This is an optimization exercise on Yosys and OpenROAD, whose aim is small area and a short achievable clock period, not a production implementation. At most, simulation tests tie the RTL to the original design; equivalence was not proved. Not every run is shown, and edits may drop behaviour that the tests do not exercise. Only the layout flow was run in runs 3, 11 and 12; the RTL was not checked for function there. Power and IR drop assume default switching activity.

--- flow/design.v: outline only ---
// module SAD_cal: 6979 lines
module SAD_cal(rstn,clk,din,refi,cal_en,sad,sad_val);
  // ...
==> flow/flow/run.sh <==
#!/bin/bash
# The standard layout (standard.sh), with plain buf_1 cells as the port buffers
# instead of the delay cells buffer_ports picks by default.
set -euo pipefail
export BUFFER_PORTS_ARGS="-buffer_cell sky130_fd_sc_hd__buf_1"
bash standard.sh > standard.log 2>&1
==> flow/standard.sh <==
#!/bin/bash
# synth_recipe.tcl (not shown) runs the flow's synth.tcl, then flattens the netlist and writes it again
# the make line also repeats each setting of config.mk as NAME=value (left out here)
make -C /OpenROAD-flow-scripts/flow DESIGN_CONFIG=/design/flow/config.mk WORK_HOME=/design/flow/orfs CLKGATE_MAP_FILE= SYNTH_SCRIPT=/design/flow/synth_recipe.tcl "${@:-finish}"
==> flow/config.mk <==
export PLATFORM = sky130hd
export DESIGN_NAME = SAD_cal
export DESIGN_NICKNAME = SAD_cal
export VERILOG_FILES = /design/flow/design.v
export SDC_FILE = /design/flow/constraint.sdc
export NUM_CORES = 4
export LEC_CHECK = 0
export CAP_MARGIN = 20
export CORE_AREA = 2 2 718 718
export DIE_AREA = 0 0 720 720
export PLACE_DENSITY = 0.6
export SETUP_SLACK_MARGIN = 0.6
export SLEW_MARGIN = 20
==> flow/constraint.sdc <==
create_clock -name core_clock -period 4.0 [get_ports {clk}]
set_input_delay 0.8000 -clock core_clock [delete_from_list [all_inputs] [get_ports {clk}]]
set_output_delay 0.8000 -clock core_clock [all_outputs]
set_load 0.01 [all_outputs]
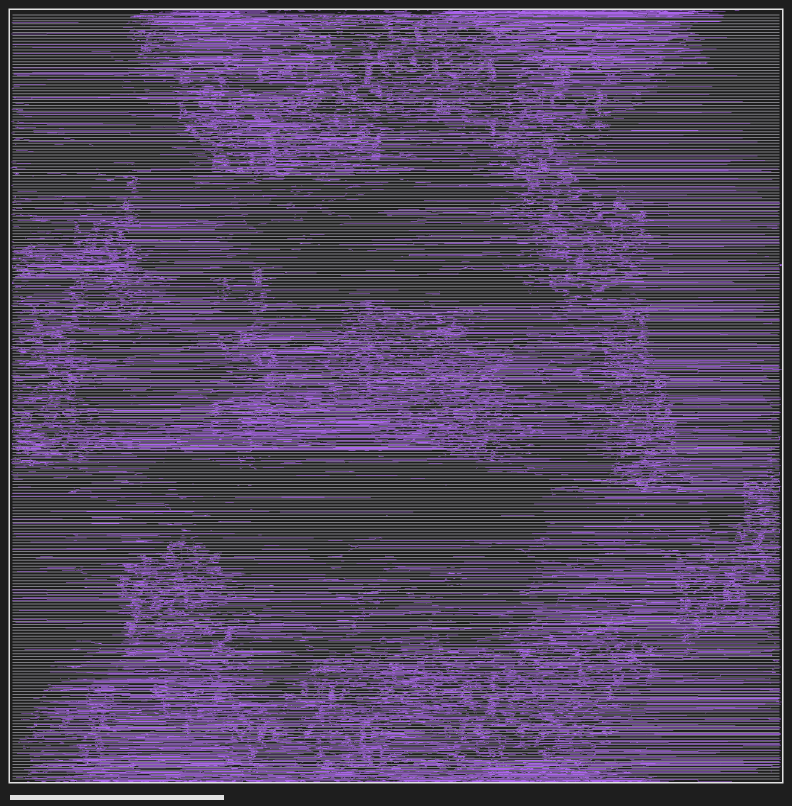
(run_1/m1.png)
Bar = 200 µm. Supply wires on this layer in grey.
The wires run mostly horizontal. The longest straight run is 280 µm. The layer carries 262 mm of wire. The layer holds 38% of the routed length.

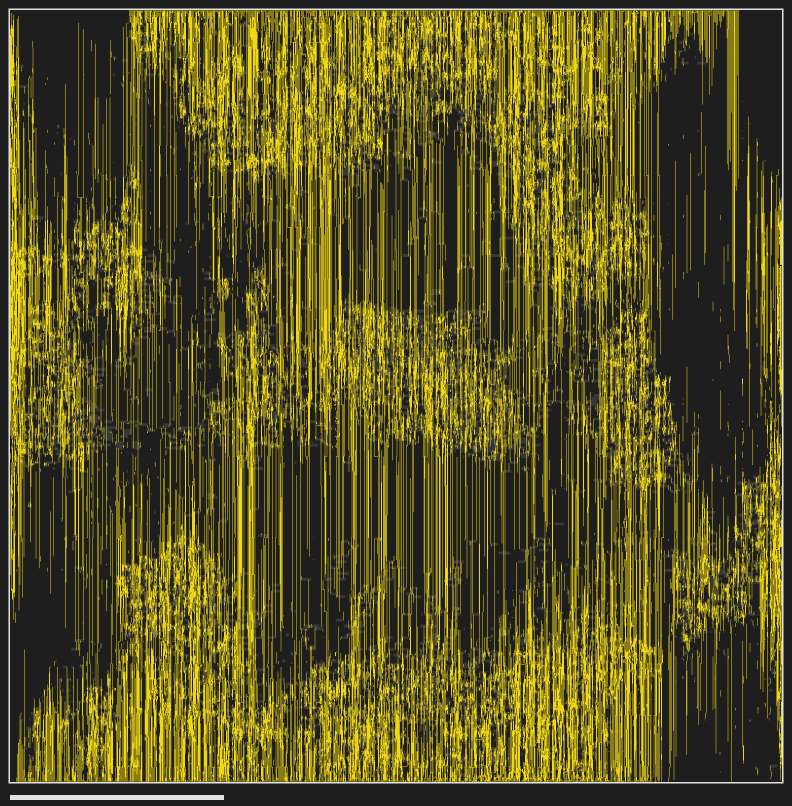
(run_1/m2.png)
Bar = 200 µm.
The wires run mostly vertical. The layer carries 317 mm of wire.

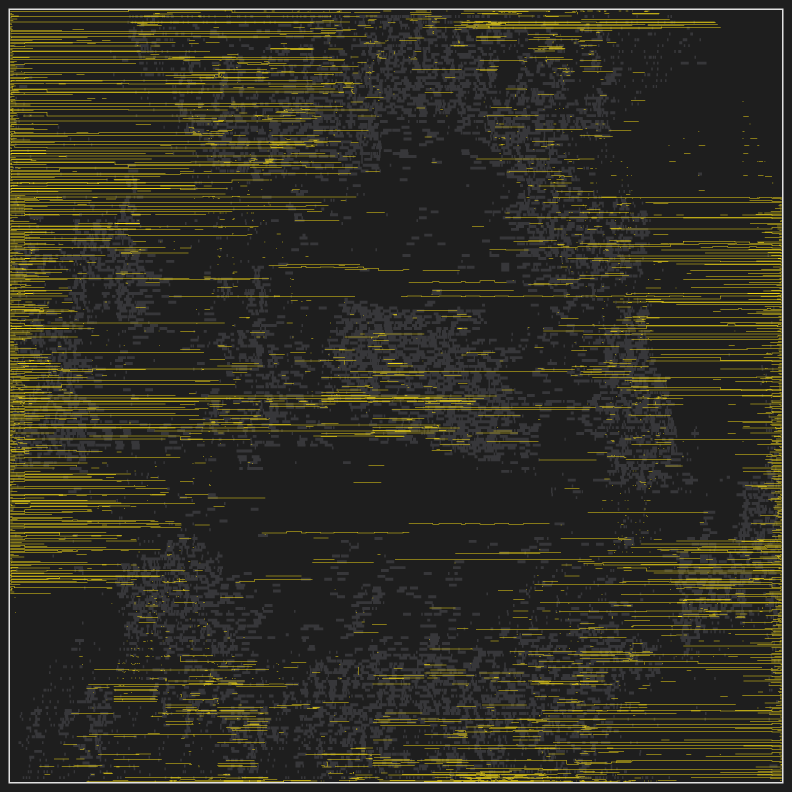
(run_1/m3.png)
The layer carries 69.5 mm of wire. The longest straight run is 353 µm. The wires run mostly horizontal. 1891 nets have wire on it. The layer holds 10% of the routed length.
vias: 75050
Total Wirelength: 694300 µm
GRT met3 Usage: 10.34%

==> results by group, run 1 <==
Placement
  – Dpl ws: -0.4477 ns
  – DP Cell Count: 17610
  – Port Buffer Count: 2067
  – Hpwl dp: 661000 µm
  – Final Wtd Congestion: 1.111
  – Placed cell areas: 105300 µm²

Final layout
  – Invs w/o clock: 1958
  – Max FFs per register: 16
  – Non-clock buffer count in the final layout: 2415
  – Fin nets: 15400
  – Fraction of area in multi-input gates: 59.12%
  – Antenna diodes: 356
  – Final cell count without fillers: 18160
  – Clk_buf instances: 119
  – Most common cell after layout, fill and taps aside: buf_1
  – Fillers: 56450
  – Share of layout cells above drive strength 1: 7.454%
  – Area occupied by multi-input gates: 65010 µm²
  – Core Util, Final: 21.57%
  – Count of multi-input gates: 5829
  – Non-clock buffer share of cell area: 9.933%
  – Layout sequential cell count: 682
  – ClkCell Share: 3.315%
  – Sequential share of cell area: 12.43%
  – Commonest non-fill, non-tap cells in the layout: 2054 x buf_1, 1951 x inv_1, 1387 x fa_1
  – Layout area overhead: 28.33%
  – FF+latch area: 13670 µm²
  – Final instance area: 110000 µm²
  – Max-area cell class: multi-input combinational cells

Logic synthesis
  – XOR/XNOR Fraction of Synth Area: 12.43%
  – Mux contribution to synthesized area: 0.7958%
  – Synth Area in Compound Gates: 9.605%
  – Synth unique cells: 59
  – Flops & latches, synth: 682
  – Top FF cell, synth: dfxtp_1
  – Ys async rst share: 0.5865%
  – Synthesized netlist cell count: 8574
  – Syn_nets: 12990
  – Mapped Area: 85680 µm²
  – Yosys warns: 1
  – Post-synth EDFFs: 0
  – Syn_area_per_cell: 9.994 µm²
  – Seq/Total Area, Yosys: 15.96%
  – Adder-cell share of the synthesized area: 47.22%
  – Synth Area in Simple Gates: 4.814%
  – Largest family of logic cells by synthesized area: adder cells

Setup path
  – CP Max Fanout: 2
  – Worst r2r path cells: 8
  – Critical Path Source Type: primary input
  – Crit end category: flop
  – Worst path arrival time: 4.05 ns
  – Worst path cell trace: buf_1 -> inv_1 -> ha_1 -> fa_1 -> buf_4 -> a21oi_1 -> o211ai_1 -> buf_4 -> xor2_1 -> o21ai_0 -> a22o_1 -> fa_1 -> fa_1
  – CP dominant cell by count: fa_1
  – Worst path depth: 13
  – Reg2reg setup slack: 0.83 ns
  – Critical path type: primary input to flop
  – Worst EP required: 4.70 ns
  – Buf+Inv Stages, Crit Path: 4
  – Slowest cell delay on critical path: 0.66 ns
  – CP delay by family, top: adder cells
  – Slowest cell on the critical path: fa_1

Floorplanning
  – Row count: 262
  – Die height: 720 µm
  – Die area: 518400 µm²
  – Core area: 509800 µm²
  – N_taps: 6732
  – Initial core utilization: 16.81%
  – Die Wd: 720 µm
  – IO Pins: 2068

Clock network
  – Post_cts resized: 3
  – Worst-skew pair later-pin latency: 0.89 ns
  – Post-CTS Hold Buffers: 2
  – Clock slew at the register clock pins of the worst setup and hold paths: 0.06 ns
  – Clk sink count: 682
  – CTS root buf: clkbuf_16
  – TritonCTS buffer count: 102
  – Post CTS Setup Buffer Count: 0
  – CTS tree: built
  – Clk buf depth: 4
  – H-tree depth: 3

STA
  – Worst hold slack: 0.3350 ns
  – TNS Setup: 0 ns
  – Unrepaired setup endpoints after global routing: false
  – Max Slew Vio Count: 0
  – Final worst path period share: 83.75%
  – FMAX: 298.5 MHz
  – Final Worst Setup Slack: 0.6499 ns
  – Final Critical Period: 3.350 ns
  – Slew HR: 43.67%
  – Clk_skew: 0.07146 ns
  – Worst-Margin Slew: 0.8215 ns
  – Final Hold Viols: 0
  – Setup-failing EPs final: 0

Pwr
  – P_seq: 0.0167 W
  – Clock share of power: 10.5%
  – Reg power frac: 17.2%
  – Top power group: combinational cells
  – Comb pwr: 0.0701 W
  – Clk power: 0.0102 W
  – Power Total: 0.09708 W
  – Leakage: 47.79 nW
  – Combinational power share: 72.2%
  – Sw frac: 52.24%
  – Pint: 0.04636 W
  – Worst vdd ir: 0.9803 mV
  – Power per cell area: 882.8 nW/µm²
  – Sw Pwr: 0.05072 W

Detailed routing
  – Drt first-iter violations: 6040
  – # DRC: 0
  – Avg WL per Cell: 38.24 µm
  – Post-DR vias/cell: 4.134
  – Final ANT Viol Nets: 0
  – First drt pass iteration count: 5

Global routing
  – Overall routing resource usage: 26.07%
  – First-pass GRT wire length: 849800 µm
  – Pin count of the biggest net entering global routing: 15
  – Initial antenna violation count: 967
  – Overflow after GRT: 0
  – Vias in the first global route: 75280

Min path
  – Worst hold path class: primary input to async pin

Run status
  – Status: no timing/DRC/antenna violations

Run
  – MaxCap Viol Count: 0
==> run 1: synth_stat cells (12+ instances only) <==
cell type / count / area, µm²
nor2b_1: 65 / 406.6
nand2_1: 132 / 495.5
o21bai_2: 15 / 168.9
o21ai_0: 140 / 700.7
a21o_1: 31 / 232.7
o21a_1: 21 / 157.7
a21oi_1: 683 / 3418
xor2_1: 365 / 3197
nand3_1: 292 / 1461
mux2i_1: 67 / 670.6
xnor2_1: 851 / 7453
o21ba_2: 12 / 120.1
o21bai_1: 117 / 878.3
or3_1: 36 / 225.2
nor2_1: 142 / 533.0
nand2b_1: 34 / 212.7
buf_2: 86 / 430.4
inv_1: 1958 / 7350
fa_1: 1448 / 28990
ha_1: 917 / 11470
dfxtp_1: 678 / 13570
o22ai_1: 82 / 513.0
o21ai_2: 17 / 148.9
o211ai_1: 131 / 983.4
clkbuf_1: 16 / 60.06
nor3_1: 104 / 520.5
a22o_1: 36 / 315.3
==> run 1: metal layers <==
layer / GRT usage (%) / routed length [µm]
met2: 42.36 / 316500
met4: 12.80 / 43560
met5: 0 / 2833
met1: 29.72 / 262000
met3: 10.34 / 69470
==> run 1 -> run 2 <==
--- a/flow/config.mk
+++ b/flow/config.mk
@@ -10,4 +10,3 @@
 export DIE_AREA = 0 0 720 720
 export PLACE_DENSITY = 0.6
-export SETUP_SLACK_MARGIN = 0.6
 export SLEW_MARGIN = 20
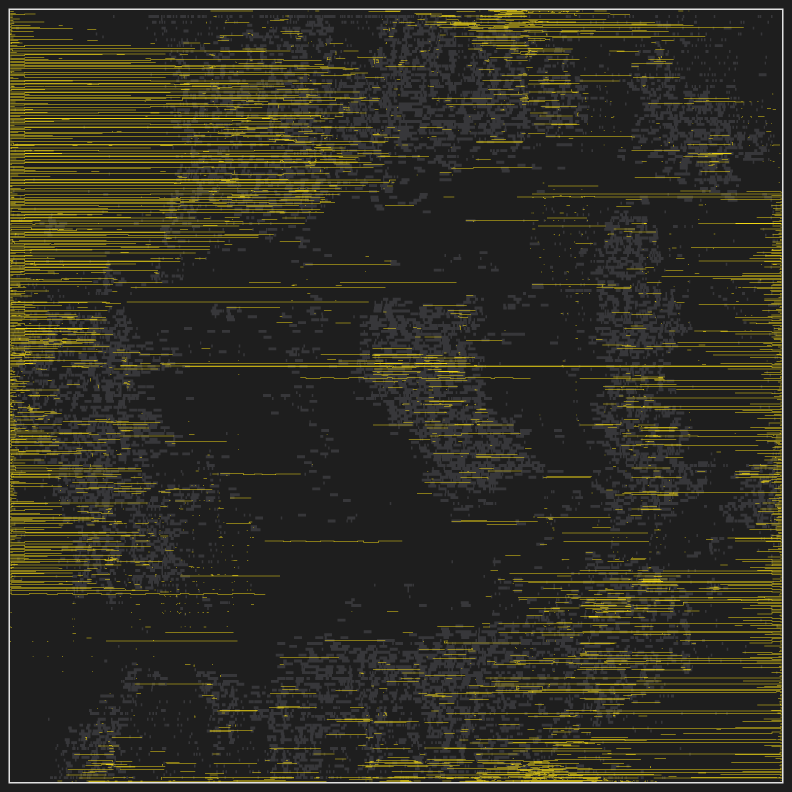
(run_2/m3.png)
The longest straight run is 353 µm. 1907 nets have wire on it. The layer carries 70.1 mm of wire. The layer holds 10% of the routed length.
GRT met3 Usage: 10.68%
vias: 75120
Total Wirelength: 693300 µm

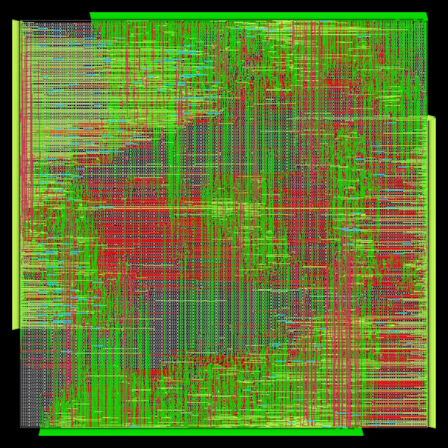
(run_2/routed.png)
metal2 WL: 311000 µm
top sig layer: met5
Avg WL per Cell: 38.04 µm

==> results by group, run 2 <==
Run status
  – Status: no timing/DRC/antenna violations

Setup path
  – Critical path type: primary input to flop
  – Worst EP required: 4.66 ns
  – Worst path depth: 13
  – CP dominant cell by count: fa_1
  – CP delay by family, top: adder cells
  – Critical Path Source Type: primary input
  – Slowest cell delay on critical path: 0.60 ns
  – CP Max Fanout: 6
  – Worst path cell trace: buf_1 -> inv_1 -> ha_1 -> fa_1 -> a21oi_1 -> o211ai_1 -> o21ai_0 -> nor2b_1 -> buf_4 -> xnor2_1 -> fa_1 -> inv_1 -> fa_1
  – Crit end category: flop
  – Buf+Inv Stages, Crit Path: 4
  – Worst path arrival time: 4.15 ns
  – Slowest cell on the critical path: fa_1
  – Reg2reg setup slack: 0.87 ns

Clock network
  – Worst-skew pair later-pin latency: 0.88 ns
  – Clk buf depth: 4
  – Clock slew at the register clock pins of the worst setup and hold paths: 0.06 ns
  – Clk sink count: 682
  – Post CTS Setup Buffer Count: 0
  – CTS root buf: clkbuf_16
  – CTS tree: built
  – H-tree depth: 3
  – TritonCTS buffer count: 100

STA
  – FMAX: 286.5 MHz
  – Clk_skew: 0.1033 ns
  – Worst-Margin Slew: 0.9763 ns
  – Setup-failing EPs final: 0
  – TNS Setup: 0 ns
  – Unrepaired setup endpoints after global routing: false
  – Final Worst Setup Slack: 0.5094 ns
  – Final worst path period share: 87.26%
  – Max Slew Vio Count: 0
  – Final Critical Period: 3.491 ns
  – Slew HR: 34.70%

Final layout
  – ClkCell Share: 3.131%
  – Max-area cell class: multi-input combinational cells
  – Most common cell after layout, fill and taps aside: buf_1
  – Area occupied by multi-input gates: 64150 µm²
  – Layout sequential cell count: 682
  – Max FFs per register: 16
  – Final cell count without fillers: 18230
  – Non-clock buffer count in the final layout: 2489
  – Core Util, Final: 21.44%
  – Fillers: 56390
  – Fin nets: 15480
  – Commonest non-fill, non-tap cells in the layout: 2061 x buf_1, 1958 x inv_1, 1448 x fa_1
  – Share of layout cells above drive strength 1: 6.086%
  – Antenna diodes: 354
  – Invs w/o clock: 1958
  – Count of multi-input gates: 5829
  – Fraction of area in multi-input gates: 58.71%
  – Layout area overhead: 27.52%
  – Final instance area: 109300 µm²
  – Clk_buf instances: 124
  – Non-clock buffer share of cell area: 10.40%
  – FF+latch area: 13670 µm²

Global routing
  – Most Crowded Layer GR: met2
  – GRT met1 Usage: 30.04%
  – Overall routing resource usage: 25.99%
  – Initial antenna violation count: 868
  – Overflow after GRT: 0
  – Met2 global-route usage: 41.73%
  – Vias in the first global route: 75270
  – Pin count of the biggest net entering global routing: 17
  – First-pass GRT wire length: 846900 µm

Placement
  – DP Cell Count: 17690
  – Hpwl dp: 660100 µm
  – Placed cell areas: 104900 µm²
  – Final Wtd Congestion: 1.132
  – Dpl ws: -0.3052 ns
  – Port Buffer Count: 2067

Logic synthesis
  – Post-synth top area cell: fa_1
  – Mapped Area: 85680 µm²
  – XOR/XNOR Fraction of Synth Area: 12.43%
  – Synth Area in Simple Gates: 4.814%
  – Top FF cell, synth: dfxtp_1
  – Most frequent cell after synthesis: inv_1
  – Synth top area cells: fa_1 34%, dfxtp_1 16%, ha_1 13%
  – Largest family of logic cells by synthesized area: adder cells
  – Seq/Total Area, Yosys: 15.96%
  – Synthesized netlist cell count: 8574
  – Adder-cell share of the synthesized area: 47.22%
  – Synth unique cells: 59
  – Post-synth EDFFs: 0
  – Synth Area in Compound Gates: 9.605%
  – Synth top area share: 33.83%
  – Flops & latches, synth: 682
  – Mux contribution to synthesized area: 0.7958%
  – Yosys warns: 1
  – Synth top cells by count: 1958 x inv_1, 1448 x fa_1, 917 x ha_1
  – Syn_area_per_cell: 9.994 µm²
  – Ys async rst share: 0.5865%

Pwr
  – Sw Pwr: 0.05072 W
  – Power per cell area: 877.6 nW/µm²
  – Worst vdd ir: 1.054 mV
  – Clock share of power: 10.0%
  – Sw frac: 52.89%
  – Power Total: 0.09589 W
  – Reg power frac: 17.0%
  – Combinational power share: 73.0%

Min path
  – Worst hold path class: primary input to flop

Detailed routing
  – Post-Route M1 WL: 268000 µm
  – Drt first-iter violations: 6084
  – Final ANT Viol Nets: 0
  – Met3 WL: 70150 µm
  – First drt pass iteration count: 5
  – Post-DR vias/cell: 4.121
  – # DRC: 0

Floorplanning
  – Die Wd: 720 µm
  – Die height: 720 µm
  – IO Pins: 2068
  – Die area: 518400 µm²
  – N_taps: 6732
  – Initial core utilization: 16.81%
  – Row count: 262
## run 2: changes by cell type in the layout (fill, tap and decap cells not counted), moves of 6 or more
| cell | before | now |
|---|---|---|
| xor2_1 | 342 | 365 |
| buf_4 | 318 | 394 |
| ha_4 | 6 | 0 |
| a21oi_1 | 576 | 683 |
| fa_2 | 61 | 0 |
| a21oi_2 | 109 | 4 |
| ha_1 | 910 | 917 |
| fa_1 | 1387 | 1448 |
| bufinv_16 | 19 | 11 |
| xor2_2 | 23 | 0 |
| buf_1 | 2054 | 2061 |
| inv_1 | 1951 | 1958 |
| buf_12 | 40 | 33 |
## run 2: repair_timing
action	in CTS	in global routing
endpoints found under the setup margin	0	0
hold endpoints to repair	4	0
hold buffers	1	0
resized for setup	0	0
## run 2: power by group through the flow
stage	Sequential, W	Combinational [W]	Clock, W
2_1_floorplan	0.0137	0.0368	0
3_3_place_gp	0.0167	0.0696	0
3_5_place_dp	0.0167	0.0711	0
4_1_cts	0.0166	0.0714	0.00993
5_1_grt	0.0166	0.0776	0.0101
6_report	0.0163	0.0700	0.00960
## Run 3: large edit since run 2, in outline
flow/design.v: 6979 -> 7599 lines; modules unchanged: 0
  SAD_cal: edited, 6979 -> 7599 lines
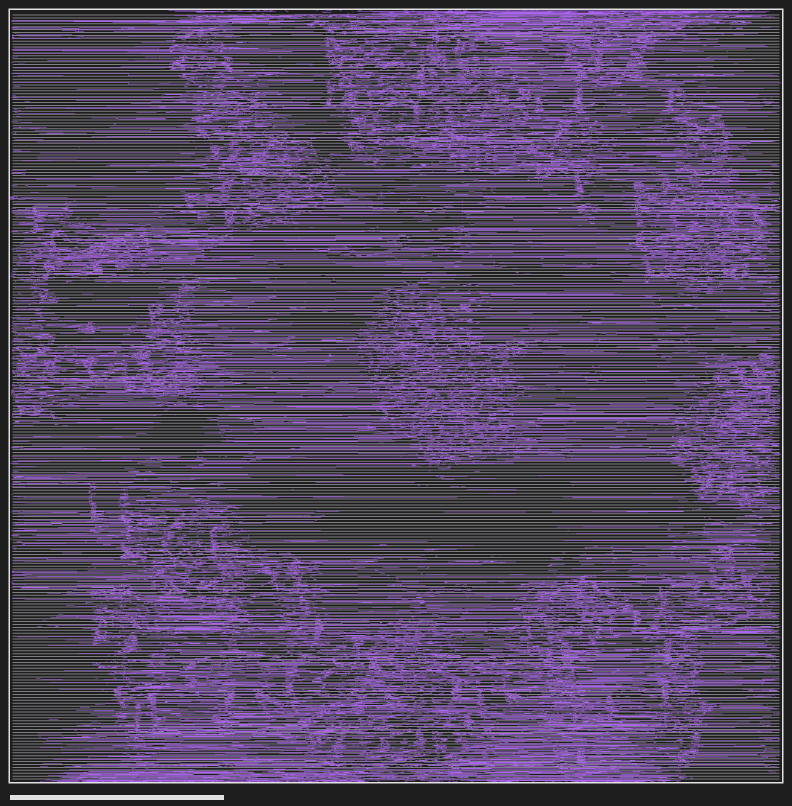
(run_3/m1.png)
Bar = 200 µm. Supply wires on this layer in grey.
GRT met1 Usage: 30.79%
vias: 81620

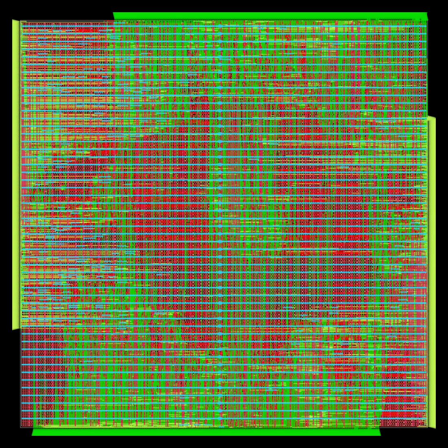
(run_3/top_view.png)
IO Pins: 2068
final cell count without fillers: 19100
Core Util, Final: 23.37%
Total Wirelength: 695100 µm

==> results by group, run 3 <==
Final layout
  – Final instance area: 119100 µm²
  – Max FFs per register: 16
  – Share of layout cells above drive strength 1: 4.469%
  – Fin nets: 16280
  – Fillers: 55880
  – Commonest non-fill, non-tap cells in the layout: 2456 x inv_1, 2057 x buf_1, 1448 x fa_1
  – Most common cell after layout, fill and taps aside: inv_1
  – Layout area overhead: 23.32%

Clock network
  – Clk buf depth: 4
  – Clock slew at the register clock pins of the worst setup and hold paths: 0.06 ns
  – Worst-skew pair later-pin latency: 0.89 ns
  – CTS tree: built
  – TritonCTS buffer count: 147
  – CTS root buf: clkbuf_16
  – Clk sink count: 992
  – Post_cts resized: 0
  – H-tree depth: 4

Global routing
  – Initial antenna violation count: 880
  – Vias in the first global route: 81450
  – Overall routing resource usage: 26.11%
  – Met2 global-route usage: 42.94%
  – Most Crowded Layer GR: met2
  – Pin count of the biggest net entering global routing: 15
  – Overflow after GRT: 0
  – First-pass GRT wire length: 863200 µm
  – GRT met3 Usage: 8.661%

Run status
  – Status: no timing/DRC/antenna violations

STA
  – Final Hold Viols: 0
  – Worst-Margin Slew: 0.8229 ns
  – TNS Setup: 0 ns
  – Slew HR: 44.45%
  – FMAX: 300.0 MHz
  – Final worst path period share: 83.34%
  – Unrepaired setup endpoints after global routing: false
  – Setup-failing EPs final: 0
  – Final Worst Setup Slack: 0.6664 ns
  – Final Critical Period: 3.334 ns
  – Max Slew Vio Count: 0
  – Worst hold slack: 0.3169 ns
  – Clk_skew: 0.08640 ns

Detailed routing
  – First drt pass iteration count: 7
  – Post-DR vias/cell: 4.273
  – Final ANT Viol Nets: 0
  – Drt first-iter violations: 6395
  – Avg WL per Cell: 36.39 µm
  – # DRC: 0

Pwr
  – Power Total: 0.1211 W
  – Leakage: 53.75 nW
  – Worst vdd ir: 0.9859 mV
  – Power per cell area: 1016 nW/µm²

Min path
  – Worst hold path class: primary input to flop
  – Min-Delay Path Depth: 3

Placement
  – Hpwl dp: 652300 µm
  – Dpl ws: 0.1848 ns
  – Port Buffer Count: 2067
  – Placed cell areas: 113100 µm²
  – Final Wtd Congestion: 1.108
  – DP Cell Count: 18440

Logic synthesis
  – Yosys warns: 1
  – Seq/Total Area, Yosys: 20.58%
  – Synth top area share: 30.01%
  – Mux contribution to synthesized area: 0.8509%
  – Adder-cell share of the synthesized area: 41.90%
  – XOR/XNOR Fraction of Synth Area: 8.967%
  – Flops & latches, synth: 992
  – Ys async rst share: 0.4032%
  – Post-synth EDFFs: 0
  – Largest family of logic cells by synthesized area: adder cells
  – Synth Area in Simple Gates: 6.716%
  – Synthesized netlist cell count: 9606
  – Synth unique cells: 66
  – Synth Area in Compound Gates: 11.41%
  – Top FF cell, synth: dfxtp_1
  – Post-synth top area cell: fa_1
  – Mapped Area: 96600 µm²
  – Synth top area cells: fa_1 30%, dfxtp_1 20%, ha_1 12%
  – Most frequent cell after synthesis: inv_1
  – Synth top cells by count: 2456 x inv_1, 1448 x fa_1, 988 x dfxtp_1
  – Syn_nets: 14020
  – Syn_area_per_cell: 10.06 µm²

Setup path
  – Worst r2r path cells: 8
  – Worst EP required: 4.74 ns
  – Reg2reg setup slack: 0.67 ns
  – CP Max Fanout: 1
  – Critical path type: flop to flop
  – Critical Path Source Type: flop
  – Crit end category: flop
  – Worst path arrival time: 4.07 ns

Floorplanning
  – Die area: 518400 µm²
  – Die height: 720 µm
  – Die Wd: 720 µm
  – Initial core utilization: 18.95%
  – Core area: 509800 µm²
  – Row count: 262

Run
  – MaxCap Viol Count: 0
## run 3: report_power, final
part / total [W] / internal, W / switching (W)
clock: 0.0139 / 0.00817 / 0.00576
sequential: 0.0198 / 0.0165 / 0.00329
combinational: 0.0874 / 0.0309 / 0.0565
total: 0.121 / 0.0555 / 0.0655
## run 3: per-layer routing
metal,routed length (µm),share of wire [%]
met5,2339,0.34
met2,321700,46
met4,38610,5.6
met1,271900,39
met3,60570,8.7
## run 3: what timing repair did
item / in CTS / in global routing
setup buffers: 0 / 0
endpoints found under the hold margin: 5 / 0
hold buffers: 2 / 0
## run 3: final cells by class
class | instances | area [µm²] | area share, %
multi-input combinational | 6151 | 67470 | 56.64
tap | 6732 | 8423 | 7.070
clock buffer | 184 | 4123 | 3.461
clock inverter | 79 | 889.6 | 0.7467
antenna | 396 | 991.0 | 0.8318
sequential | 992 | 19880 | 16.69
inverter | 2456 | 9219 | 7.738
timing repair buffer | 2110 | 8137 | 6.830
## run 3: worst max-delay path: stages (launching register included)
cell and delay [ns]:
dfxtp_1 0.32, inv_1 0.07, fa_1 0.55, inv_1 0.11
fa_1 0.93, inv_1 0.17, fa_1 0.56, inv_1 0.05
fa_1 0.44
--- run 4: outline of the changes from run 3 ---
flow/design.v: 7599 -> 11043 lines; modules unchanged: 0
  SAD_cal: edited, 7599 -> 10964 lines
  SAD_fa: new, 6 lines
  SAD_ha: new, 6 lines
  SAD_andn: new, 5 lines
  SAD_nandn: new, 5 lines
  SAD_xor: new, 5 lines
  SAD_xnor: new, 5 lines
  SAD_nand: new, 5 lines
  SAD_nor: new, 5 lines
  SAD_aoi: new, 5 lines
  SAD_oai: new, 5 lines
  SAD_inv: new, 5 lines
  SAD_absdiff: new, 22 lines
==> module SAD_nandn as of run 4 <==
module SAD_nandn(a, b, y);
input a, b;
output y;
assign y = ~(a & ~b);
endmodule
==> module SAD_aoi as of run 4 <==
module SAD_aoi(a1, a2, b1, y);
input a1, a2, b1;
output y;
assign y = ~((a1 & a2) | b1);
endmodule
==> module SAD_xor as of run 4 <==
module SAD_xor(a, b, y);
input a, b;
output y;
assign y = a ^ b;
endmodule
==> module SAD_oai as of run 4 <==
module SAD_oai(a1, a2, b1, y);
input a1, a2, b1;
output y;
assign y = ~((a1 | a2) & b1);
endmodule
==> module SAD_fa as of run 4 <==
module SAD_fa(a, b, c, s, co);
input a, b, c;
output s, co;
assign s = ~(~a ^ b ^ c);
assign co = ~((~a & ~b) | (~a & ~c) | (~b & ~c));
endmodule
==> module SAD_andn as of run 4 <==
module SAD_andn(a, b, y);
input a, b;
output y;
assign y = a & ~b;
endmodule
==> module SAD_inv as of run 4 <==
module SAD_inv(a, y);
input a;
output y;
assign y = ~a;
endmodule
==> module SAD_nor as of run 4 <==
module SAD_nor(a, b, y);
input a, b;
output y;
assign y = ~(a | b);
endmodule
==> module SAD_xnor as of run 4 <==
module SAD_xnor(a, b, y);
input a, b;
output y;
assign y = ~(a ^ b);
endmodule
==> module SAD_absdiff as of run 4 <==
module SAD_absdiff(a, b, e, gt, p);
input [7:0] a, b;
output [7:0] e, p;
output gt;
wire [7:0] p_m = a ^ ~b;
wire [7:0] g_m = a & ~b;
wire G10__m = g_m[1] | p_m[1] & g_m[0];
wire G32__m = g_m[3] | p_m[3] & g_m[2];  wire P32__m = p_m[3] & p_m[2];
wire G54__m = g_m[5] | p_m[5] & g_m[4];  wire P54__m = p_m[5] & p_m[4];
wire G76__m = g_m[7] | p_m[7] & g_m[6];  wire P76__m = p_m[7] & p_m[6];
wire G20__m = g_m[2] | p_m[2] & G10__m;
wire G30__m = G32__m | P32__m & G10__m;
wire G64__m = g_m[6] | p_m[6] & G54__m;  wire P64__m = p_m[6] & P54__m;
wire G74__m = G76__m | P76__m & G54__m;  wire P74__m = P76__m & P54__m;
wire G40__m = g_m[4] | p_m[4] & G30__m;
wire G50__m = G54__m | P54__m & G30__m;
wire G60__m = G64__m | P64__m & G30__m;
wire gt_m = G74__m | P74__m & G30__m;
wire [7:0] t_m = p_m ^ {G60__m, G50__m, G40__m, G30__m, G20__m, G10__m, g_m[0], 1'b0};
wire [7:0] e_m = t_m ^ {8{~gt_m}};
assign e = e_m; assign gt = gt_m; assign p = p_m;
endmodule
==> module SAD_nand as of run 4 <==
module SAD_nand(a, b, y);
input a, b;
output y;
assign y = ~(a & b);
endmodule
==> module SAD_ha as of run 4 <==
module SAD_ha(a, b, s, co);
input a, b;
output s, co;
assign s = ~(~a ^ b);
assign co = ~(~a | ~b);
endmodule
--- a/flow/config.mk
+++ b/flow/config.mk
@@ -11,2 +11,3 @@
 export PLACE_DENSITY = 0.6
 export SLEW_MARGIN = 20
+export SYNTH_HIERARCHICAL = 1
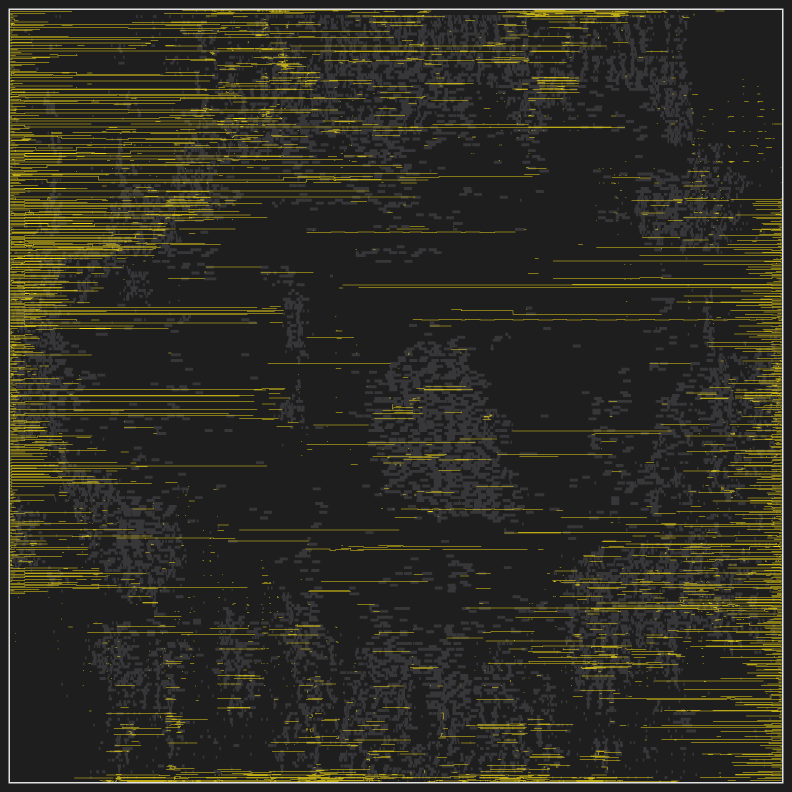
(run_4/m3.png)
The wires run mostly horizontal. The layer carries 61.2 mm of wire. The longest straight run is 400 µm.

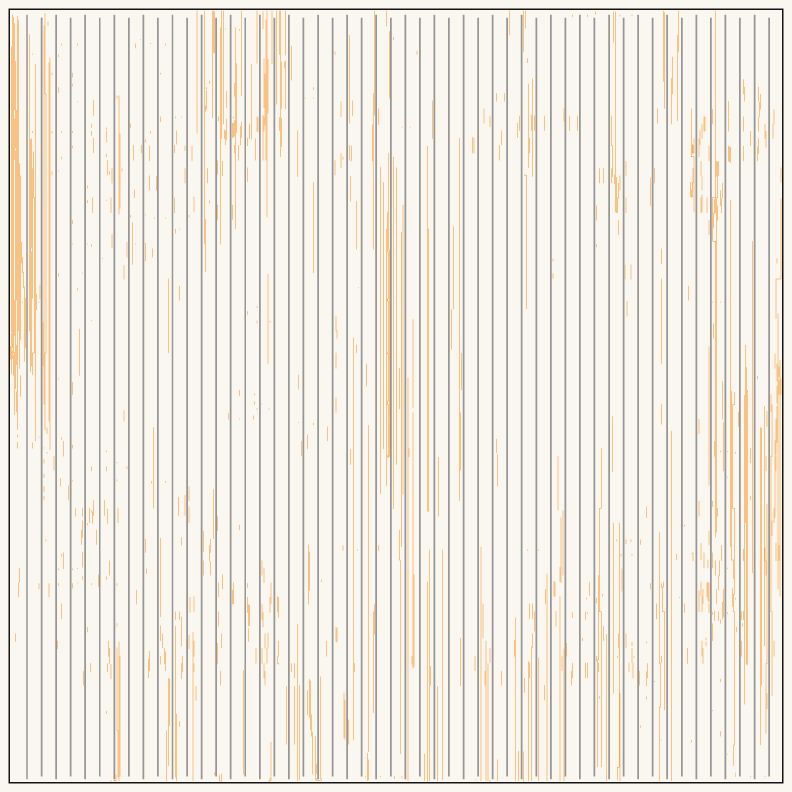
(run_4/m4.png)
Supply wires on this layer in grey.
The layer holds 4.9% of the routed length. The longest straight run is 386 µm. The wires run mostly vertical.

==> results by group, run 4 <==
Run status
  – Status: complete, but fails checks
  – Blocking Checks: antenna violations

Floorplanning
  – Row count: 262
  – N_taps: 6732
  – Die area: 518400 µm²
  – IO Pins: 2068
  – Die Wd: 720 µm
  – Die height: 720 µm
  – Initial core utilization: 16.61%
  – Core area: 509800 µm²

Clock network
  – Clk buf depth: 4
  – Worst-skew pair later-pin latency: 0.90 ns
  – CTS root buf: clkbuf_16
  – TritonCTS buffer count: 103
  – H-tree depth: 3
  – Clk sink count: 682
  – CTS tree: built
  – Clock slew at the register clock pins of the worst setup and hold paths: 0.06 ns
  – Post CTS Setup Buffer Count: 0

Final layout
  – Fin nets: 14320
  – Antenna diodes: 374
  – Non-clock buffer count in the final layout: 2282
  – Max FFs per register: 16
  – Area occupied by multi-input gates: 69320 µm²
  – Share of layout cells above drive strength 1: 8.180%
  – Count of multi-input gates: 7597
  – Clk_buf instances: 129
  – Invs w/o clock: 450
  – Max-area cell class: multi-input combinational cells
  – Sequential share of cell area: 12.78%
  – Fillers: 56420
  – Commonest non-fill, non-tap cells in the layout: 2065 x buf_1, 1668 x xnor2_1, 1475 x xor2_1
  – FF+latch area: 13670 µm²
  – Layout area overhead: 26.39%
  – ClkCell Share: 3.263%
  – Non-clock buffer share of cell area: 8.851%
  – Layout sequential cell count: 682
  – Most common cell after layout, fill and taps aside: buf_1
  – Fraction of area in multi-input gates: 64.78%

STA
  – Clk_skew: 0.09773 ns
  – FMAX: 296.9 MHz
  – Max Slew Vio Count: 0
  – Final worst path period share: 84.20%
  – Worst hold slack: 0.1284 ns
  – Final Hold Viols: 0
  – Setup-failing EPs final: 0
  – Worst-Margin Slew: 1.103 ns
  – Final Critical Period: 3.368 ns
  – Unrepaired setup endpoints after global routing: false
  – Slew HR: 25.96%

Global routing
  – Pin count of the biggest net entering global routing: 19
  – Overflow after GRT: 0
  – Overall routing resource usage: 25.00%
  – Vias in the first global route: 73420
  – First-pass GRT wire length: 822300 µm
  – Most Crowded Layer GR: met2
  – Met2 global-route usage: 43.10%
  – GRT met1 Usage: 28.08%
  – Initial antenna violation count: 871
  – GRT met3 Usage: 8.796%

Logic synthesis
  – Post-synth EDFFs: 0
  – Largest family of logic cells by synthesized area: XOR/XNOR gates
  – Synth Area in Simple Gates: 10.83%
  – Seq/Total Area, Yosys: 16.15%
  – Yosys warns: 7
  – Synth top area cells: fa_1 27%, xnor2_1 17%, dfxtp_1 16%
  – Mapped Area: 84660 µm²
  – Synth unique cells: 30
  – Adder-cell share of the synthesized area: 26.98%
  – Syn_nets: 11930
  – Synth top cells by count: 1668 x xnor2_1, 1475 x xor2_1, 1128 x fa_1
  – Top FF cell, synth: dfxtp_1
  – Synthesized netlist cell count: 8730
  – Mux contribution to synthesized area: 0%
  – Synth Area in Compound Gates: 11.51%
  – Syn_area_per_cell: 9.698 µm²
  – XOR/XNOR Fraction of Synth Area: 32.52%
  – Ys async rst share: 0.5865%
  – Synth top area share: 26.67%
  – Post-synth top area cell: fa_1
  – Most frequent cell after synthesis: xnor2_1
  – Flops & latches, synth: 682

Setup path
  – CP Max Fanout: 4
  – Worst path depth: 10
  – Worst path cell trace: buf_1 -> xor2_1 -> o21ai_1 -> a21oi_2 -> o21ai_1 -> a21oi_2 -> xor2_1 -> xnor2_1 -> fa_1 -> fa_1
  – CP delay by family, top: XOR/XNOR gates
  – Critical Path Source Type: primary input
  – Worst EP required: 4.68 ns
  – Slowest cell on the critical path: xor2_1
  – Crit end category: flop
  – Critical path type: primary input to flop
  – Worst path arrival time: 4.05 ns
  – Buf+Inv Stages, Crit Path: 1
  – Slowest cell delay on critical path: 0.60 ns
  – Reg2reg setup slack: 1.04 ns
  – Worst r2r path cells: 4

Detailed routing
  – Met3 WL: 61150 µm
  – Post-DR vias/cell: 4.074
  – Post-Route M1 WL: 250600 µm
  – First drt pass iteration count: 6
  – # DRC: 0
  – Total Wirelength: 669300 µm
  – Vias: 74570
  – Drt first-iter violations: 5364
  – Final ANT Viol Nets: 1
  – Metal2 WL: 321800 µm
  – Avg WL per Cell: 36.56 µm
  – Top sig layer: met5

Pwr
  – Power Total: 0.1041 W
  – Worst vdd ir: 0.8258 mV
  – Power per cell area: 972.4 nW/µm²
  – Leakage: 37.54 nW

Placement
  – Hpwl dp: 632600 µm
  – Port Buffer Count: 2067
  – Final Wtd Congestion: 1.181

Min path
  – Min-Delay Path Depth: 1
  – Worst hold path class: primary input to flop

Run
  – MaxCap Viol Count: 0
-- run 4: through the flow --
stage | std cells | cell area [µm²] | setup WS [ns] | utilization (%) | setup TNS (ns)
after floorplan | 8730 | 84660 | 0.6973 | - | 0
after global placement | 17740 | 102500 | -0.6822 | 20.11 | -13.46
after detailed placement | 17740 | 102500 | -0.3782 | 20.12 | -5.029
after CTS | 17930 | 106000 | 0.5074 | 20.80 | 0
after global routing | 18080 | 106400 | 0.3929 | 20.88 | 0
final | 18300 | 107000 | 0.6318 | 20.99 | 0
-- run 4: report_power, final --
| part | internal (W) | switching, W |
|---|---|---|
| Combinational | 0.0308 | 0.0464 |
| Sequential | 0.0126 | 0.00456 |
| Clock | 0.00562 | 0.00414 |
| Total | 0.0489 | 0.0551 |
-- run 4: what timing repair did --
| action | in CTS | in global routing |
|---|---|---|
| gates resized for setup | 0 | 0 |
| hold buffers | 1 | 0 |
| hold endpoints to repair | 4 | 0 |
| setup endpoints to repair | 0 | 0 |
-- run 4: logic make-up after synthesis --
| logic type | Yosys count |
|---|---|
| AOI/OAI and AO/OA | 1553 |
| xor gates and xnor gates | 3143 |
| adders and majority gates | 1149 |
| buffers and inverters | 451 |
| DFF | 682 |
| and+or+nand+nor | 1752 |
==> run 4 -> run 5 <==
--- a/flow/config.mk
+++ b/flow/config.mk
@@ -10,4 +10,5 @@
 export DIE_AREA = 0 0 720 720
 export PLACE_DENSITY = 0.6
+export SETUP_SLACK_MARGIN = 0.5
 export SLEW_MARGIN = 20
 export SYNTH_HIERARCHICAL = 1
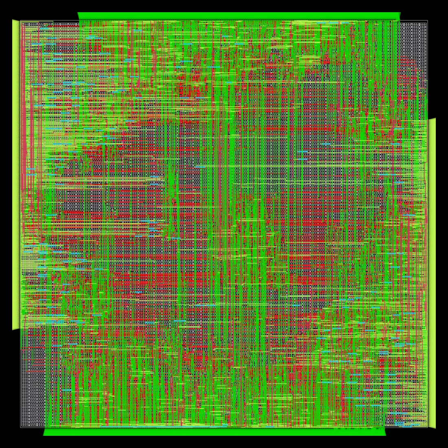
(run_5/routed.png)
Total Wirelength: 669000 µm
Post-Route M1 WL: 251100 µm

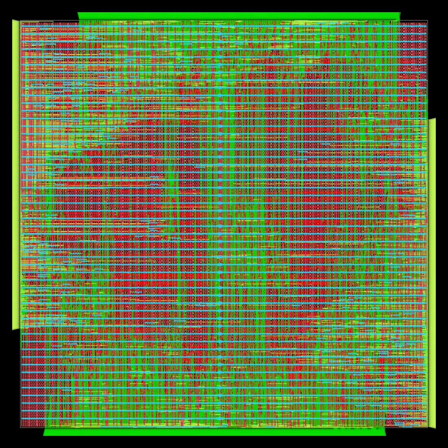
(run_5/top_view.png)
Core Util, Final: 20.98%
die height: 720 µm
Die Wd: 720 µm
final instance area: 107000 µm²
die area: 518400 µm²

==> results by group, run 5 <==
Setup path
  – Worst EP required: 4.68 ns
  – Worst path arrival time: 3.97 ns
  – Crit end category: flop
  – Worst r2r path cells: 4
  – Buf+Inv Stages, Crit Path: 1
  – Slowest cell on the critical path: o21ai_1
  – Critical Path Source Type: primary input
  – Reg2reg setup slack: 1.03 ns
  – Slowest cell delay on critical path: 0.89 ns
  – CP Max Fanout: 8
  – Critical path type: primary input to flop
  – Worst path cell trace: buf_1 -> xor2_1 -> o21ai_1 -> a21oi_2 -> o21ai_1 -> xnor2_1 -> fa_1 -> fa_1
  – Worst path depth: 8
  – CP delay by family, top: compound AO/OA/AOI/OAI gates

STA
  – Slew HR: 25.32%
  – Max Slew Vio Count: 0
  – Worst hold slack: 0.1310 ns
  – Final Critical Period: 3.288 ns
  – Final Worst Setup Slack: 0.7118 ns
  – FMAX: 304.1 MHz
  – Final worst path period share: 82.21%
  – Worst-Margin Slew: 1.113 ns
  – Clk_skew: 0.09577 ns
  – Final Hold Viols: 0
  – TNS Setup: 0 ns
  – Unrepaired setup endpoints after global routing: true
  – Setup-failing EPs final: 0

Placement
  – DP Cell Count: 17740
  – Dpl ws: -0.3782 ns
  – Hpwl dp: 632600 µm
  – Final Wtd Congestion: 1.181
  – Port Buffer Count: 2067

Clock network
  – Worst-skew pair later-pin latency: 0.90 ns
  – CTS tree: built
  – Clk sink count: 682
  – TritonCTS buffer count: 103
  – Clk buf depth: 4
  – H-tree depth: 3
  – CTS root buf: clkbuf_16
  – Clock slew at the register clock pins of the worst setup and hold paths: 0.06 ns

Final layout
  – Final cell count without fillers: 18280
  – Share of layout cells above drive strength 1: 8.198%
  – Layout area overhead: 26.35%
  – Most common cell after layout, fill and taps aside: buf_1
  – Fin nets: 14320
  – Commonest non-fill, non-tap cells in the layout: 2065 x buf_1, 1667 x xnor2_1, 1474 x xor2_1
  – Max FFs per register: 16

Logic synthesis
  – Most frequent cell after synthesis: xnor2_1
  – XOR/XNOR Fraction of Synth Area: 32.52%
  – Largest family of logic cells by synthesized area: XOR/XNOR gates
  – Mapped Area: 84660 µm²
  – Yosys warns: 7
  – Post-synth top area cell: fa_1
  – Mux contribution to synthesized area: 0%
  – Synth top area share: 26.67%
  – Synth top cells by count: 1668 x xnor2_1, 1475 x xor2_1, 1128 x fa_1
  – Synthesized netlist cell count: 8730
  – Ys async rst share: 0.5865%
  – Adder-cell share of the synthesized area: 26.98%
  – Seq/Total Area, Yosys: 16.15%
  – Synth Area in Simple Gates: 10.83%
  – Post-synth EDFFs: 0
  – Flops & latches, synth: 682
  – Synth Area in Compound Gates: 11.51%
  – Syn_nets: 11930
  – Synth top area cells: fa_1 27%, xnor2_1 17%, dfxtp_1 16%
  – Synth unique cells: 30
  – Top FF cell, synth: dfxtp_1
  – Syn_area_per_cell: 9.698 µm²

Pwr
  – Reg power frac: 16.5%
  – Pint: 0.04896 W
  – Leakage: 37.55 nW
  – Sw Pwr: 0.05509 W
  – Combinational power share: 74.2%
  – Comb pwr: 0.0772 W
  – Top power group: combinational cells
  – Clk power: 0.00975 W
  – Power per cell area: 972.7 nW/µm²
  – P_seq: 0.0171 W
  – Power Total: 0.1040 W
  – Sw frac: 52.95%
  – Clock share of power: 9.4%
  – Worst vdd ir: 0.8534 mV

Detailed routing
  – Drt first-iter violations: 5282
  – Vias: 74410
  – Post-DR vias/cell: 4.070
  – Final ANT Viol Nets: 0
  – First drt pass iteration count: 6
  – Avg WL per Cell: 36.59 µm
  – # DRC: 0

Run status
  – Status: no timing/DRC/antenna violations

Global routing
  – Overall routing resource usage: 25.00%
  – First-pass GRT wire length: 822300 µm
  – Vias in the first global route: 73420
  – Initial antenna violation count: 871
  – Overflow after GRT: 0
  – Pin count of the biggest net entering global routing: 19

Min path
  – Min-Delay Path Depth: 1
  – Worst hold path class: primary input to flop

Run
  – MaxCap Viol Count: 0

Floorplanning
  – Core area: 509800 µm²
  – Row count: 262
  – IO Pins: 2068
  – Initial core utilization: 16.61%
==> run 5: timing repair <==
action / 4_1_cts / 5_1_grt
hold buffers: 1 / 0
buffers inserted: 0 / 0
hold endpoints to repair: 4 / 0
resized for setup: 0 / 3
setup endpoints to repair: 0 / 7
==> run 5: per-stage QoR <==
step	area [µm²]	utilization, %
CTS	106000	20.80
detailed placement	102500	20.12
floorplan	84660	-
global placement	102500	20.11
global route	106500	20.89
finish	107000	20.98
==> run 5: final cells by class <==
type                    count  area, µm²
repair buffers           2282       9470
fillers                 56420     402800
multi-input cells        7597      69340
inverters                 450       1689
clock inverters            58      675.6
well taps                6732       8423
clock buffers             129       2815
flip-flops and latches    682      13670
diodes                    351      878.3
==> run 5: routing by layer <==
| metal | wire [µm] | global-route usage (%) | part of all wire (%) | up-vias |
|---|---|---|---|---|
| met4 | 32570 | 9.861 | 4.9 | 370 |
| met1 | 251100 | 28.08 | 38 | 36060 |
| li1 | - | - | - | 32880 |
| met5 | 2617 | 0 | 0.39 | - |
| met2 | 322200 | 43.10 | 48 | 3532 |
| met3 | 60550 | 8.796 | 9.1 | 1566 |
==> run 5 -> run 6 <==
==> flow/flow/run.sh (replaced) <==
#!/bin/bash
# The standard layout (standard.sh), with plain buf_1 cells as the port buffers
# instead of the delay cells buffer_ports picks by default, and the I/O pins
# allowed on every routing track of the die's edge so that the die can be smaller.
set -euo pipefail
export BUFFER_PORTS_ARGS="-buffer_cell sky130_fd_sc_hd__buf_1"
export PLACE_PINS_ARGS="-min_distance 1 -min_distance_in_tracks"
bash standard.sh > standard.log 2>&1
--- a/flow/config.mk
+++ b/flow/config.mk
@@ -7,8 +7,7 @@
 export LEC_CHECK = 0
 export CAP_MARGIN = 20
-export CORE_AREA = 2 2 718 718
-export DIE_AREA = 0 0 720 720
-export PLACE_DENSITY = 0.6
-export SETUP_SLACK_MARGIN = 0.5
+export CORE_AREA = 2 2 418 418
+export DIE_AREA = 0 0 420 420
+export PLACE_DENSITY = 0.7
 export SLEW_MARGIN = 20
 export SYNTH_HIERARCHICAL = 1
==> results by group, run 6 <==
Run status
  – Status: stopped before the end
  – Failed at: 5_1_grt
  – Tool error: [ERROR GRT-0116] Global routing finished with congestion. Check the congestion regions in the DRC Viewer.

Logic synthesis
  – Yosys warns: 7
  – Syn_nets: 11930
  – Post-synth top area cell: fa_1
  – Mapped Area: 84660 µm²
  – Most frequent cell after synthesis: xnor2_1
  – Synthesized netlist cell count: 8730
  – Ys async rst share: 0.5865%
  – Syn_area_per_cell: 9.698 µm²
  – Top FF cell, synth: dfxtp_1
  – Seq/Total Area, Yosys: 16.15%
  – Flops & latches, synth: 682
  – Synth top area share: 26.67%
  – Post-synth EDFFs: 0
  – Synth unique cells: 30
  – Synth top area cells: fa_1 27%, xnor2_1 17%, dfxtp_1 16%
  – Synth top cells by count: 1668 x xnor2_1, 1475 x xor2_1, 1128 x fa_1

Placement
  – DP Cell Count: 13230
  – Final Wtd Congestion: 1.193
  – Hpwl dp: 354100 µm
  – Placed cell areas: 96240 µm²
  – Port Buffer Count: 2067

Clock network
  – H-tree depth: 3
  – CTS root buf: clkbuf_16
  – TritonCTS buffer count: 75
  – Post_cts resized: 0
  – Clk sink count: 682
  – Post CTS Setup Buffer Count: 0
  – Clk buf depth: 3

Floorplanning
  – Row count: 152
  – Die height: 420 µm
  – IO Pins: 2068
  – Initial core utilization: 49.30%
  – Die Wd: 420 µm

Global routing
  – Pin count of the biggest net entering global routing: 15
==> run 6: cell families after synthesis <==
group / share of synthesized area [%]
flip-flops: 16.15
adder cells (fa/ha/maj): 26.98
buffers and inverters: 2.008
AND/OR/NAND/NOR: 10.83
AO/OA/AOI/OAI: 11.51
XOR/XNOR: 32.52
==> run 6: per-stage QoR <==
stage | setup TNS [ns] | setup WS [ns]
4_1_cts | 0 | 0.6686
3_3_place_gp | -0.03336 | -0.03336
3_5_place_dp | -0.03512 | -0.03512
2_1_floorplan | 0 | 0.6973
==> run 6: power by group through the flow <==
stage / sequential, W / combinational (W) / clock [W]
2_1_floorplan: 0.0143 / 0.0392 / 0
3_3_place_gp: 0.0165 / 0.0644 / 0
3_5_place_dp: 0.0164 / 0.0664 / 0
4_1_cts: 0.0163 / 0.0669 / 0.00745
==> run 6: repair_timing <==
item | 4_1_cts
hold buffers | 1
endpoints found under the hold margin | 4
setup endpoints to repair | 0
==> run 6 -> run 7 <==
--- a/flow/config.mk
+++ b/flow/config.mk
@@ -7,7 +7,7 @@
 export LEC_CHECK = 0
 export CAP_MARGIN = 20
-export CORE_AREA = 2 2 418 418
-export DIE_AREA = 0 0 420 420
-export PLACE_DENSITY = 0.7
+export CORE_AREA = 2 2 478 478
+export DIE_AREA = 0 0 480 480
+export PLACE_DENSITY = 0.6
 export SLEW_MARGIN = 20
 export SYNTH_HIERARCHICAL = 1
==> results by group, run 7 <==
Run status
  – Status: stopped before the end
  – Failed at: 5_1_grt
  – Tool error: [ERROR GRT-0116] Global routing finished with congestion. Check the congestion regions in the DRC Viewer.

Clock network
  – Clk buf depth: 3
  – Post_cts resized: 0
  – CTS root buf: clkbuf_16
  – Clk sink count: 682
  – TritonCTS buffer count: 80
  – H-tree depth: 3
  – Post CTS Setup Buffer Count: 0
  – Post-CTS Hold Buffers: 1

Placement
  – Port Buffer Count: 2067
  – Dpl ws: 0.005174 ns
  – Final Wtd Congestion: 1.082
  – DP Cell Count: 13910
  – Hpwl dp: 379900 µm

Logic synthesis
  – Mapped Area: 84660 µm²
  – Seq/Total Area, Yosys: 16.15%
  – Synthesized netlist cell count: 8730
  – Post-synth EDFFs: 0
  – Synth unique cells: 30
  – Syn_nets: 11930
  – Ys async rst share: 0.5865%
  – Post-synth top area cell: fa_1
  – Synth top cells by count: 1668 x xnor2_1, 1475 x xor2_1, 1128 x fa_1
  – Syn_area_per_cell: 9.698 µm²
  – Yosys warns: 7
  – Most frequent cell after synthesis: xnor2_1
  – Synth top area cells: fa_1 27%, xnor2_1 17%, dfxtp_1 16%
  – Top FF cell, synth: dfxtp_1
  – Synth top area share: 26.67%
  – Flops & latches, synth: 682

Floorplanning
  – Initial core utilization: 37.61%
  – Die Wd: 480 µm
  – Die height: 480 µm
  – Row count: 174
  – IO Pins: 2068

Global routing
  – Pin count of the biggest net entering global routing: 16
run 7: cell counts after synthesis:
No cell type changed its count.
run 7: power groups by stage:
stage	Combinational, W	Clock [W]	Sequential [W]
floorplan	0.0392	0	0.0143
global placement	0.0663	0	0.0168
detailed placement	0.0672	0	0.0168
CTS	0.0677	0.00800	0.0167
run 7: metrics by stage:
step	utilization [%]	hold WS [ns]	cell area, µm²
3_5_place_dp	43.12	0.3175	97060
3_3_place_gp	43.11	0.3132	97050
2_1_floorplan	-	0.3096	84660
4_1_cts	44.37	0.1737	99870
run 7: cell families after synthesis:
family	share of synthesized area, %
adder cells (fa/ha/maj)	26.98
flip-flops	16.15
buffers and inverters	2.008
XOR/XNOR	32.52
AND/OR/NAND/NOR	10.83
AO/OA/AOI/OAI	11.51
==> run 7 -> run 8 <==
--- a/flow/flow/run.sh
+++ b/flow/flow/run.sh
@@ -6,3 +6,4 @@
 export BUFFER_PORTS_ARGS="-buffer_cell sky130_fd_sc_hd__buf_1"
 export PLACE_PINS_ARGS="-min_distance 1 -min_distance_in_tracks"
+export ROUTING_LAYER_ADJUSTMENT=0.10
 bash standard.sh > standard.log 2>&1
==> results by group, run 8 <==
Logic synthesis
  – Flops & latches, synth: 682
  – XOR/XNOR Fraction of Synth Area: 32.52%
  – Post-synth EDFFs: 0
  – Mux contribution to synthesized area: 0%
  – Most frequent cell after synthesis: xnor2_1
  – Syn_nets: 11930
  – Synth top area cells: fa_1 27%, xnor2_1 17%, dfxtp_1 16%
  – Top FF cell, synth: dfxtp_1
  – Yosys warns: 7
  – Syn_area_per_cell: 9.698 µm²
  – Synth top area share: 26.67%
  – Synth unique cells: 30
  – Largest family of logic cells by synthesized area: XOR/XNOR gates
  – Adder-cell share of the synthesized area: 26.98%
  – Seq/Total Area, Yosys: 16.15%
  – Synth top cells by count: 1668 x xnor2_1, 1475 x xor2_1, 1128 x fa_1
  – Synth Area in Simple Gates: 10.83%
  – Ys async rst share: 0.5865%
  – Synth Area in Compound Gates: 11.51%
  – Mapped Area: 84660 µm²
  – Post-synth top area cell: fa_1
  – Synthesized netlist cell count: 8730

Clock network
  – CTS root buf: clkbuf_16
  – TritonCTS buffer count: 80
  – H-tree depth: 3
  – Post CTS Setup Buffer Count: 0
  – Clk buf depth: 3
  – Post_cts resized: 0
  – Clk sink count: 682

Global routing
  – Pin count of the biggest net entering global routing: 16

Floorplanning
  – IO Pins: 2068
  – Die Wd: 480 µm
  – Row count: 174
  – Initial core utilization: 37.61%
  – Die height: 480 µm

Run status
  – Status: stopped before the end
  – Failed at: 5_1_grt
  – Tool error: [ERROR GRT-0116] Global routing finished with congestion. Check the congestion regions in the DRC Viewer.

Placement
  – Port Buffer Count: 2067
  – Hpwl dp: 379900 µm
  – Final Wtd Congestion: 1.082
  – Dpl ws: 0.005174 ns
  – Placed cell areas: 97060 µm²
run 8: cell counts after synthesis:
No cell type changed its count.
run 8: kinds of logic after synthesis:
family / count (synthesis)
AOI/OAI and AO/OA: 1553
xor gates and xnor gates: 3143
adders and majority gates: 1149
buffers and inverters: 451
DFF: 682
and+or+nand+nor: 1752
run 8: metrics by stage:
stage                     instances  util (%)
after CTS                     14060     44.37
after global placement        13910     43.11
after detailed placement      13910     43.12
after floorplan                8730         -
run 8: repair_timing:
action                                 4_1_cts
hold buffers                                 1
setup endpoints to repair                    0
endpoints found under the hold margin        4
run 8: power groups by stage:
| stage | Clock (W) | Sequential, W | Combinational, W |
|---|---|---|---|
| 2_1_floorplan | 0 | 0.0143 | 0.0392 |
| 3_3_place_gp | 0 | 0.0168 | 0.0663 |
| 3_5_place_dp | 0 | 0.0168 | 0.0672 |
| 4_1_cts | 0.00800 | 0.0167 | 0.0677 |
==> run 8 -> run 9 <==
--- a/flow/config.mk
+++ b/flow/config.mk
@@ -7,5 +7,5 @@
 export LEC_CHECK = 0
 export CAP_MARGIN = 20
-export CORE_AREA = 2 2 478 478
+export CORE_AREA = 12 12 468 468
 export DIE_AREA = 0 0 480 480
 export PLACE_DENSITY = 0.6
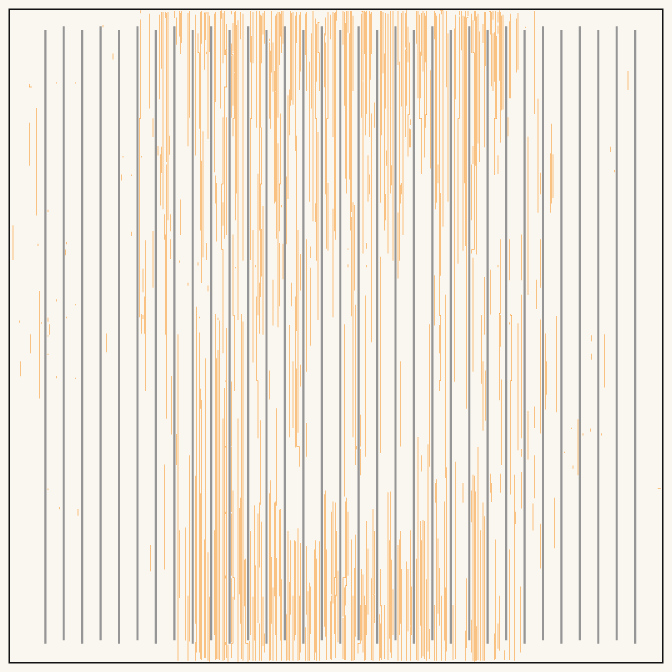
(run_9/m4.png)
Supply wires on this layer in grey.
The layer carries 35.5 mm of wire. The layer holds 8.3% of the routed length. The wires run mostly vertical.
Total Wirelength: 430500 µm
vias: 72570

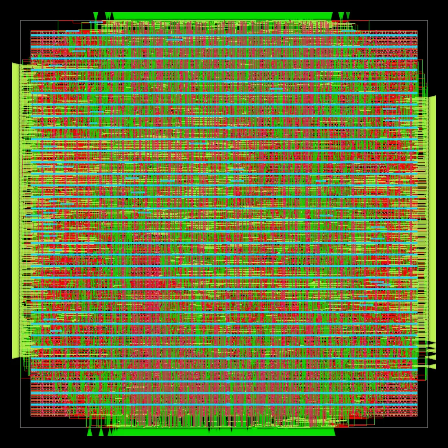
(run_9/top_view.png)
die area: 230400 µm²
die height: 480 µm
Die Wd: 480 µm

==> results by group, run 9 <==
STA
  – Max Slew Vio Count: 0
  – Final Critical Period: 3.298 ns
  – Final worst path period share: 82.45%
  – Worst hold slack: 0.2286 ns
  – Unrepaired setup endpoints after global routing: false
  – Slew HR: 25.42%
  – Final Worst Setup Slack: 0.7019 ns
  – Worst-Margin Slew: 1.111 ns
  – TNS Setup: 0 ns
  – Clk_skew: 0.03454 ns
  – Final Hold Viols: 0
  – Setup-failing EPs final: 0

Detailed routing
  – Met3 WL: 40640 µm
  – Final ANT Viol Nets: 0
  – Metal2 WL: 192600 µm
  – Drt first-iter violations: 5505
  – # DRC: 0
  – Post-DR vias/cell: 5.175
  – First drt pass iteration count: 5

Min path
  – Min-Delay Path Depth: 1
  – Worst hold path class: primary input to flop

Logic synthesis
  – Mapped Area: 84660 µm²
  – Synth top cells by count: 1668 x xnor2_1, 1475 x xor2_1, 1128 x fa_1
  – XOR/XNOR Fraction of Synth Area: 32.52%
  – Synth top area cells: fa_1 27%, xnor2_1 17%, dfxtp_1 16%
  – Top FF cell, synth: dfxtp_1
  – Synth unique cells: 30
  – Seq/Total Area, Yosys: 16.15%
  – Syn_area_per_cell: 9.698 µm²
  – Mux contribution to synthesized area: 0%
  – Syn_nets: 11930
  – Synthesized netlist cell count: 8730
  – Ys async rst share: 0.5865%
  – Synth top area share: 26.67%
  – Most frequent cell after synthesis: xnor2_1
  – Synth Area in Compound Gates: 11.51%
  – Flops & latches, synth: 682
  – Synth Area in Simple Gates: 10.83%
  – Post-synth top area cell: fa_1
  – Adder-cell share of the synthesized area: 26.98%
  – Largest family of logic cells by synthesized area: XOR/XNOR gates
  – Post-synth EDFFs: 0

Floorplanning
  – Core area: 206900 µm²
  – Initial core utilization: 40.93%
  – IO Pins: 2068
  – Row count: 167

Pwr
  – Reg power frac: 17.6%
  – Sw frac: 50.53%
  – Pint: 0.04630 W
  – Power per cell area: 934.3 nW/µm²
  – Leakage: 36.72 nW
  – Sw Pwr: 0.04729 W
  – Power Total: 0.09359 W
  – Combinational power share: 74.1%

Final layout
  – Final cell count without fillers: 14020
  – Core Util, Final: 48.43%
  – Fillers: 20090
  – Layout area overhead: 18.33%
  – Final instance area: 100200 µm²
  – Max FFs per register: 16
  – Commonest non-fill, non-tap cells in the layout: 2067 x buf_1, 1668 x xnor2_1, 1475 x xor2_1
  – Most common cell after layout, fill and taps aside: buf_1

Global routing
  – Initial antenna violation count: 319
  – Pin count of the biggest net entering global routing: 15
  – Vias in the first global route: 75740
  – Met2 global-route usage: 56.29%
  – GRT met3 Usage: 11.38%
  – GRT met1 Usage: 41.19%
  – Overflow after GRT: 0

Placement
  – Final Wtd Congestion: 1.054
  – Port Buffer Count: 2067
  – Dpl ws: 0.03812 ns

Clock network
  – Clk sink count: 682
  – Clock slew at the register clock pins of the worst setup and hold paths: 0.07 ns
  – H-tree depth: 3
  – Post CTS Setup Buffer Count: 0
  – Post-CTS Hold Buffers: 1
  – Post_cts resized: 0
  – CTS tree: built
  – CTS root buf: clkbuf_16
  – Clk buf depth: 3

Setup path
  – Reg2reg setup slack: 1.11 ns
  – Slowest cell on the critical path: fa_1
  – Buf+Inv Stages, Crit Path: 1
  – Critical path type: primary input to flop
  – Worst r2r path cells: 4
  – Crit end category: flop
  – Worst EP required: 4.56 ns
  – Critical Path Source Type: primary input
  – CP delay by family, top: adder cells

Run status
  – Status: no timing/DRC/antenna violations

Run
  – MaxCap Viol Count: 0
run 9: cell counts after synthesis:
No cell type changed its count.
run 9: worst register-to-register path, cell delays in order (launching register included):
cell and delay [ns]:
dfxtp_1 0.36, fa_1 0.83, fa_1 0.54, fa_1 0.57
fa_1 0.44
run 9: final cells by class:
| cell class | count | area (µm²) | share of cell area, % |
|---|---|---|---|
| tap | 2704 | 3383 | 3.377 |
| clock buffer | 105 | 2228 | 2.225 |
| clock inverter | 39 | 470.5 | 0.4696 |
| timing repair buffer | 2193 | 8770 | 8.754 |
| multi-input combinational | 7597 | 69320 | 69.20 |
| inverter | 450 | 1689 | 1.686 |
| sequential | 682 | 13670 | 13.65 |
| antenna | 254 | 635.6 | 0.6345 |
run 9: power groups by stage:
| stage | combinational (W) | sequential, W | clock [W] |
|---|---|---|---|
| 6_report | 0.0694 | 0.0165 | 0.00770 |
| 5_1_grt | 0.0757 | 0.0167 | 0.00804 |
| 4_1_cts | 0.0689 | 0.0165 | 0.00777 |
| 3_5_place_dp | 0.0683 | 0.0166 | 0 |
| 3_3_place_gp | 0.0673 | 0.0167 | 0 |
| 2_1_floorplan | 0.0392 | 0.0143 | 0 |
==> run 9 -> run 10 <==
--- a/flow/config.mk
+++ b/flow/config.mk
@@ -10,4 +10,5 @@
 export DIE_AREA = 0 0 480 480
 export PLACE_DENSITY = 0.6
+export SETUP_SLACK_MARGIN = 0.5
 export SLEW_MARGIN = 20
 export SYNTH_HIERARCHICAL = 1
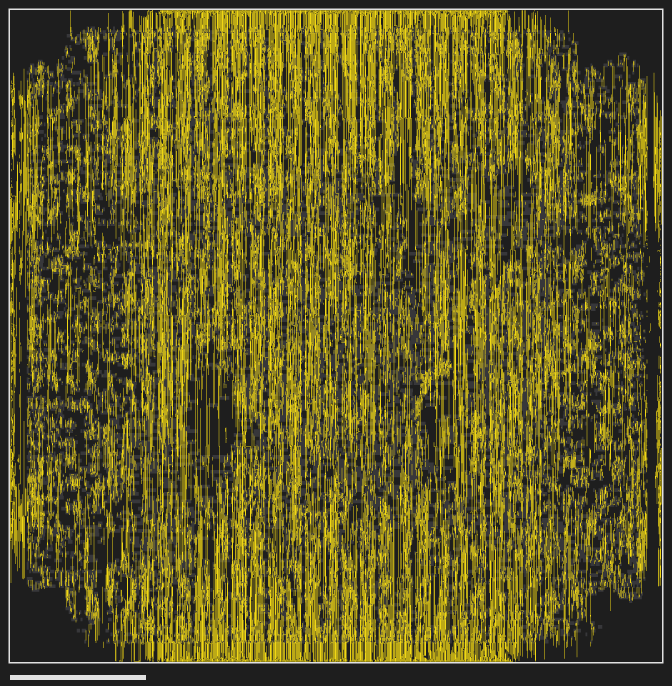
(run_10/m2.png)
Bar = 100 µm.
The layer holds 45% of the routed length. The wires run mostly vertical. The longest straight run is 138 µm.
met2 global-route usage: 56.29%

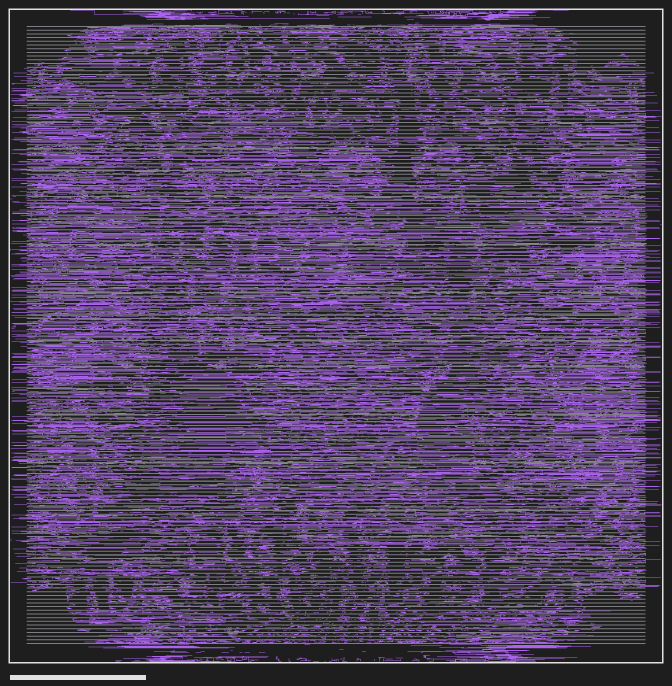
(run_10/m1.png)
Bar = 100 µm. Supply wires on this layer in grey.
The layer holds 37% of the routed length. The longest straight run is 240 µm.
GRT met1 Usage: 41.19%

==> results by group, run 10 <==
Run
  – MaxCap Viol Count: 0

Setup path
  – Worst path arrival time: 3.86 ns
  – CP delay by family, top: adder cells
  – Slowest cell delay on critical path: 0.92 ns
  – CP Max Fanout: 8
  – Worst r2r path cells: 4
  – Worst path cell trace: buf_1 -> xor2_1 -> o21ai_1 -> a21oi_2 -> o21ai_1 -> xnor2_1 -> fa_1 -> fa_1
  – Buf+Inv Stages, Crit Path: 1
  – Worst path depth: 8
  – Critical Path Source Type: primary input
  – Reg2reg setup slack: 1.11 ns
  – Slowest cell on the critical path: fa_1

Pwr
  – Sw frac: 50.53%
  – Power Total: 0.09359 W
  – P_seq: 0.0165 W
  – Sw Pwr: 0.04729 W
  – Top power group: combinational cells
  – Pint: 0.04630 W
  – Comb pwr: 0.0694 W
  – Combinational power share: 74.1%
  – Reg power frac: 17.6%
  – Clk power: 0.00770 W

Logic synthesis
  – Seq/Total Area, Yosys: 16.15%
  – Post-synth EDFFs: 0
  – Mapped Area: 84660 µm²
  – Syn_area_per_cell: 9.698 µm²
  – Synthesized netlist cell count: 8730
  – Ys async rst share: 0.5865%
  – Yosys warns: 7
  – Most frequent cell after synthesis: xnor2_1
  – Synth top cells by count: 1668 x xnor2_1, 1475 x xor2_1, 1128 x fa_1
  – Synth unique cells: 30

Global routing
  – Pin count of the biggest net entering global routing: 15
  – First-pass GRT wire length: 581100 µm
  – Overall routing resource usage: 35.96%

Clock network
  – Clock slew at the register clock pins of the worst setup and hold paths: 0.07 ns
  – CTS root buf: clkbuf_16
  – CTS tree: built
  – TritonCTS buffer count: 80
  – Worst-skew pair later-pin latency: 0.69 ns
  – H-tree depth: 3
  – Clk sink count: 682
  – Post-CTS Hold Buffers: 1

STA
  – FMAX: 303.2 MHz
  – Worst hold slack: 0.2286 ns
  – Setup-failing EPs final: 0
  – Clk_skew: 0.03454 ns
  – Slew HR: 25.42%
  – Worst-Margin Slew: 1.111 ns

Detailed routing
  – Vias: 72570
  – Final ANT Viol Nets: 0
  – Avg WL per Cell: 30.70 µm
  – Post-DR vias/cell: 5.175
  – Total Wirelength: 430500 µm
  – First drt pass iteration count: 5

Final layout
  – Final cell count without fillers: 14020
  – Core Util, Final: 48.43%
  – Max FFs per register: 16
  – Layout area overhead: 18.33%
  – Commonest non-fill, non-tap cells in the layout: 2067 x buf_1, 1668 x xnor2_1, 1475 x xor2_1

Floorplanning
  – Die Wd: 480 µm
  – Initial core utilization: 40.93%
  – IO Pins: 2068

Placement
  – DP Cell Count: 13630
  – Final Wtd Congestion: 1.054

Run status
  – Status: no timing/DRC/antenna violations

Min path
  – Worst hold path class: primary input to flop
run 10: logic make-up (layout without fill, tap and decap cells):
logic type	Yosys count	in the layout	share of synthesized area [%]
and+or+nand+nor	1752	1752	10.83
AOI/OAI and AO/OA	1553	1553	11.51
DFF	682	682	16.15
other	0	254	0
adders and majority gates	1149	1149	26.98
xor gates and xnor gates	3143	3143	32.52
buffers and inverters	451	2787	2.008
run 10: area by class of cell:
type,instances,area [µm²],area share (%)
diodes,254,635.6,0.6345
clock buffers,105,2228,2.225
clock inverters,39,470.5,0.4696
inverters,450,1689,1.686
multi-input cells,7597,69320,69.20
flip-flops and latches,682,13670,13.65
well taps,2704,3383,3.377
repair buffers,2193,8770,8.754
run 10: metrics by stage:
step,area (µm²),TNS [ns]
floorplan,84660,0
global placement,96790,-0.05164
detailed placement,96810,0
CTS,99520,0
global route,100000,0
finish,100200,0
run 10: per-layer routing:
metal / share of wire, % / track usage (%) / wire [µm] / vias to the layer above
met5: 0.12 / 2.099 / 533 / -
met2: 45 / 56.29 / 192600 / 3550
met4: 8.3 / 25.67 / 35540 / 78
met1: 37 / 41.19 / 161200 / 35350
met3: 9.4 / 11.38 / 40640 / 1131
li1: - / - / - / 32470
## Run 11: large edit since run 10, in outline
flow/design.v: 11043 -> 11365 lines; modules unchanged: 12
  SAD_cal: edited, 10964 -> 11286 lines
==> flow/flow/run.sh (replaced) <==
#!/bin/bash
# The standard layout (standard.sh) with three changes to how the layout is made:
#  - plain buf_1 cells as the port buffers instead of the delay cells buffer_ports picks;
#  - I/O pins allowed on every routing track of the die's edge, so the die can be smaller;
#  - the clock pin placed first (io_pre.tcl) in a stretch of edge kept free of other pins,
#    because the clock net's wider-spacing routing rule clashes with pins one track away.
set -euo pipefail
export BUFFER_PORTS_ARGS="-buffer_cell sky130_fd_sc_hd__buf_1"
export PLACE_PINS_ARGS="-min_distance 1 -min_distance_in_tracks -exclude top:225-255"
export PRE_IO_PLACEMENT_TCL="$PWD/flow/io_pre.tcl"
export ROUTING_LAYER_ADJUSTMENT=0.10
bash standard.sh > standard.log 2>&1
==> flow/flow/io_pre.tcl (new file) <==
# Clock pin in the middle of the top edge; place_pins keeps other pins out of top:225-255.
place_pin -pin_name clk -layer met2 -location {240 480} -pin_size {0.14 0.97} -force_to_die_boundary
--- a/flow/config.mk
+++ b/flow/config.mk
@@ -10,5 +10,5 @@
 export DIE_AREA = 0 0 480 480
 export PLACE_DENSITY = 0.6
-export SETUP_SLACK_MARGIN = 0.5
+export SETUP_SLACK_MARGIN = 1.0
 export SLEW_MARGIN = 20
 export SYNTH_HIERARCHICAL = 1
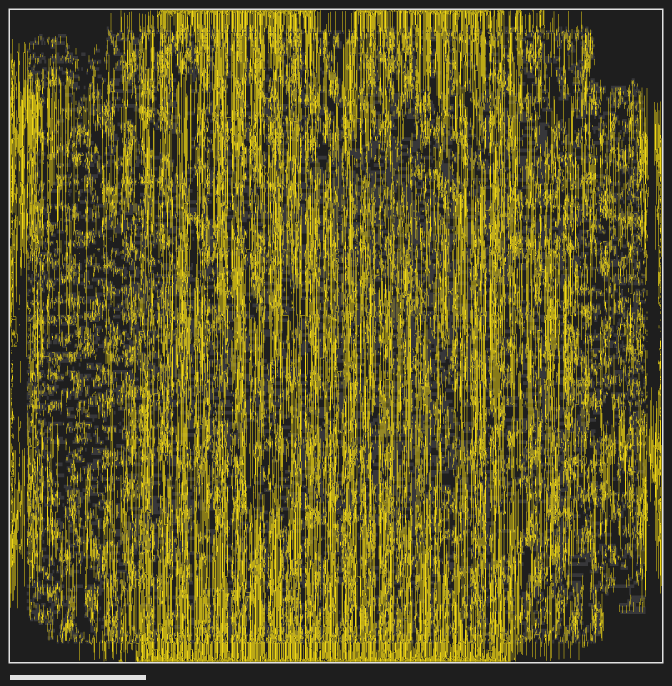
(run_11/m2.png)
Bar = 100 µm.
12905 nets have wire on it. The wires run mostly vertical. The layer carries 198 mm of wire.
Total Wirelength: 431000 µm
met2 global-route usage: 58.32%

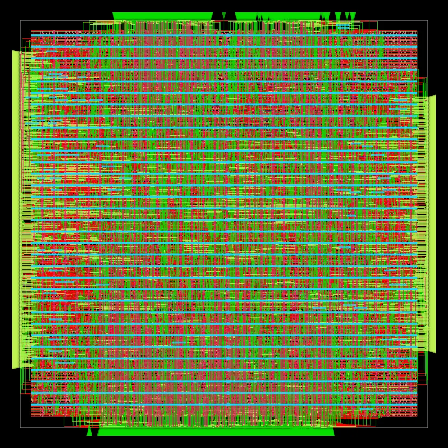
(run_11/top_view.png)
final instance area: 103400 µm²
IO Pins: 2067
row count: 167
Core Util, Final: 49.96%
final cell count without fillers: 14210

==> results by group, run 11 <==
Pwr
  – Pint: 0.04312 W
  – Combinational power share: 68.6%
  – Leakage: 37.84 nW
  – Top power group: combinational cells
  – Worst vdd ir: 0.7135 mV
  – P_seq: 0.0180 W
  – Sw Pwr: 0.04234 W
  – Sw frac: 49.54%
  – Reg power frac: 21.1%
  – Clk power: 0.00883 W
  – Power per cell area: 826.9 nW/µm²
  – Comb pwr: 0.0586 W
  – Clock share of power: 10.3%
  – Power Total: 0.08546 W

Detailed routing
  – Top sig layer: met5
  – Vias: 73810
  – Avg WL per Cell: 30.33 µm
  – Post-Route M1 WL: 159300 µm
  – Metal2 WL: 198000 µm
  – First drt pass iteration count: 5
  – Met3 WL: 36950 µm
  – Post-DR vias/cell: 5.194
  – Drt first-iter violations: 5556
  – Final ANT Viol Nets: 0
  – # DRC: 0

Setup path
  – Buf+Inv Stages, Crit Path: 1
  – Crit end category: flop
  – Worst path depth: 10
  – Worst r2r path cells: 3
  – CP Max Fanout: 5
  – Worst EP required: 4.56 ns
  – Critical Path Source Type: primary input
  – Worst path cell trace: buf_1 -> xor2_1 -> o21ai_1 -> a21oi_2 -> o21ai_1 -> a21oi_2 -> xor2_1 -> xnor2_1 -> fa_1 -> fa_1
  – Critical path type: primary input to flop
  – Worst path arrival time: 3.51 ns
  – Reg2reg setup slack: 1.49 ns
  – Slowest cell on the critical path: fa_1
  – CP delay by family, top: compound AO/OA/AOI/OAI gates

Clock network
  – Clock slew at the register clock pins of the worst setup and hold paths: 0.06 ns
  – Post_cts resized: 1
  – CTS tree: built
  – Worst-skew pair later-pin latency: 0.71 ns
  – CTS root buf: clkbuf_16
  – Post-CTS Hold Buffers: 1
  – TritonCTS buffer count: 92
  – Post CTS Setup Buffer Count: 0
  – H-tree depth: 3
  – Clk sink count: 780
  – Clk buf depth: 3

Logic synthesis
  – Syn_area_per_cell: 9.744 µm²
  – Post-synth EDFFs: 0
  – Yosys warns: 7
  – Seq/Total Area, Yosys: 17.92%
  – Synth unique cells: 32
  – Synthesized netlist cell count: 8956
  – Syn_nets: 12160
  – Top FF cell, synth: dfxtp_1
  – Mapped Area: 87260 µm²
  – Synth top cells by count: 1667 x xnor2_1, 1476 x xor2_1, 1153 x o21ai_1
  – Post-synth top area cell: fa_1
  – Synth top area share: 25.90%
  – Most frequent cell after synthesis: xnor2_1
  – Synth top area cells: fa_1 26%, dfxtp_1 18%, xnor2_1 17%

Placement
  – Dpl ws: 0.2341 ns
  – Hpwl dp: 399100 µm
  – Placed cell areas: 99240 µm²
  – Port Buffer Count: 2067
  – Final Wtd Congestion: 1.079
  – DP Cell Count: 13790

STA
  – Clk_skew: 0.02976 ns
  – Setup-failing EPs final: 0
  – Slew HR: 42.26%
  – Final Hold Viols: 0
  – Worst-Margin Slew: 0.8599 ns
  – Unrepaired setup endpoints after global routing: true
  – Worst hold slack: 0.2185 ns
  – Final worst path period share: 73.78%
  – Final Critical Period: 2.951 ns
  – Final Worst Setup Slack: 1.049 ns
  – TNS Setup: 0 ns
  – Max Slew Vio Count: 0
  – FMAX: 338.9 MHz

Final layout
  – Fillers: 19890
  – Layout area overhead: 18.43%
  – Commonest non-fill, non-tap cells in the layout: 2066 x buf_1, 1665 x xnor2_1, 1457 x xor2_1
  – Share of layout cells above drive strength 1: 7.737%
  – Fin nets: 14380
  – Most common cell after layout, fill and taps aside: buf_1

Run
  – MaxCap Viol Count: 0

Floorplanning
  – Die area: 230400 µm²
  – Initial core utilization: 42.18%
  – Die Wd: 480 µm
  – Core area: 206900 µm²
  – Die height: 480 µm

Min path
  – Min-Delay Path Depth: 1
  – Worst hold path class: primary input to flop

Global routing
  – Overall routing resource usage: 36.14%
  – Most Crowded Layer GR: met2
  – Vias in the first global route: 76260
  – Overflow after GRT: 0
  – GRT met3 Usage: 10.51%
  – GRT met1 Usage: 40.71%
  – Pin count of the biggest net entering global routing: 14

Run status
  – Status: no timing/DRC/antenna violations
run 11: changes by cell type after synthesis, sizes merged, moves of 2 or more:
| cell | before | now |
|---|---|---|
| a211o | 0 | 2 |
| nand2b | 1024 | 1028 |
| nor3 | 3 | 0 |
| nand2 | 260 | 258 |
| nor2 | 454 | 450 |
| ha | 21 | 19 |
| dfxtp | 678 | 775 |
| nor2b | 4 | 2 |
| a21boi | 0 | 2 |
| o21ai | 1026 | 1157 |
| and3 | 0 | 3 |
run 11: cells by family (layout without fill, tap and decap cells):
kind of cell | after synthesis | in the layout | share of synthesized area [%]
XOR/XNOR | 3143 | 3143 | 31.55
AND/OR/NAND/NOR | 1749 | 1749 | 10.51
AO/OA/AOI/OAI | 1685 | 1685 | 11.90
adder cells (fa/ha/maj) | 1148 | 1148 | 26.17
flip-flops | 780 | 780 | 17.92
buffers and inverters | 451 | 2753 | 1.950
other | 0 | 247 | 0
run 11: cell type report:
cell class	instances	area [µm²]	share of cell area (%)
inverter	449	1685	1.631
tap	2704	3383	3.274
multi-input combinational	7725	70590	68.30
clock inverter	48	556.8	0.5387
sequential	780	15640	15.13
antenna	247	618.1	0.5981
timing repair buffer	2133	8270	8.002
clock buffer	123	2610	2.525
==> run 11 -> run 12 <==
--- a/flow/config.mk
+++ b/flow/config.mk
@@ -10,5 +10,5 @@
 export DIE_AREA = 0 0 480 480
 export PLACE_DENSITY = 0.6
-export SETUP_SLACK_MARGIN = 1.0
+export SETUP_SLACK_MARGIN = 1.5
 export SLEW_MARGIN = 20
 export SYNTH_HIERARCHICAL = 1
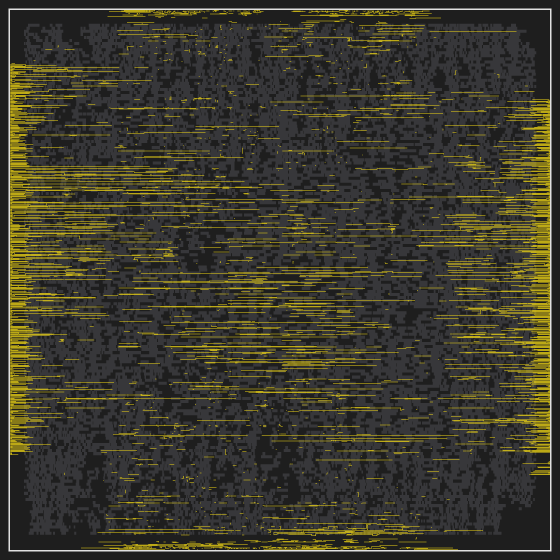
(run_12/m3.png)
The layer holds 9.0% of the routed length. The layer carries 40.3 mm of wire. The longest straight run is 188 µm. 2145 nets have wire on it. The wires run mostly horizontal.
GRT met3 Usage: 10.30%
Total Wirelength: 448800 µm

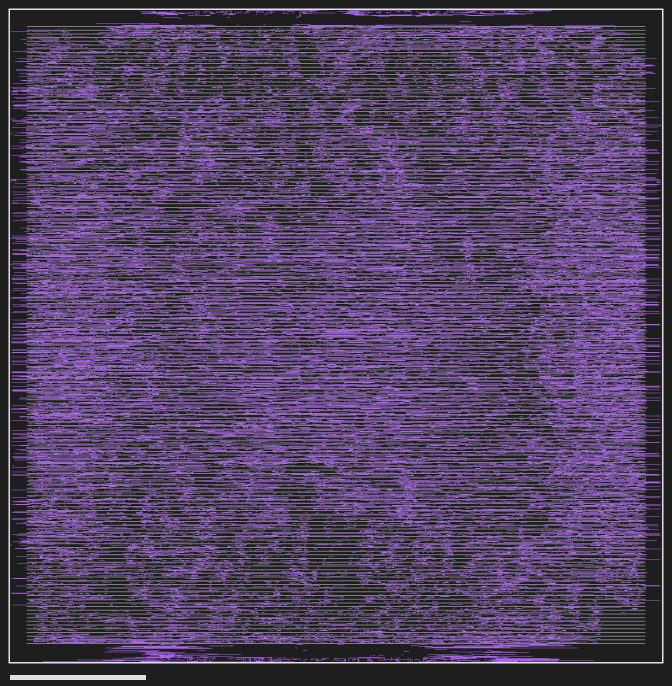
(run_12/m1.png)
Bar = 100 µm. Supply wires on this layer in grey.
14371 nets have wire on it. The longest straight run is 165 µm. The layer carries 163 mm of wire. The wires run mostly horizontal. The layer holds 36% of the routed length.
GRT met1 Usage: 41.42%
vias: 78710

==> results by group, run 12 <==
Placement
  – Port Buffer Count: 2067
  – Final Wtd Congestion: 1.040
  – Dpl ws: 0.3425 ns
  – Placed cell areas: 105600 µm²
  – Hpwl dp: 391000 µm

STA
  – TNS Setup: 0 ns
  – Unrepaired setup endpoints after global routing: true
  – Setup-failing EPs final: 0
  – Final Hold Viols: 0
  – Max Slew Vio Count: 0
  – Final Worst Setup Slack: 1.012 ns
  – Worst-Margin Slew: 1.273 ns
  – FMAX: 334.7 MHz
  – Clk_skew: 0.07301 ns
  – Final worst path period share: 74.69%
  – Final Critical Period: 2.988 ns

Logic synthesis
  – Largest family of logic cells by synthesized area: XOR/XNOR gates
  – Seq/Total Area, Yosys: 17.92%
  – Ys async rst share: 0.6410%
  – Synth Area in Simple Gates: 10.51%
  – XOR/XNOR Fraction of Synth Area: 31.55%
  – Most frequent cell after synthesis: xnor2_1
  – Synth top area share: 25.90%
  – Synth unique cells: 32
  – Post-synth top area cell: fa_1
  – Top FF cell, synth: dfxtp_1
  – Synth top cells by count: 1667 x xnor2_1, 1476 x xor2_1, 1153 x o21ai_1
  – Syn_nets: 12160
  – Mux contribution to synthesized area: 0%
  – Flops & latches, synth: 780
  – Yosys warns: 7
  – Post-synth EDFFs: 0
  – Synth Area in Compound Gates: 11.90%

Clock network
  – Post_cts resized: 1094
  – Post-CTS Hold Buffers: 1
  – Post CTS Setup Buffer Count: 415
  – TritonCTS buffer count: 88
  – H-tree depth: 3
  – CTS root buf: clkbuf_16
  – Worst-skew pair later-pin latency: 0.73 ns
  – Clock slew at the register clock pins of the worst setup and hold paths: 0.06 ns
  – Clk buf depth: 3
  – Clk sink count: 780
  – CTS tree: built

Floorplanning
  – Die Wd: 480 µm
  – Die area: 230400 µm²
  – Die height: 480 µm
  – Initial core utilization: 42.18%
  – Row count: 167
  – IO Pins: 2067
  – Core area: 206900 µm²

Global routing
  – Met2 global-route usage: 58.22%
  – First-pass GRT wire length: 589300 µm
  – Pin count of the biggest net entering global routing: 16
  – Most Crowded Layer GR: met2
  – Overall routing resource usage: 36.12%
  – Vias in the first global route: 80340
  – Initial antenna violation count: 249
  – Overflow after GRT: 0

Pwr
  – Sw Pwr: 0.04590 W
  – Reg power frac: 19.1%
  – Clock share of power: 9.4%
  – Sw frac: 48.92%
  – Combinational power share: 71.5%
  – Power Total: 0.09383 W
  – Power per cell area: 702.5 nW/µm²
  – P_seq: 0.0179 W
  – Clk power: 0.00879 W
  – Leakage: 51.45 nW
  – Top power group: combinational cells
  – Pint: 0.04793 W
  – Worst vdd ir: 0.8101 mV

Setup path
  – CP Max Fanout: 5
  – Critical path type: primary input to flop
  – Crit end category: flop
  – Worst r2r path cells: 3
  – Reg2reg setup slack: 1.49 ns
  – Critical Path Source Type: primary input
  – Worst EP required: 4.67 ns
  – Worst path arrival time: 3.66 ns

Final layout
  – Most common cell after layout, fill and taps aside: buf_1
  – Layout area overhead: 53.06%
  – Final instance area: 133600 µm²
  – Share of layout cells above drive strength 1: 42.51%
  – Commonest non-fill, non-tap cells in the layout: 1180 x buf_1, 1163 x xnor2_1, 925 x nand2b_1
  – Fin nets: 15300

Detailed routing
  – First drt pass iteration count: 5
  – Drt first-iter violations: 5349
  – Top sig layer: met5
  – Post-DR vias/cell: 5.214
  – Final ANT Viol Nets: 0
  – Post-Route M1 WL: 163000 µm
  – Met3 WL: 40280 µm
  – Avg WL per Cell: 29.73 µm

Run
  – MaxCap Viol Count: 0

Min path
  – Min-Delay Path Depth: 1

Run status
  – Status: no timing/DRC/antenna violations
## run 12: changes by cell type in the layout (fill, tap and decap cells not counted), moves of 502 or more
cell / previous run / this run
xor2_1: 1457 / 648
buf_1: 2066 / 1180
o21ai_1: 1044 / 450
buf_4: 64 / 918
xor2_2: 19 / 636
xnor2_1: 1665 / 1163
## run 12: stage by stage
stage / util [%] / cells
after detailed placement: 51.05 / 13740
after CTS: 56.53 / 14320
after floorplan: - / 8956
final: 64.57 / 15100
after global routing: 64.52 / 15050
after global placement: 51.05 / 13740
## run 12: area by class of cell
| type | count | area [µm²] |
|---|---|---|
| multi-input combinational | 7725 | 90690 |
| fill | 16790 | 73300 |
| timing repair buffer | 3058 | 18450 |
| sequential | 780 | 15640 |
| tap | 2704 | 3383 |
| clock buffer | 114 | 2470 |
| inverter | 449 | 1685 |
| clock inverter | 46 | 693.2 |
| antenna | 219 | 548.0 |
## run 12: critical path: stages
cell and delay, ns:
buf_1 0.59, xor2_1 0.29, nor2_1 0.23, nand2_1 0.15, o21ai_4 0.31, buf_4 0.18, xnor2_2 0.08, fa_2 0.43
fa_2 0.57
--- run 13: outline of the changes from run 12 ---
flow/design.v: 11365 -> 11171 lines; modules unchanged: 12
  SAD_cal: edited, 11286 -> 11092 lines
--- a/flow/flow/run.sh
+++ b/flow/flow/run.sh
@@ -7,5 +7,5 @@
 set -euo pipefail
 export BUFFER_PORTS_ARGS="-buffer_cell sky130_fd_sc_hd__buf_1"
-export PLACE_PINS_ARGS="-min_distance 1 -min_distance_in_tracks -exclude top:225-255"
+export PLACE_PINS_ARGS="-min_distance 1 -min_distance_in_tracks -exclude top:205-235"
 export PRE_IO_PLACEMENT_TCL="$PWD/flow/io_pre.tcl"
 export ROUTING_LAYER_ADJUSTMENT=0.10
==> flow/flow/io_pre.tcl (replaced) <==
# Clock pin in the middle of the top edge; place_pins keeps other pins out of top:205-235.
place_pin -pin_name clk -layer met2 -location {220 440} -pin_size {0.14 0.97} -force_to_die_boundary
--- a/flow/config.mk
+++ b/flow/config.mk
@@ -7,8 +7,8 @@
 export LEC_CHECK = 0
 export CAP_MARGIN = 20
-export CORE_AREA = 12 12 468 468
-export DIE_AREA = 0 0 480 480
-export PLACE_DENSITY = 0.6
-export SETUP_SLACK_MARGIN = 1.5
+export CORE_AREA = 12 12 428 428
+export DIE_AREA = 0 0 440 440
+export PLACE_DENSITY = 0.65
+export SETUP_SLACK_MARGIN = 1.0
 export SLEW_MARGIN = 20
 export SYNTH_HIERARCHICAL = 1
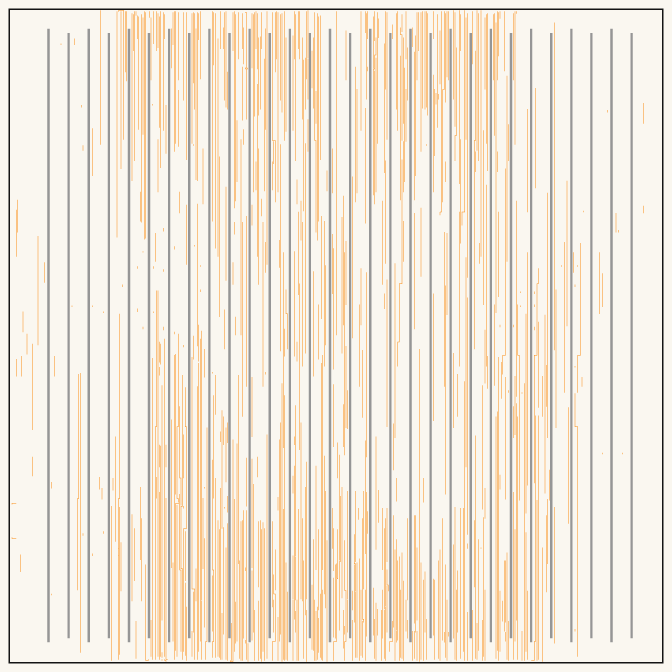
(run_13/m4.png)
Supply wires on this layer in grey.
561 nets have wire on it. The wires run mostly vertical. The longest straight run is 247 µm. The layer carries 39.9 mm of wire.
vias: 74170
Total Wirelength: 410300 µm

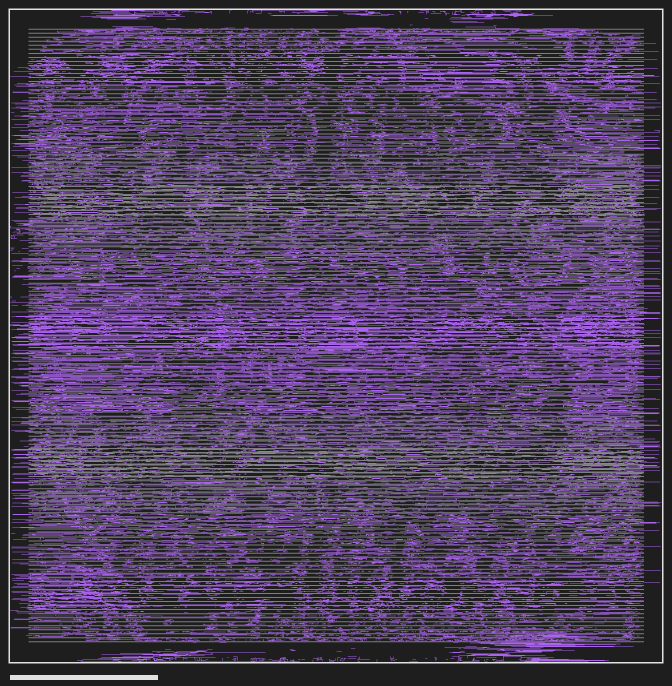
(run_13/m1.png)
Bar = 100 µm. Supply wires on this layer in grey.
GRT met1 Usage: 44.20%

==> results by group, run 13 <==
Run status
  – Status: no timing/DRC/antenna violations

Logic synthesis
  – Most frequent cell after synthesis: xnor2_1
  – Synth top area share: 26.47%
  – Mux contribution to synthesized area: 0%
  – Synth Area in Simple Gates: 10.75%
  – Post-synth top area cell: fa_1
  – Yosys warns: 7
  – Synth Area in Compound Gates: 12.17%
  – Synth top cells by count: 1668 x xnor2_1, 1475 x xor2_1, 1153 x o21ai_1
  – Largest family of logic cells by synthesized area: XOR/XNOR gates
  – Synth unique cells: 30
  – Syn_nets: 12060
  – Synth top area cells: fa_1 26%, xnor2_1 17%, dfxtp_1 16%
  – Synthesized netlist cell count: 8858
  – Syn_area_per_cell: 9.630 µm²
  – Adder-cell share of the synthesized area: 26.78%
  – Top FF cell, synth: dfxtp_1
  – Seq/Total Area, Yosys: 16.03%
  – Mapped Area: 85300 µm²
  – Flops & latches, synth: 682
  – XOR/XNOR Fraction of Synth Area: 32.27%
  – Ys async rst share: 0.5865%
  – Post-synth EDFFs: 0

Floorplanning
  – Core area: 171700 µm²
  – Row count: 152
  – Die Wd: 440 µm
  – Die height: 440 µm
  – Die area: 193600 µm²
  – Initial core utilization: 49.67%
  – IO Pins: 2067

STA
  – Unrepaired setup endpoints after global routing: true
  – FMAX: 332.9 MHz
  – Final Critical Period: 3.004 ns
  – Slew HR: 47.76%
  – Setup-failing EPs final: 0
  – Final Hold Viols: 0
  – Max Slew Vio Count: 0
  – Worst-Margin Slew: 0.7809 ns
  – Clk_skew: 0.02700 ns
  – Final worst path period share: 75.11%
  – TNS Setup: 0 ns
  – Worst hold slack: 0.2442 ns

Placement
  – Placed cell areas: 96580 µm²
  – Final Wtd Congestion: 1.082
  – Port Buffer Count: 2067
  – Hpwl dp: 376100 µm

Global routing
  – Overflow after GRT: 0
  – Initial antenna violation count: 324
  – Pin count of the biggest net entering global routing: 15
  – Overall routing resource usage: 40.96%
  – First-pass GRT wire length: 557100 µm
  – Vias in the first global route: 76140

Clock network
  – Post_cts resized: 2
  – H-tree depth: 3
  – Worst-skew pair later-pin latency: 0.69 ns
  – Clk sink count: 682
  – Clk buf depth: 3
  – Post CTS Setup Buffer Count: 0
  – CTS tree: built
  – Clock slew at the register clock pins of the worst setup and hold paths: 0.06 ns
  – CTS root buf: clkbuf_16
  – TritonCTS buffer count: 81
  – Post-CTS Hold Buffers: 1

Final layout
  – Max FFs per register: 16
  – Final instance area: 100500 µm²
  – Commonest non-fill, non-tap cells in the layout: 2067 x buf_1, 1665 x xnor2_1, 1460 x xor2_1
  – Core Util, Final: 58.55%
  – Most common cell after layout, fill and taps aside: buf_1
  – Layout area overhead: 17.87%
  – Share of layout cells above drive strength 1: 7.487%
  – Fin nets: 14250
  – Fillers: 15680

Detailed routing
  – Top sig layer: met5
  – Avg WL per Cell: 29.96 µm
  – Post-DR vias/cell: 5.416
  – Final ANT Viol Nets: 0
  – # DRC: 0
  – Met3 WL: 41600 µm
  – Post-Route M1 WL: 142400 µm
  – Metal2 WL: 186000 µm
  – Drt first-iter violations: 5964
  – First drt pass iteration count: 6

Setup path
  – Slowest cell delay on critical path: 0.53 ns
  – Worst EP required: 4.56 ns
  – CP Max Fanout: 5
  – Worst r2r path cells: 4
  – Worst path arrival time: 3.57 ns
  – Worst path depth: 10
  – Critical path type: primary input to flop
  – Worst path cell trace: buf_1 -> nand2b_1 -> o21ai_1 -> a21oi_4 -> o21ai_1 -> a21oi_2 -> xor2_1 -> xnor2_1 -> fa_1 -> fa_1
  – CP delay by family, top: adder cells
  – Reg2reg setup slack: 1.12 ns
  – Critical Path Source Type: primary input
  – Crit end category: flop
  – Slowest cell on the critical path: fa_1
  – Buf+Inv Stages, Crit Path: 1

Min path
  – Worst hold path class: primary input to flop
  – Min-Delay Path Depth: 1

Pwr
  – P_seq: 0.0161 W
  – Clock share of power: 8.7%
  – Comb pwr: 0.0698 W
  – Top power group: combinational cells
  – Leakage: 36.74 nW
  – Sw frac: 50.10%
  – Pint: 0.04693 W
  – Clk power: 0.00816 W
  – Combinational power share: 74.2%
  – Power per cell area: 935.3 nW/µm²
  – Reg power frac: 17.1%
  – Sw Pwr: 0.04711 W
  – Worst vdd ir: 1.065 mV

Run
  – MaxCap Viol Count: 0
[run 13: cell types whose count changed after synthesis, sizes merged, moves of 2 or more]
cell / delta
nor2: +4
nor2b: +2
dfxtp: -97
a211o: -2
o21ai: -3
and3: -3
nor3: +3
a21boi: -2
ha: +2
nand2: +2
nand2b: -4
[run 13: metal layers]
layer  vias to the layer above  track usage (%)
li1                      32830                -
met1                     35890            44.20
met2                      4064            64.62
met3                      1302            14.07
met4                        84            33.79
met5                         -           0.9068
[run 13: through the flow]
step	setup slack (ns)	power [W]	instances
floorplan	0.9728	0.05365	8858
global placement	0.3060	0.08240	13270
detailed placement	0.2522	0.08406	13270
CTS	1.002	0.09262	13420
global route	0.9449	0.1001	13620
finish	0.9958	0.09404	13700
[run 13: final cells by class]
class / count / area [µm²] / area share [%]
well taps: 2310 / 2890 / 2.875
flip-flops and latches: 682 / 13670 / 13.60
diodes: 273 / 683.2 / 0.6795
clock buffers: 100 / 2241 / 2.229
multi-input cells: 7725 / 70630 / 70.25
clock inverters: 49 / 676.9 / 0.6732
repair buffers: 2107 / 8061 / 8.018
inverters: 450 / 1689 / 1.680
==> run 13 -> run 14 <==
--- a/flow/flow/run.sh
+++ b/flow/flow/run.sh
@@ -7,5 +7,5 @@
 set -euo pipefail
 export BUFFER_PORTS_ARGS="-buffer_cell sky130_fd_sc_hd__buf_1"
-export PLACE_PINS_ARGS="-min_distance 1 -min_distance_in_tracks -exclude top:205-235"
+export PLACE_PINS_ARGS="-min_distance 1 -min_distance_in_tracks -exclude top:225-255"
 export PRE_IO_PLACEMENT_TCL="$PWD/flow/io_pre.tcl"
 export ROUTING_LAYER_ADJUSTMENT=0.10
==> flow/flow/io_pre.tcl (replaced) <==
# Clock pin in the middle of the top edge; place_pins keeps other pins out of top:225-255.
place_pin -pin_name clk -layer met2 -location {240 480} -pin_size {0.14 0.97} -force_to_die_boundary
--- a/flow/config.mk
+++ b/flow/config.mk
@@ -7,7 +7,7 @@
 export LEC_CHECK = 0
 export CAP_MARGIN = 20
-export CORE_AREA = 12 12 428 428
-export DIE_AREA = 0 0 440 440
-export PLACE_DENSITY = 0.65
+export CORE_AREA = 12 12 468 468
+export DIE_AREA = 0 0 480 480
+export PLACE_DENSITY = 0.6
 export SETUP_SLACK_MARGIN = 1.0
 export SLEW_MARGIN = 20
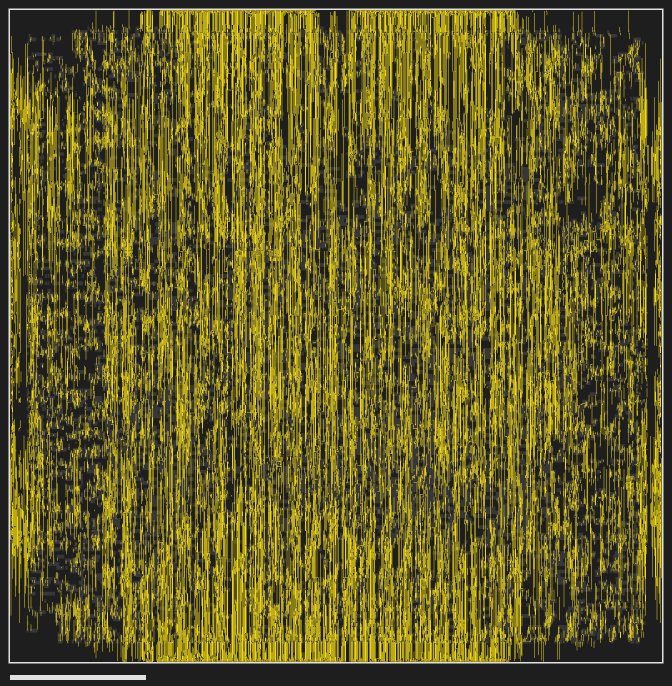
(run_14/m2.png)
Bar = 100 µm.
The wires run mostly vertical. 12881 nets have wire on it. The layer holds 46% of the routed length.

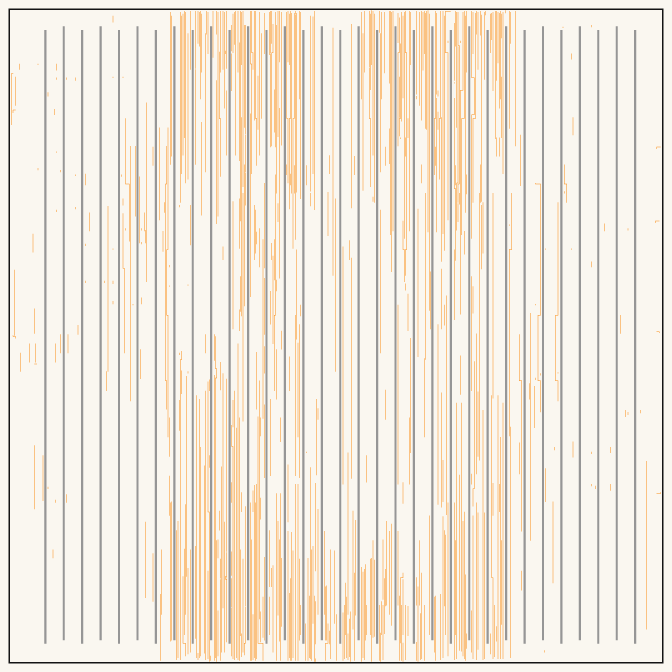
(run_14/m4.png)
Supply wires on this layer in grey.
The wires run mostly vertical. The longest straight run is 233 µm. 495 nets have wire on it. The layer carries 35.4 mm of wire.

==> results by group, run 14 <==
Run status
  – Status: no timing/DRC/antenna violations

STA
  – Max Slew Vio Count: 0
  – Unrepaired setup endpoints after global routing: true
  – FMAX: 334.3 MHz
  – Clk_skew: 0.03436 ns
  – Worst-Margin Slew: 0.7720 ns
  – Slew HR: 48.19%
  – Final Hold Viols: 0
  – Setup-failing EPs final: 0
  – TNS Setup: 0 ns
  – Final Critical Period: 2.992 ns
  – Final worst path period share: 74.79%
  – Worst hold slack: 0.2037 ns

Clock network
  – Post CTS Setup Buffer Count: 0
  – Clk sink count: 682
  – Post-CTS Hold Buffers: 1
  – Post_cts resized: 4
  – Worst-skew pair later-pin latency: 0.71 ns
  – Clock slew at the register clock pins of the worst setup and hold paths: 0.06 ns
  – Clk buf depth: 3
  – CTS tree: built
  – H-tree depth: 3
  – CTS root buf: clkbuf_16
  – TritonCTS buffer count: 81

Detailed routing
  – Avg WL per Cell: 31.29 µm
  – Total Wirelength: 440600 µm
  – Metal2 WL: 201400 µm
  – Final ANT Viol Nets: 0
  – Post-DR vias/cell: 5.229
  – Drt first-iter violations: 5848
  – Top sig layer: met5
  – First drt pass iteration count: 5
  – Vias: 73640
  – Post-Route M1 WL: 164100 µm
  – Met3 WL: 38860 µm
  – # DRC: 0

Logic synthesis
  – Syn_nets: 12060
  – Synthesized netlist cell count: 8858
  – Top FF cell, synth: dfxtp_1
  – Syn_area_per_cell: 9.630 µm²
  – Post-synth top area cell: fa_1
  – Flops & latches, synth: 682
  – Yosys warns: 7
  – Synth unique cells: 30
  – Synth top area cells: fa_1 26%, xnor2_1 17%, dfxtp_1 16%
  – Post-synth EDFFs: 0
  – Mapped Area: 85300 µm²
  – Seq/Total Area, Yosys: 16.03%
  – Ys async rst share: 0.5865%
  – Synth top area share: 26.47%
  – Synth top cells by count: 1668 x xnor2_1, 1475 x xor2_1, 1153 x o21ai_1
  – Most frequent cell after synthesis: xnor2_1

Floorplanning
  – Die area: 230400 µm²
  – IO Pins: 2067
  – Core area: 206900 µm²
  – Die Wd: 480 µm
  – Row count: 167
  – Die height: 480 µm
  – Initial core utilization: 41.24%

Setup path
  – Crit end category: flop
  – Worst path arrival time: 3.55 ns
  – Critical Path Source Type: primary input
  – CP delay by family, top: adder cells
  – Worst path depth: 9
  – Worst path cell trace: buf_1 -> nand2b_1 -> o21ai_1 -> a21oi_2 -> buf_4 -> o21ai_1 -> xnor2_1 -> fa_1 -> fa_1
  – Slowest cell delay on critical path: 0.53 ns
  – CP Max Fanout: 5
  – Slowest cell on the critical path: fa_1
  – Worst EP required: 4.56 ns
  – Buf+Inv Stages, Crit Path: 2
  – Reg2reg setup slack: 1.06 ns
  – Worst r2r path cells: 4
  – Critical path type: primary input to flop

Pwr
  – Comb pwr: 0.0700 W
  – Worst vdd ir: 0.9252 mV
  – Leakage: 36.75 nW
  – P_seq: 0.0163 W
  – Clk power: 0.00804 W
  – Reg power frac: 17.3%
  – Sw frac: 50.64%
  – Top power group: combinational cells
  – Combinational power share: 74.2%
  – Power Total: 0.09438 W
  – Sw Pwr: 0.04779 W
  – Pint: 0.04659 W
  – Power per cell area: 934.5 nW/µm²
  – Clock share of power: 8.5%

Placement
  – Hpwl dp: 409000 µm
  – DP Cell Count: 13670
  – Final Wtd Congestion: 1.074
  – Port Buffer Count: 2067

Global routing
  – Pin count of the biggest net entering global routing: 16
  – Most Crowded Layer GR: met2
  – Met2 global-route usage: 59.00%
  – First-pass GRT wire length: 591400 µm
  – Overall routing resource usage: 36.83%
  – Initial antenna violation count: 358
  – Overflow after GRT: 0
  – GRT met3 Usage: 10.44%
  – Vias in the first global route: 75520
  – GRT met1 Usage: 42.21%

Final layout
  – Area occupied by multi-input gates: 70620 µm²
  – Max FFs per register: 16
  – Core Util, Final: 48.82%
  – Layout area overhead: 18.39%
  – Fin nets: 14260
  – Fillers: 20160
  – FF+latch area: 13670 µm²
  – Share of layout cells above drive strength 1: 7.526%
  – Final cell count without fillers: 14080
  – Most common cell after layout, fill and taps aside: buf_1
  – Commonest non-fill, non-tap cells in the layout: 2065 x buf_1, 1664 x xnor2_1, 1462 x xor2_1

Run
  – MaxCap Viol Count: 0

Min path
  – Min-Delay Path Depth: 1
  – Worst hold path class: primary input to flop
## run 14: cell counts after synthesis
Identical to the previous run, type by type.
## run 14: cell type report
type	count	share of cell area, %
clock inverters	52	0.6591
flip-flops and latches	682	13.54
repair buffers	2117	8.059
multi-input cells	7725	69.93
inverters	450	1.673
clock buffers	96	2.162
diodes	255	0.6319
well taps	2704	3.350
## run 14: kinds of logic (layout without fill, tap and decap cells)
| family | count (synthesis) | count (layout) | synth area share [%] |
|---|---|---|---|
| xor+xnor | 3143 | 3143 | 32.27 |
| simple gates | 1752 | 1752 | 10.75 |
| compound gates | 1681 | 1681 | 12.17 |
| fa+ha+maj | 1149 | 1149 | 26.78 |
| flops | 682 | 682 | 16.03 |
| buf+inv | 451 | 2715 | 1.993 |
| other cells | 0 | 255 | 0 |
## run 14: metrics by stage
stage / worst slack, ns / area [µm²]
after floorplan: 0.9728 / 85670
after global placement: 0.08854 / 97140
after detailed placement: 0.07239 / 97140
after CTS: 0.9980 / 100000
after global routing: 0.9414 / 100800
final: 1.008 / 101000
==> run 14 -> run 15 <==
--- a/flow/config.mk
+++ b/flow/config.mk
@@ -9,5 +9,5 @@
 export CORE_AREA = 12 12 468 468
 export DIE_AREA = 0 0 480 480
-export PLACE_DENSITY = 0.6
+export PLACE_DENSITY = 0.75
 export SETUP_SLACK_MARGIN = 1.0
 export SLEW_MARGIN = 20
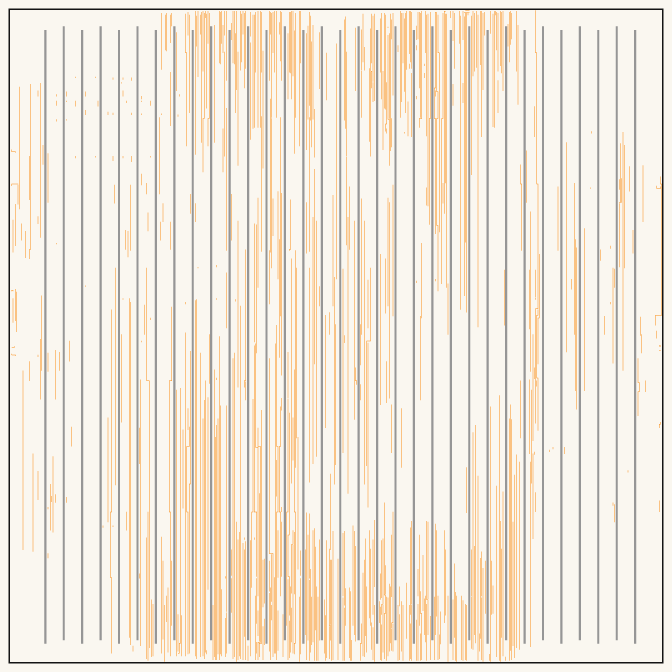
(run_15/m4.png)
Supply wires on this layer in grey.
vias: 73200
Total Wirelength: 415500 µm

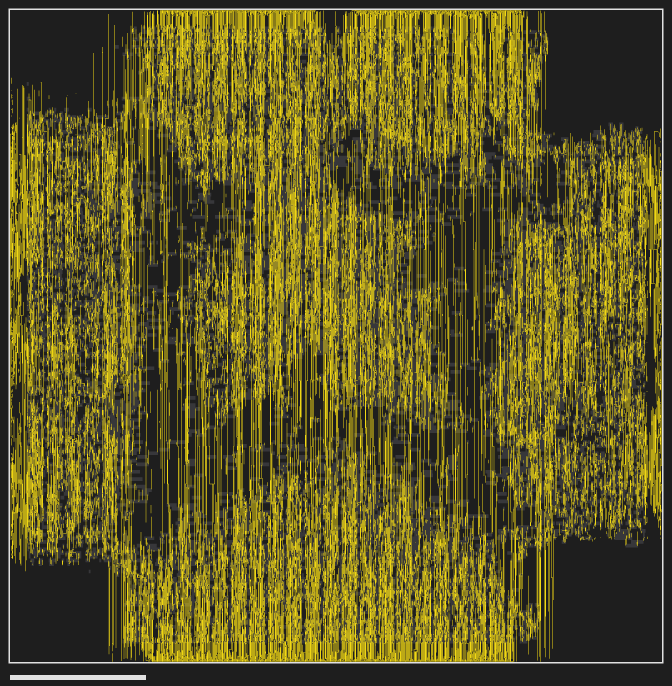
(run_15/m2.png)
Bar = 100 µm.
met2 global-route usage: 53.81%

==> results by group, run 15 <==
Run status
  – Status: no timing/DRC/antenna violations

Setup path
  – Worst path arrival time: 3.49 ns
  – Critical Path Source Type: primary input
  – CP Max Fanout: 5
  – Worst path cell trace: buf_1 -> xor2_1 -> nor2_1 -> a21oi_2 -> o21ai_1 -> a21oi_2 -> xor2_1 -> xnor2_1 -> fa_1 -> fa_1
  – CP delay by family, top: adder cells
  – Worst r2r path cells: 4
  – Worst path depth: 10
  – Reg2reg setup slack: 1.16 ns
  – Slowest cell on the critical path: fa_1
  – Crit end category: flop
  – Critical path type: primary input to flop
  – Worst EP required: 4.55 ns
  – Slowest cell delay on critical path: 0.63 ns
  – Buf+Inv Stages, Crit Path: 1

Global routing
  – Overflow after GRT: 0
  – Pin count of the biggest net entering global routing: 15
  – First-pass GRT wire length: 560400 µm
  – Vias in the first global route: 74120
  – Overall routing resource usage: 34.77%
  – Most Crowded Layer GR: met2
  – GRT met1 Usage: 38.00%
  – Initial antenna violation count: 350
  – GRT met3 Usage: 12.76%

Clock network
  – Post CTS Setup Buffer Count: 0
  – Clk buf depth: 3
  – Clock slew at the register clock pins of the worst setup and hold paths: 0.06 ns
  – H-tree depth: 3
  – CTS tree: built
  – Clk sink count: 682
  – TritonCTS buffer count: 80
  – Worst-skew pair later-pin latency: 0.70 ns
  – CTS root buf: clkbuf_16

STA
  – Final Hold Viols: 0
  – Clk_skew: 0.03037 ns
  – Worst-Margin Slew: 0.9051 ns
  – Unrepaired setup endpoints after global routing: true
  – TNS Setup: 0 ns
  – Setup-failing EPs final: 0
  – Final Critical Period: 2.940 ns
  – FMAX: 340.1 MHz
  – Max Slew Vio Count: 0
  – Slew HR: 39.46%
  – Final worst path period share: 73.50%
  – Worst hold slack: 0.2065 ns

Min path
  – Min-Delay Path Depth: 1
  – Worst hold path class: primary input to flop

Final layout
  – Max FFs per register: 16
  – FF+latch area: 13670 µm²
  – Area occupied by multi-input gates: 70400 µm²
  – Final instance area: 100800 µm²
  – Most common cell after layout, fill and taps aside: buf_1
  – Fin nets: 14240
  – Commonest non-fill, non-tap cells in the layout: 2066 x buf_1, 1666 x xnor2_1, 1469 x xor2_1
  – Layout area overhead: 18.17%
  – Fillers: 20060
  – Share of layout cells above drive strength 1: 7.220%

Pwr
  – Power per cell area: 916.9 nW/µm²
  – Power Total: 0.09242 W
  – Worst vdd ir: 0.9806 mV
  – Leakage: 36.68 nW

Detailed routing
  – Metal2 WL: 184400 µm
  – Final ANT Viol Nets: 0
  – Avg WL per Cell: 29.48 µm
  – Top sig layer: met5
  – Post-DR vias/cell: 5.193
  – First drt pass iteration count: 6
  – # DRC: 0
  – Drt first-iter violations: 6396
  – Post-Route M1 WL: 147900 µm
  – Met3 WL: 43360 µm

Run
  – MaxCap Viol Count: 0

Floorplanning
  – Die Wd: 480 µm
  – Initial core utilization: 41.24%
  – Die height: 480 µm
  – Core area: 206900 µm²
  – Row count: 167
  – Die area: 230400 µm²
  – IO Pins: 2067

Logic synthesis
  – Top FF cell, synth: dfxtp_1
  – Yosys warns: 7
  – Seq/Total Area, Yosys: 16.03%
  – Synth top area share: 26.47%
  – Synth top cells by count: 1668 x xnor2_1, 1475 x xor2_1, 1153 x o21ai_1
  – Ys async rst share: 0.5865%
  – Syn_area_per_cell: 9.630 µm²
  – Most frequent cell after synthesis: xnor2_1
  – Post-synth top area cell: fa_1
  – Flops & latches, synth: 682
  – Synth unique cells: 30
  – Synth top area cells: fa_1 26%, xnor2_1 17%, dfxtp_1 16%
  – Syn_nets: 12060
  – Mapped Area: 85300 µm²
  – Post-synth EDFFs: 0
  – Synthesized netlist cell count: 8858

Placement
  – Placed cell areas: 97070 µm²
  – Hpwl dp: 380100 µm
  – Port Buffer Count: 2067
  – Final Wtd Congestion: 1.104
## run 15: cell counts after synthesis
No cell type changed its count.
## run 15: kinds of logic after synthesis
family / Yosys count / synth area share (%)
AO/OA/AOI/OAI: 1681 / 12.17
buffers and inverters: 451 / 1.993
AND/OR/NAND/NOR: 1752 / 10.75
flip-flops: 682 / 16.03
XOR/XNOR: 3143 / 32.27
adder cells (fa/ha/maj): 1149 / 26.78
## run 15: cell type report
type	instances	share of cell area, %
multi-input cells	7725	69.84
flip-flops and latches	682	13.56
repair buffers	2104	7.977
well taps	2704	3.356
clock buffers	99	2.156
inverters	450	1.676
clock inverters	48	0.7237
diodes	284	0.7051
## run 15: report_power, final
part	total (W)	internal [W]	switching (W)
Sequential	0.0162	0.0126	0.00364
Clock	0.00811	0.00483	0.00328
Combinational	0.0681	0.0291	0.0390
## run 15: stage by stage
stage                     cells  setup slack, ns  util, %
after global placement    13660           0.3541    46.93
after CTS                 13810            1.057    48.33
after floorplan            8858           0.9728        -
after global routing      14010           0.9970    48.62
after detailed placement  13660           0.3334    46.93
final                     14100            1.060    48.73
## run 15: repair_timing
action	4_1_cts	5_1_grt
endpoints found under the hold margin	4	0
resized for setup	0	16
setup endpoints to repair	0	21
hold buffers	1	0
==> run 16: too many edits to list; what changed since run 15 <==
flow/design.v: 11171 -> 12079 lines; modules unchanged: 12
  SAD_cal: edited, 11092 -> 12000 lines
--- a/flow/config.mk
+++ b/flow/config.mk
@@ -11,4 +11,4 @@
 export PLACE_DENSITY = 0.75
 export SETUP_SLACK_MARGIN = 1.0
-export SLEW_MARGIN = 20
+export SLEW_MARGIN = 60
 export SYNTH_HIERARCHICAL = 1
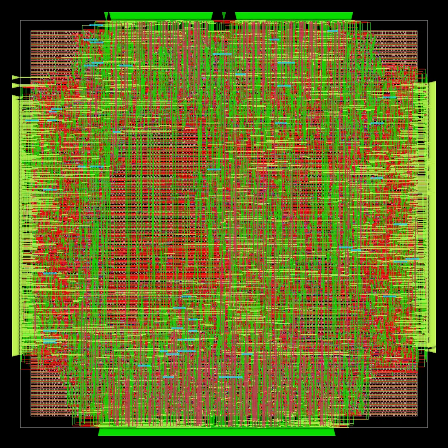
(run_16/routed.png)
overall routing resource usage: 34.34%
met3 WL: 37300 µm

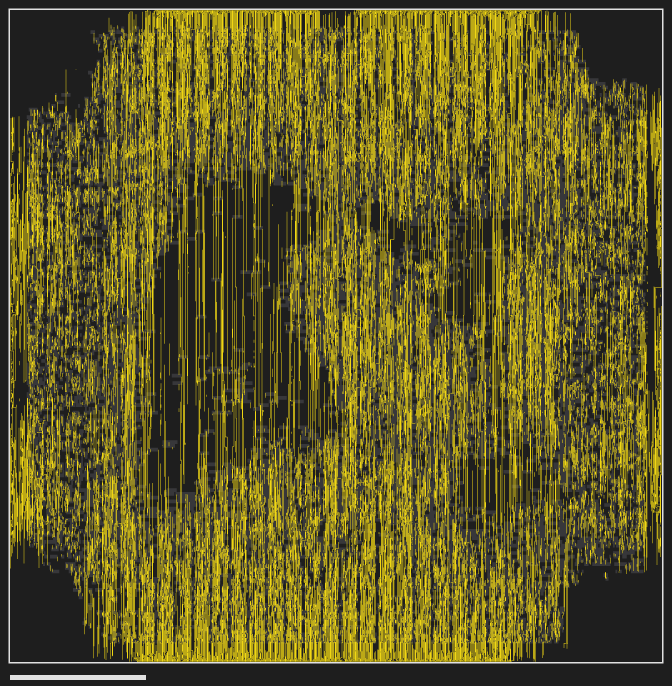
(run_16/m2.png)
Bar = 100 µm.
Total Wirelength: 410500 µm
met2 global-route usage: 55.14%

==> results by group, run 16 <==
Run status
  – Status: no timing/DRC/antenna violations

Logic synthesis
  – Post-synth top area cell: dfxtp_1
  – Syn_area_per_cell: 10.14 µm²
  – Flops & latches, synth: 1137
  – Syn_nets: 12510
  – Synth top cells by count: 1668 x xnor2_1, 1475 x xor2_1, 1153 x o21ai_1
  – Post-synth EDFFs: 0
  – Top FF cell, synth: dfxtp_1
  – Most frequent cell after synthesis: xnor2_1
  – Synth unique cells: 30
  – Synth top area share: 24.00%
  – Yosys warns: 7
  – Synthesized netlist cell count: 9313
  – Synth top area cells: dfxtp_1 24%, fa_1 24%, xnor2_1 15%
  – Mapped Area: 94410 µm²
  – Ys async rst share: 0.4398%
  – Seq/Total Area, Yosys: 24.13%

Detailed routing
  – Vias: 75250
  – Post-Route M1 WL: 155300 µm
  – Metal2 WL: 187200 µm
  – Top sig layer: met5
  – First drt pass iteration count: 6
  – Post-DR vias/cell: 5.187
  – Avg WL per Cell: 28.30 µm
  – # DRC: 0
  – Drt first-iter violations: 5573
  – Final ANT Viol Nets: 0

Clock network
  – Post_cts resized: 0
  – Clk sink count: 1137
  – Post-CTS Hold Buffers: 1
  – CTS tree: built
  – TritonCTS buffer count: 115
  – Clock slew at the register clock pins of the worst setup and hold paths: 0.06 ns
  – H-tree depth: 3
  – Post CTS Setup Buffer Count: 0
  – Worst-skew pair later-pin latency: 0.77 ns
  – CTS root buf: clkbuf_16
  – Clk buf depth: 3

STA
  – Final Critical Period: 2.629 ns
  – Setup-failing EPs final: 0
  – Max Slew Vio Count: 0
  – Final worst path period share: 65.71%
  – Slew HR: 55.64%
  – Worst hold slack: 0.1534 ns
  – TNS Setup: 0 ns
  – Clk_skew: 0.06675 ns
  – Unrepaired setup endpoints after global routing: false
  – FMAX: 380.4 MHz
  – Worst-Margin Slew: 0.6632 ns
  – Final Hold Viols: 0
  – Final Worst Setup Slack: 1.371 ns

Global routing
  – First-pass GRT wire length: 561800 µm
  – Overflow after GRT: 0
  – Pin count of the biggest net entering global routing: 18
  – Initial antenna violation count: 236
  – Vias in the first global route: 77030

Final layout
  – Commonest non-fill, non-tap cells in the layout: 2066 x buf_1, 1668 x xnor2_1, 1470 x xor2_1
  – Max FFs per register: 16
  – Final cell count without fillers: 14510
  – Final instance area: 110500 µm²
  – Fin nets: 14710
  – Most common cell after layout, fill and taps aside: buf_1
  – Layout area overhead: 17.04%
  – Share of layout cells above drive strength 1: 6.841%
  – Core Util, Final: 53.42%

Placement
  – Port Buffer Count: 2067
  – Dpl ws: 0.7662 ns
  – Hpwl dp: 371100 µm
  – DP Cell Count: 14100
  – Placed cell areas: 105800 µm²
  – Final Wtd Congestion: 1.071

Setup path
  – Slowest cell on the critical path: fa_1
  – Reg2reg setup slack: 1.37 ns
  – Worst path cell trace: ha_1 -> fa_1 -> ha_1 -> nand2_1 -> or3_1 -> nand2_1 -> a2111oi_0 -> nor3_1
  – Slowest cell delay on critical path: 0.45 ns
  – CP delay by family, top: adder cells
  – Buf+Inv Stages, Crit Path: 0
  – Critical path type: flop to flop
  – Worst path arrival time: 3.25 ns
  – Worst path depth: 8
  – CP Max Fanout: 4
  – Worst EP required: 4.62 ns
  – Critical Path Source Type: flop
  – Worst r2r path cells: 8
  – Crit end category: flop

Floorplanning
  – Initial core utilization: 45.64%
  – Row count: 167
  – Die area: 230400 µm²
  – Die Wd: 480 µm
  – Core area: 206900 µm²
  – IO Pins: 2067
  – Die height: 480 µm

Pwr
  – Clock share of power: 11.1%
  – Leakage: 40.85 nW
  – P_seq: 0.0232 W
  – Worst vdd ir: 0.6951 mV
  – Pint: 0.05246 W
  – Clk power: 0.0115 W
  – Power per cell area: 936.4 nW/µm²
  – Reg power frac: 22.5%
  – Top power group: combinational cells
  – Comb pwr: 0.0687 W
  – Sw Pwr: 0.05102 W
  – Sw frac: 49.30%
  – Combinational power share: 66.4%
  – Power Total: 0.1035 W

Min path
  – Min-Delay Path Depth: 1
  – Worst hold path class: primary input to flop

Run
  – MaxCap Viol Count: 0
run 16: cell count changes in the layout (fill, tap and decap cells not counted), moves of 9 or more:
cell        change
clkbuf_1        +9
clkinvlp_4     +10
clkbuf_16      +36
o21ai_2        -39
buf_4          -24
dfxtp_1       +454
clkbuf_8       +13
o21ai_1        +38
diode_2        -86
run 16: cell type report:
| cell class | count | area, µm² |
|---|---|---|
| fill | 19170 | 96360 |
| multi-input combinational | 7725 | 70220 |
| sequential | 1137 | 22790 |
| timing repair buffer | 2080 | 7860 |
| tap | 2704 | 3383 |
| clock buffer | 157 | 3287 |
| inverter | 450 | 1689 |
| clock inverter | 57 | 779.5 |
| antenna | 198 | 495.5 |
run 16: kinds of logic after synthesis:
logic type / share of synthesized area (%)
and+or+nand+nor: 9.714
AOI/OAI and AO/OA: 11.00
DFF: 24.13
adders and majority gates: 24.20
xor gates and xnor gates: 29.16
buffers and inverters: 1.801
run 16: layer usage:
layer | vias to the layer above | track usage, %
met3 | 1254 | 10.18
li1 | 34220 | -
met2 | 3491 | 55.14
met4 | 96 | 21.29
met1 | 36190 | 39.98
met5 | - | 1.196
==> run 16 -> run 17 <==
--- a/flow/config.mk
+++ b/flow/config.mk
@@ -11,4 +11,4 @@
 export PLACE_DENSITY = 0.75
 export SETUP_SLACK_MARGIN = 1.0
-export SLEW_MARGIN = 60
+export SLEW_MARGIN = 20
 export SYNTH_HIERARCHICAL = 1
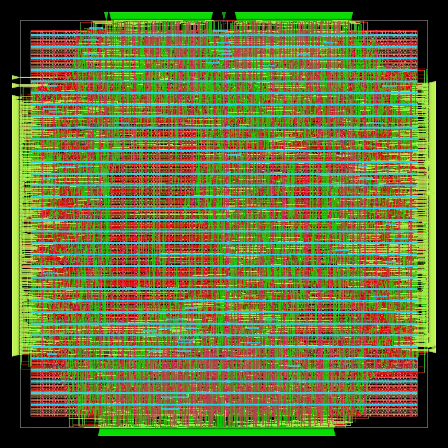
(run_17/top_view.png)
Core Util, Final: 53.36%
final instance area: 110400 µm²
final cell count without fillers: 14520
Total Wirelength: 409300 µm

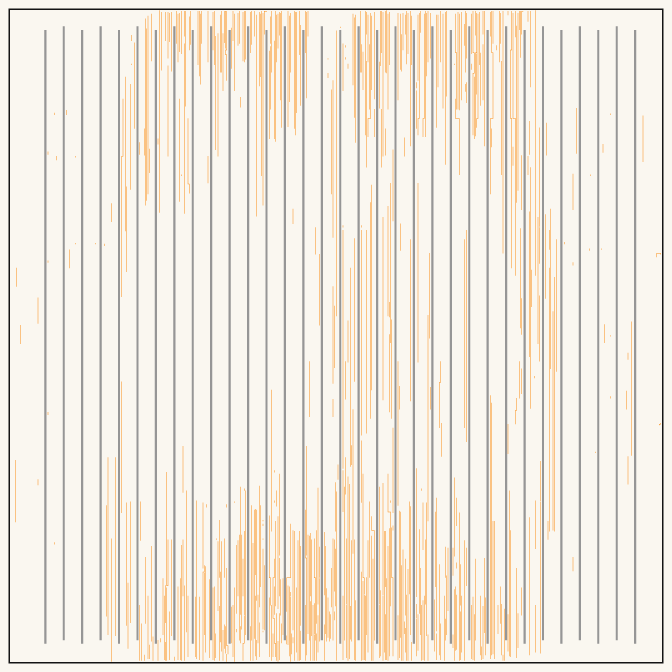
(run_17/m4.png)
Supply wires on this layer in grey.
vias: 75050

==> results by group, run 17 <==
Run status
  – Status: no timing/DRC/antenna violations

Detailed routing
  – Avg WL per Cell: 28.18 µm
  – First drt pass iteration count: 8
  – Drt first-iter violations: 5315
  – Met3 WL: 36510 µm
  – Post-DR vias/cell: 5.167
  – Post-Route M1 WL: 155300 µm
  – # DRC: 0

STA
  – Clk_skew: 0.06057 ns
  – Final Critical Period: 2.623 ns
  – Final worst path period share: 65.58%
  – Max Slew Vio Count: 0
  – TNS Setup: 0 ns
  – Slew HR: 42.82%
  – Worst hold slack: 0.1759 ns
  – Worst-Margin Slew: 0.8520 ns
  – Final Worst Setup Slack: 1.377 ns
  – Setup-failing EPs final: 0
  – Unrepaired setup endpoints after global routing: false

Setup path
  – Buf+Inv Stages, Crit Path: 0
  – Worst path depth: 7
  – CP Max Fanout: 4
  – Worst path cell trace: ha_1 -> fa_1 -> ha_1 -> nand2_1 -> or3_1 -> nand2_1 -> fa_1
  – Critical path type: flop to flop
  – Slowest cell delay on critical path: 0.44 ns
  – Critical Path Source Type: flop
  – CP delay by family, top: adder cells
  – Reg2reg setup slack: 1.38 ns
  – Worst path arrival time: 3.25 ns
  – Slowest cell on the critical path: fa_1
  – Worst r2r path cells: 7
  – Worst EP required: 4.63 ns

Floorplanning
  – Die area: 230400 µm²
  – IO Pins: 2067
  – Row count: 167
  – Die Wd: 480 µm
  – Core area: 206900 µm²
  – Die height: 480 µm
  – Initial core utilization: 45.64%

Pwr
  – Power Total: 0.1036 W
  – Power per cell area: 938.7 nW/µm²
  – Leakage: 40.88 nW
  – Worst vdd ir: 0.7404 mV

Logic synthesis
  – Post-synth EDFFs: 0
  – Top FF cell, synth: dfxtp_1
  – Mapped Area: 94410 µm²
  – Syn_area_per_cell: 10.14 µm²
  – Yosys warns: 7
  – Post-synth top area cell: dfxtp_1
  – Synth top area cells: dfxtp_1 24%, fa_1 24%, xnor2_1 15%
  – Ys async rst share: 0.4398%
  – Seq/Total Area, Yosys: 24.13%
  – Most frequent cell after synthesis: xnor2_1
  – Syn_nets: 12510
  – Synthesized netlist cell count: 9313
  – Synth top cells by count: 1668 x xnor2_1, 1475 x xor2_1, 1153 x o21ai_1
  – Synth top area share: 24.00%

Global routing
  – First-pass GRT wire length: 560600 µm
  – Overall routing resource usage: 34.29%
  – Vias in the first global route: 77060
  – GRT met1 Usage: 39.55%
  – GRT met3 Usage: 10.69%
  – Initial antenna violation count: 247
  – Most Crowded Layer GR: met2
  – Overflow after GRT: 0

Clock network
  – CTS tree: built
  – Clk buf depth: 3
  – Clk sink count: 1137
  – Clock slew at the register clock pins of the worst setup and hold paths: 0.07 ns
  – TritonCTS buffer count: 117
  – CTS root buf: clkbuf_16
  – Post_cts resized: 0
  – H-tree depth: 3
  – Post-CTS Hold Buffers: 1

Final layout
  – Layout area overhead: 16.92%
  – Most common cell after layout, fill and taps aside: buf_1
  – Share of layout cells above drive strength 1: 6.380%
  – Commonest non-fill, non-tap cells in the layout: 2067 x buf_1, 1668 x xnor2_1, 1475 x xor2_1
  – Fin nets: 14710

Placement
  – Port Buffer Count: 2067
  – DP Cell Count: 14100
  – Hpwl dp: 371100 µm
  – Dpl ws: 0.7461 ns

Min path
  – Worst hold path class: primary input to flop
  – Min-Delay Path Depth: 1
run 17: changes by cell type in the layout (fill, tap and decap cells not counted), sizes merged:
cell,before,now
clkinv,25,40
clkbuf,158,149
clkinvlp,15,7
diode,198,205
inv,455,462
bufinv,12,14
buf,2078,2079
run 17: report_power, final:
part / switching [W] / leakage [nW] / internal (W)
Combinational: 0.0417 / 29.2 / 0.0268
Sequential: 0.00425 / 9.61 / 0.0190
Clock: 0.00506 / 2.08 / 0.00681
Total: 0.0510 / 40.9 / 0.0526
run 17: cells by family after synthesis:
family / after synthesis / synth area share [%]
xor+xnor: 3143 / 29.16
fa+ha+maj: 1149 / 24.20
simple gates: 1752 / 9.714
buf+inv: 451 / 1.801
flops: 1137 / 24.13
compound gates: 1681 / 11.00
run 17: cell type report:
| class | instances | area, µm² |
|---|---|---|
| Fill cell | 19230 | 96470 |
| Multi-Input combinational cell | 7725 | 69930 |
| Sequential cell | 1137 | 22790 |
| Timing Repair Buffer | 2080 | 7859 |
| Tap cell | 2704 | 3383 |
| Clock buffer | 149 | 3279 |
| Inverter | 450 | 1689 |
| Clock inverter | 73 | 950.9 |
| Antenna cell | 205 | 513.0 |

separate check: timing with driven ports:
How much do the figures lean on ideal ports? The routed layouts below were timed once more, with nothing changed but the port constraints. Step 1: set_driving_cell puts a clkbuf_16 on clk and a buf_2 on each other input, an assumption about the parent block. Step 2 adds t to the input delays and takes it off the output delays; t is the mean of the earliest and latest rising clock arrival at the registers after step 1. Input paths then give back, and output paths get back, about the clock's delay inside the block. a / b / c = ideal / step 1 / step 2; a / b = the first two.
run	t, ns	setup WS [ns]	worst setup path after step 2	worst register clock-pin slew, ns
run 1	0.942	0.650 / 0.575 / -0.367	input to register	0.08 / 0.08
run 2	0.932	0.509 / 0.365 / -0.567	input to register	0.08 / 0.08
run 3	0.958	0.666 / 0.666 / 0.123	input to register	0.07 / 0.07
run 4	0.958	0.632 / 0.431 / -0.527	input to register	0.08 / 0.08
run 5	0.956	0.712 / 0.514 / -0.442	input to register	0.08 / 0.08
run 9	0.770	0.702 / 0.601 / -0.169	input to register	0.07 / 0.07
run 10	0.770	0.702 / 0.601 / -0.169	input to register	0.07 / 0.07
run 11	0.770	1.049 / 1.036 / 0.266	input to register	0.07 / 0.07
run 12	0.760	1.012 / 1.031 / 0.270	input to register	0.07 / 0.07
run 13	0.752	0.996 / 0.874 / 0.122	input to register	0.08 / 0.08
run 14	0.772	1.008 / 0.920 / 0.147	input to register	0.07 / 0.07
run 15	0.748	1.060 / 1.009 / 0.261	input to register	0.07 / 0.07
run 16	0.802	1.371 / 1.371 / 0.723	input to register	0.07 / 0.07
run 17	0.802	1.377 / 1.377 / 0.666	input to register	0.07 / 0.07
The setup slack of run 4, which loses most, moves by -0.201 ns with the drivers and by -1.159 ns with both steps.
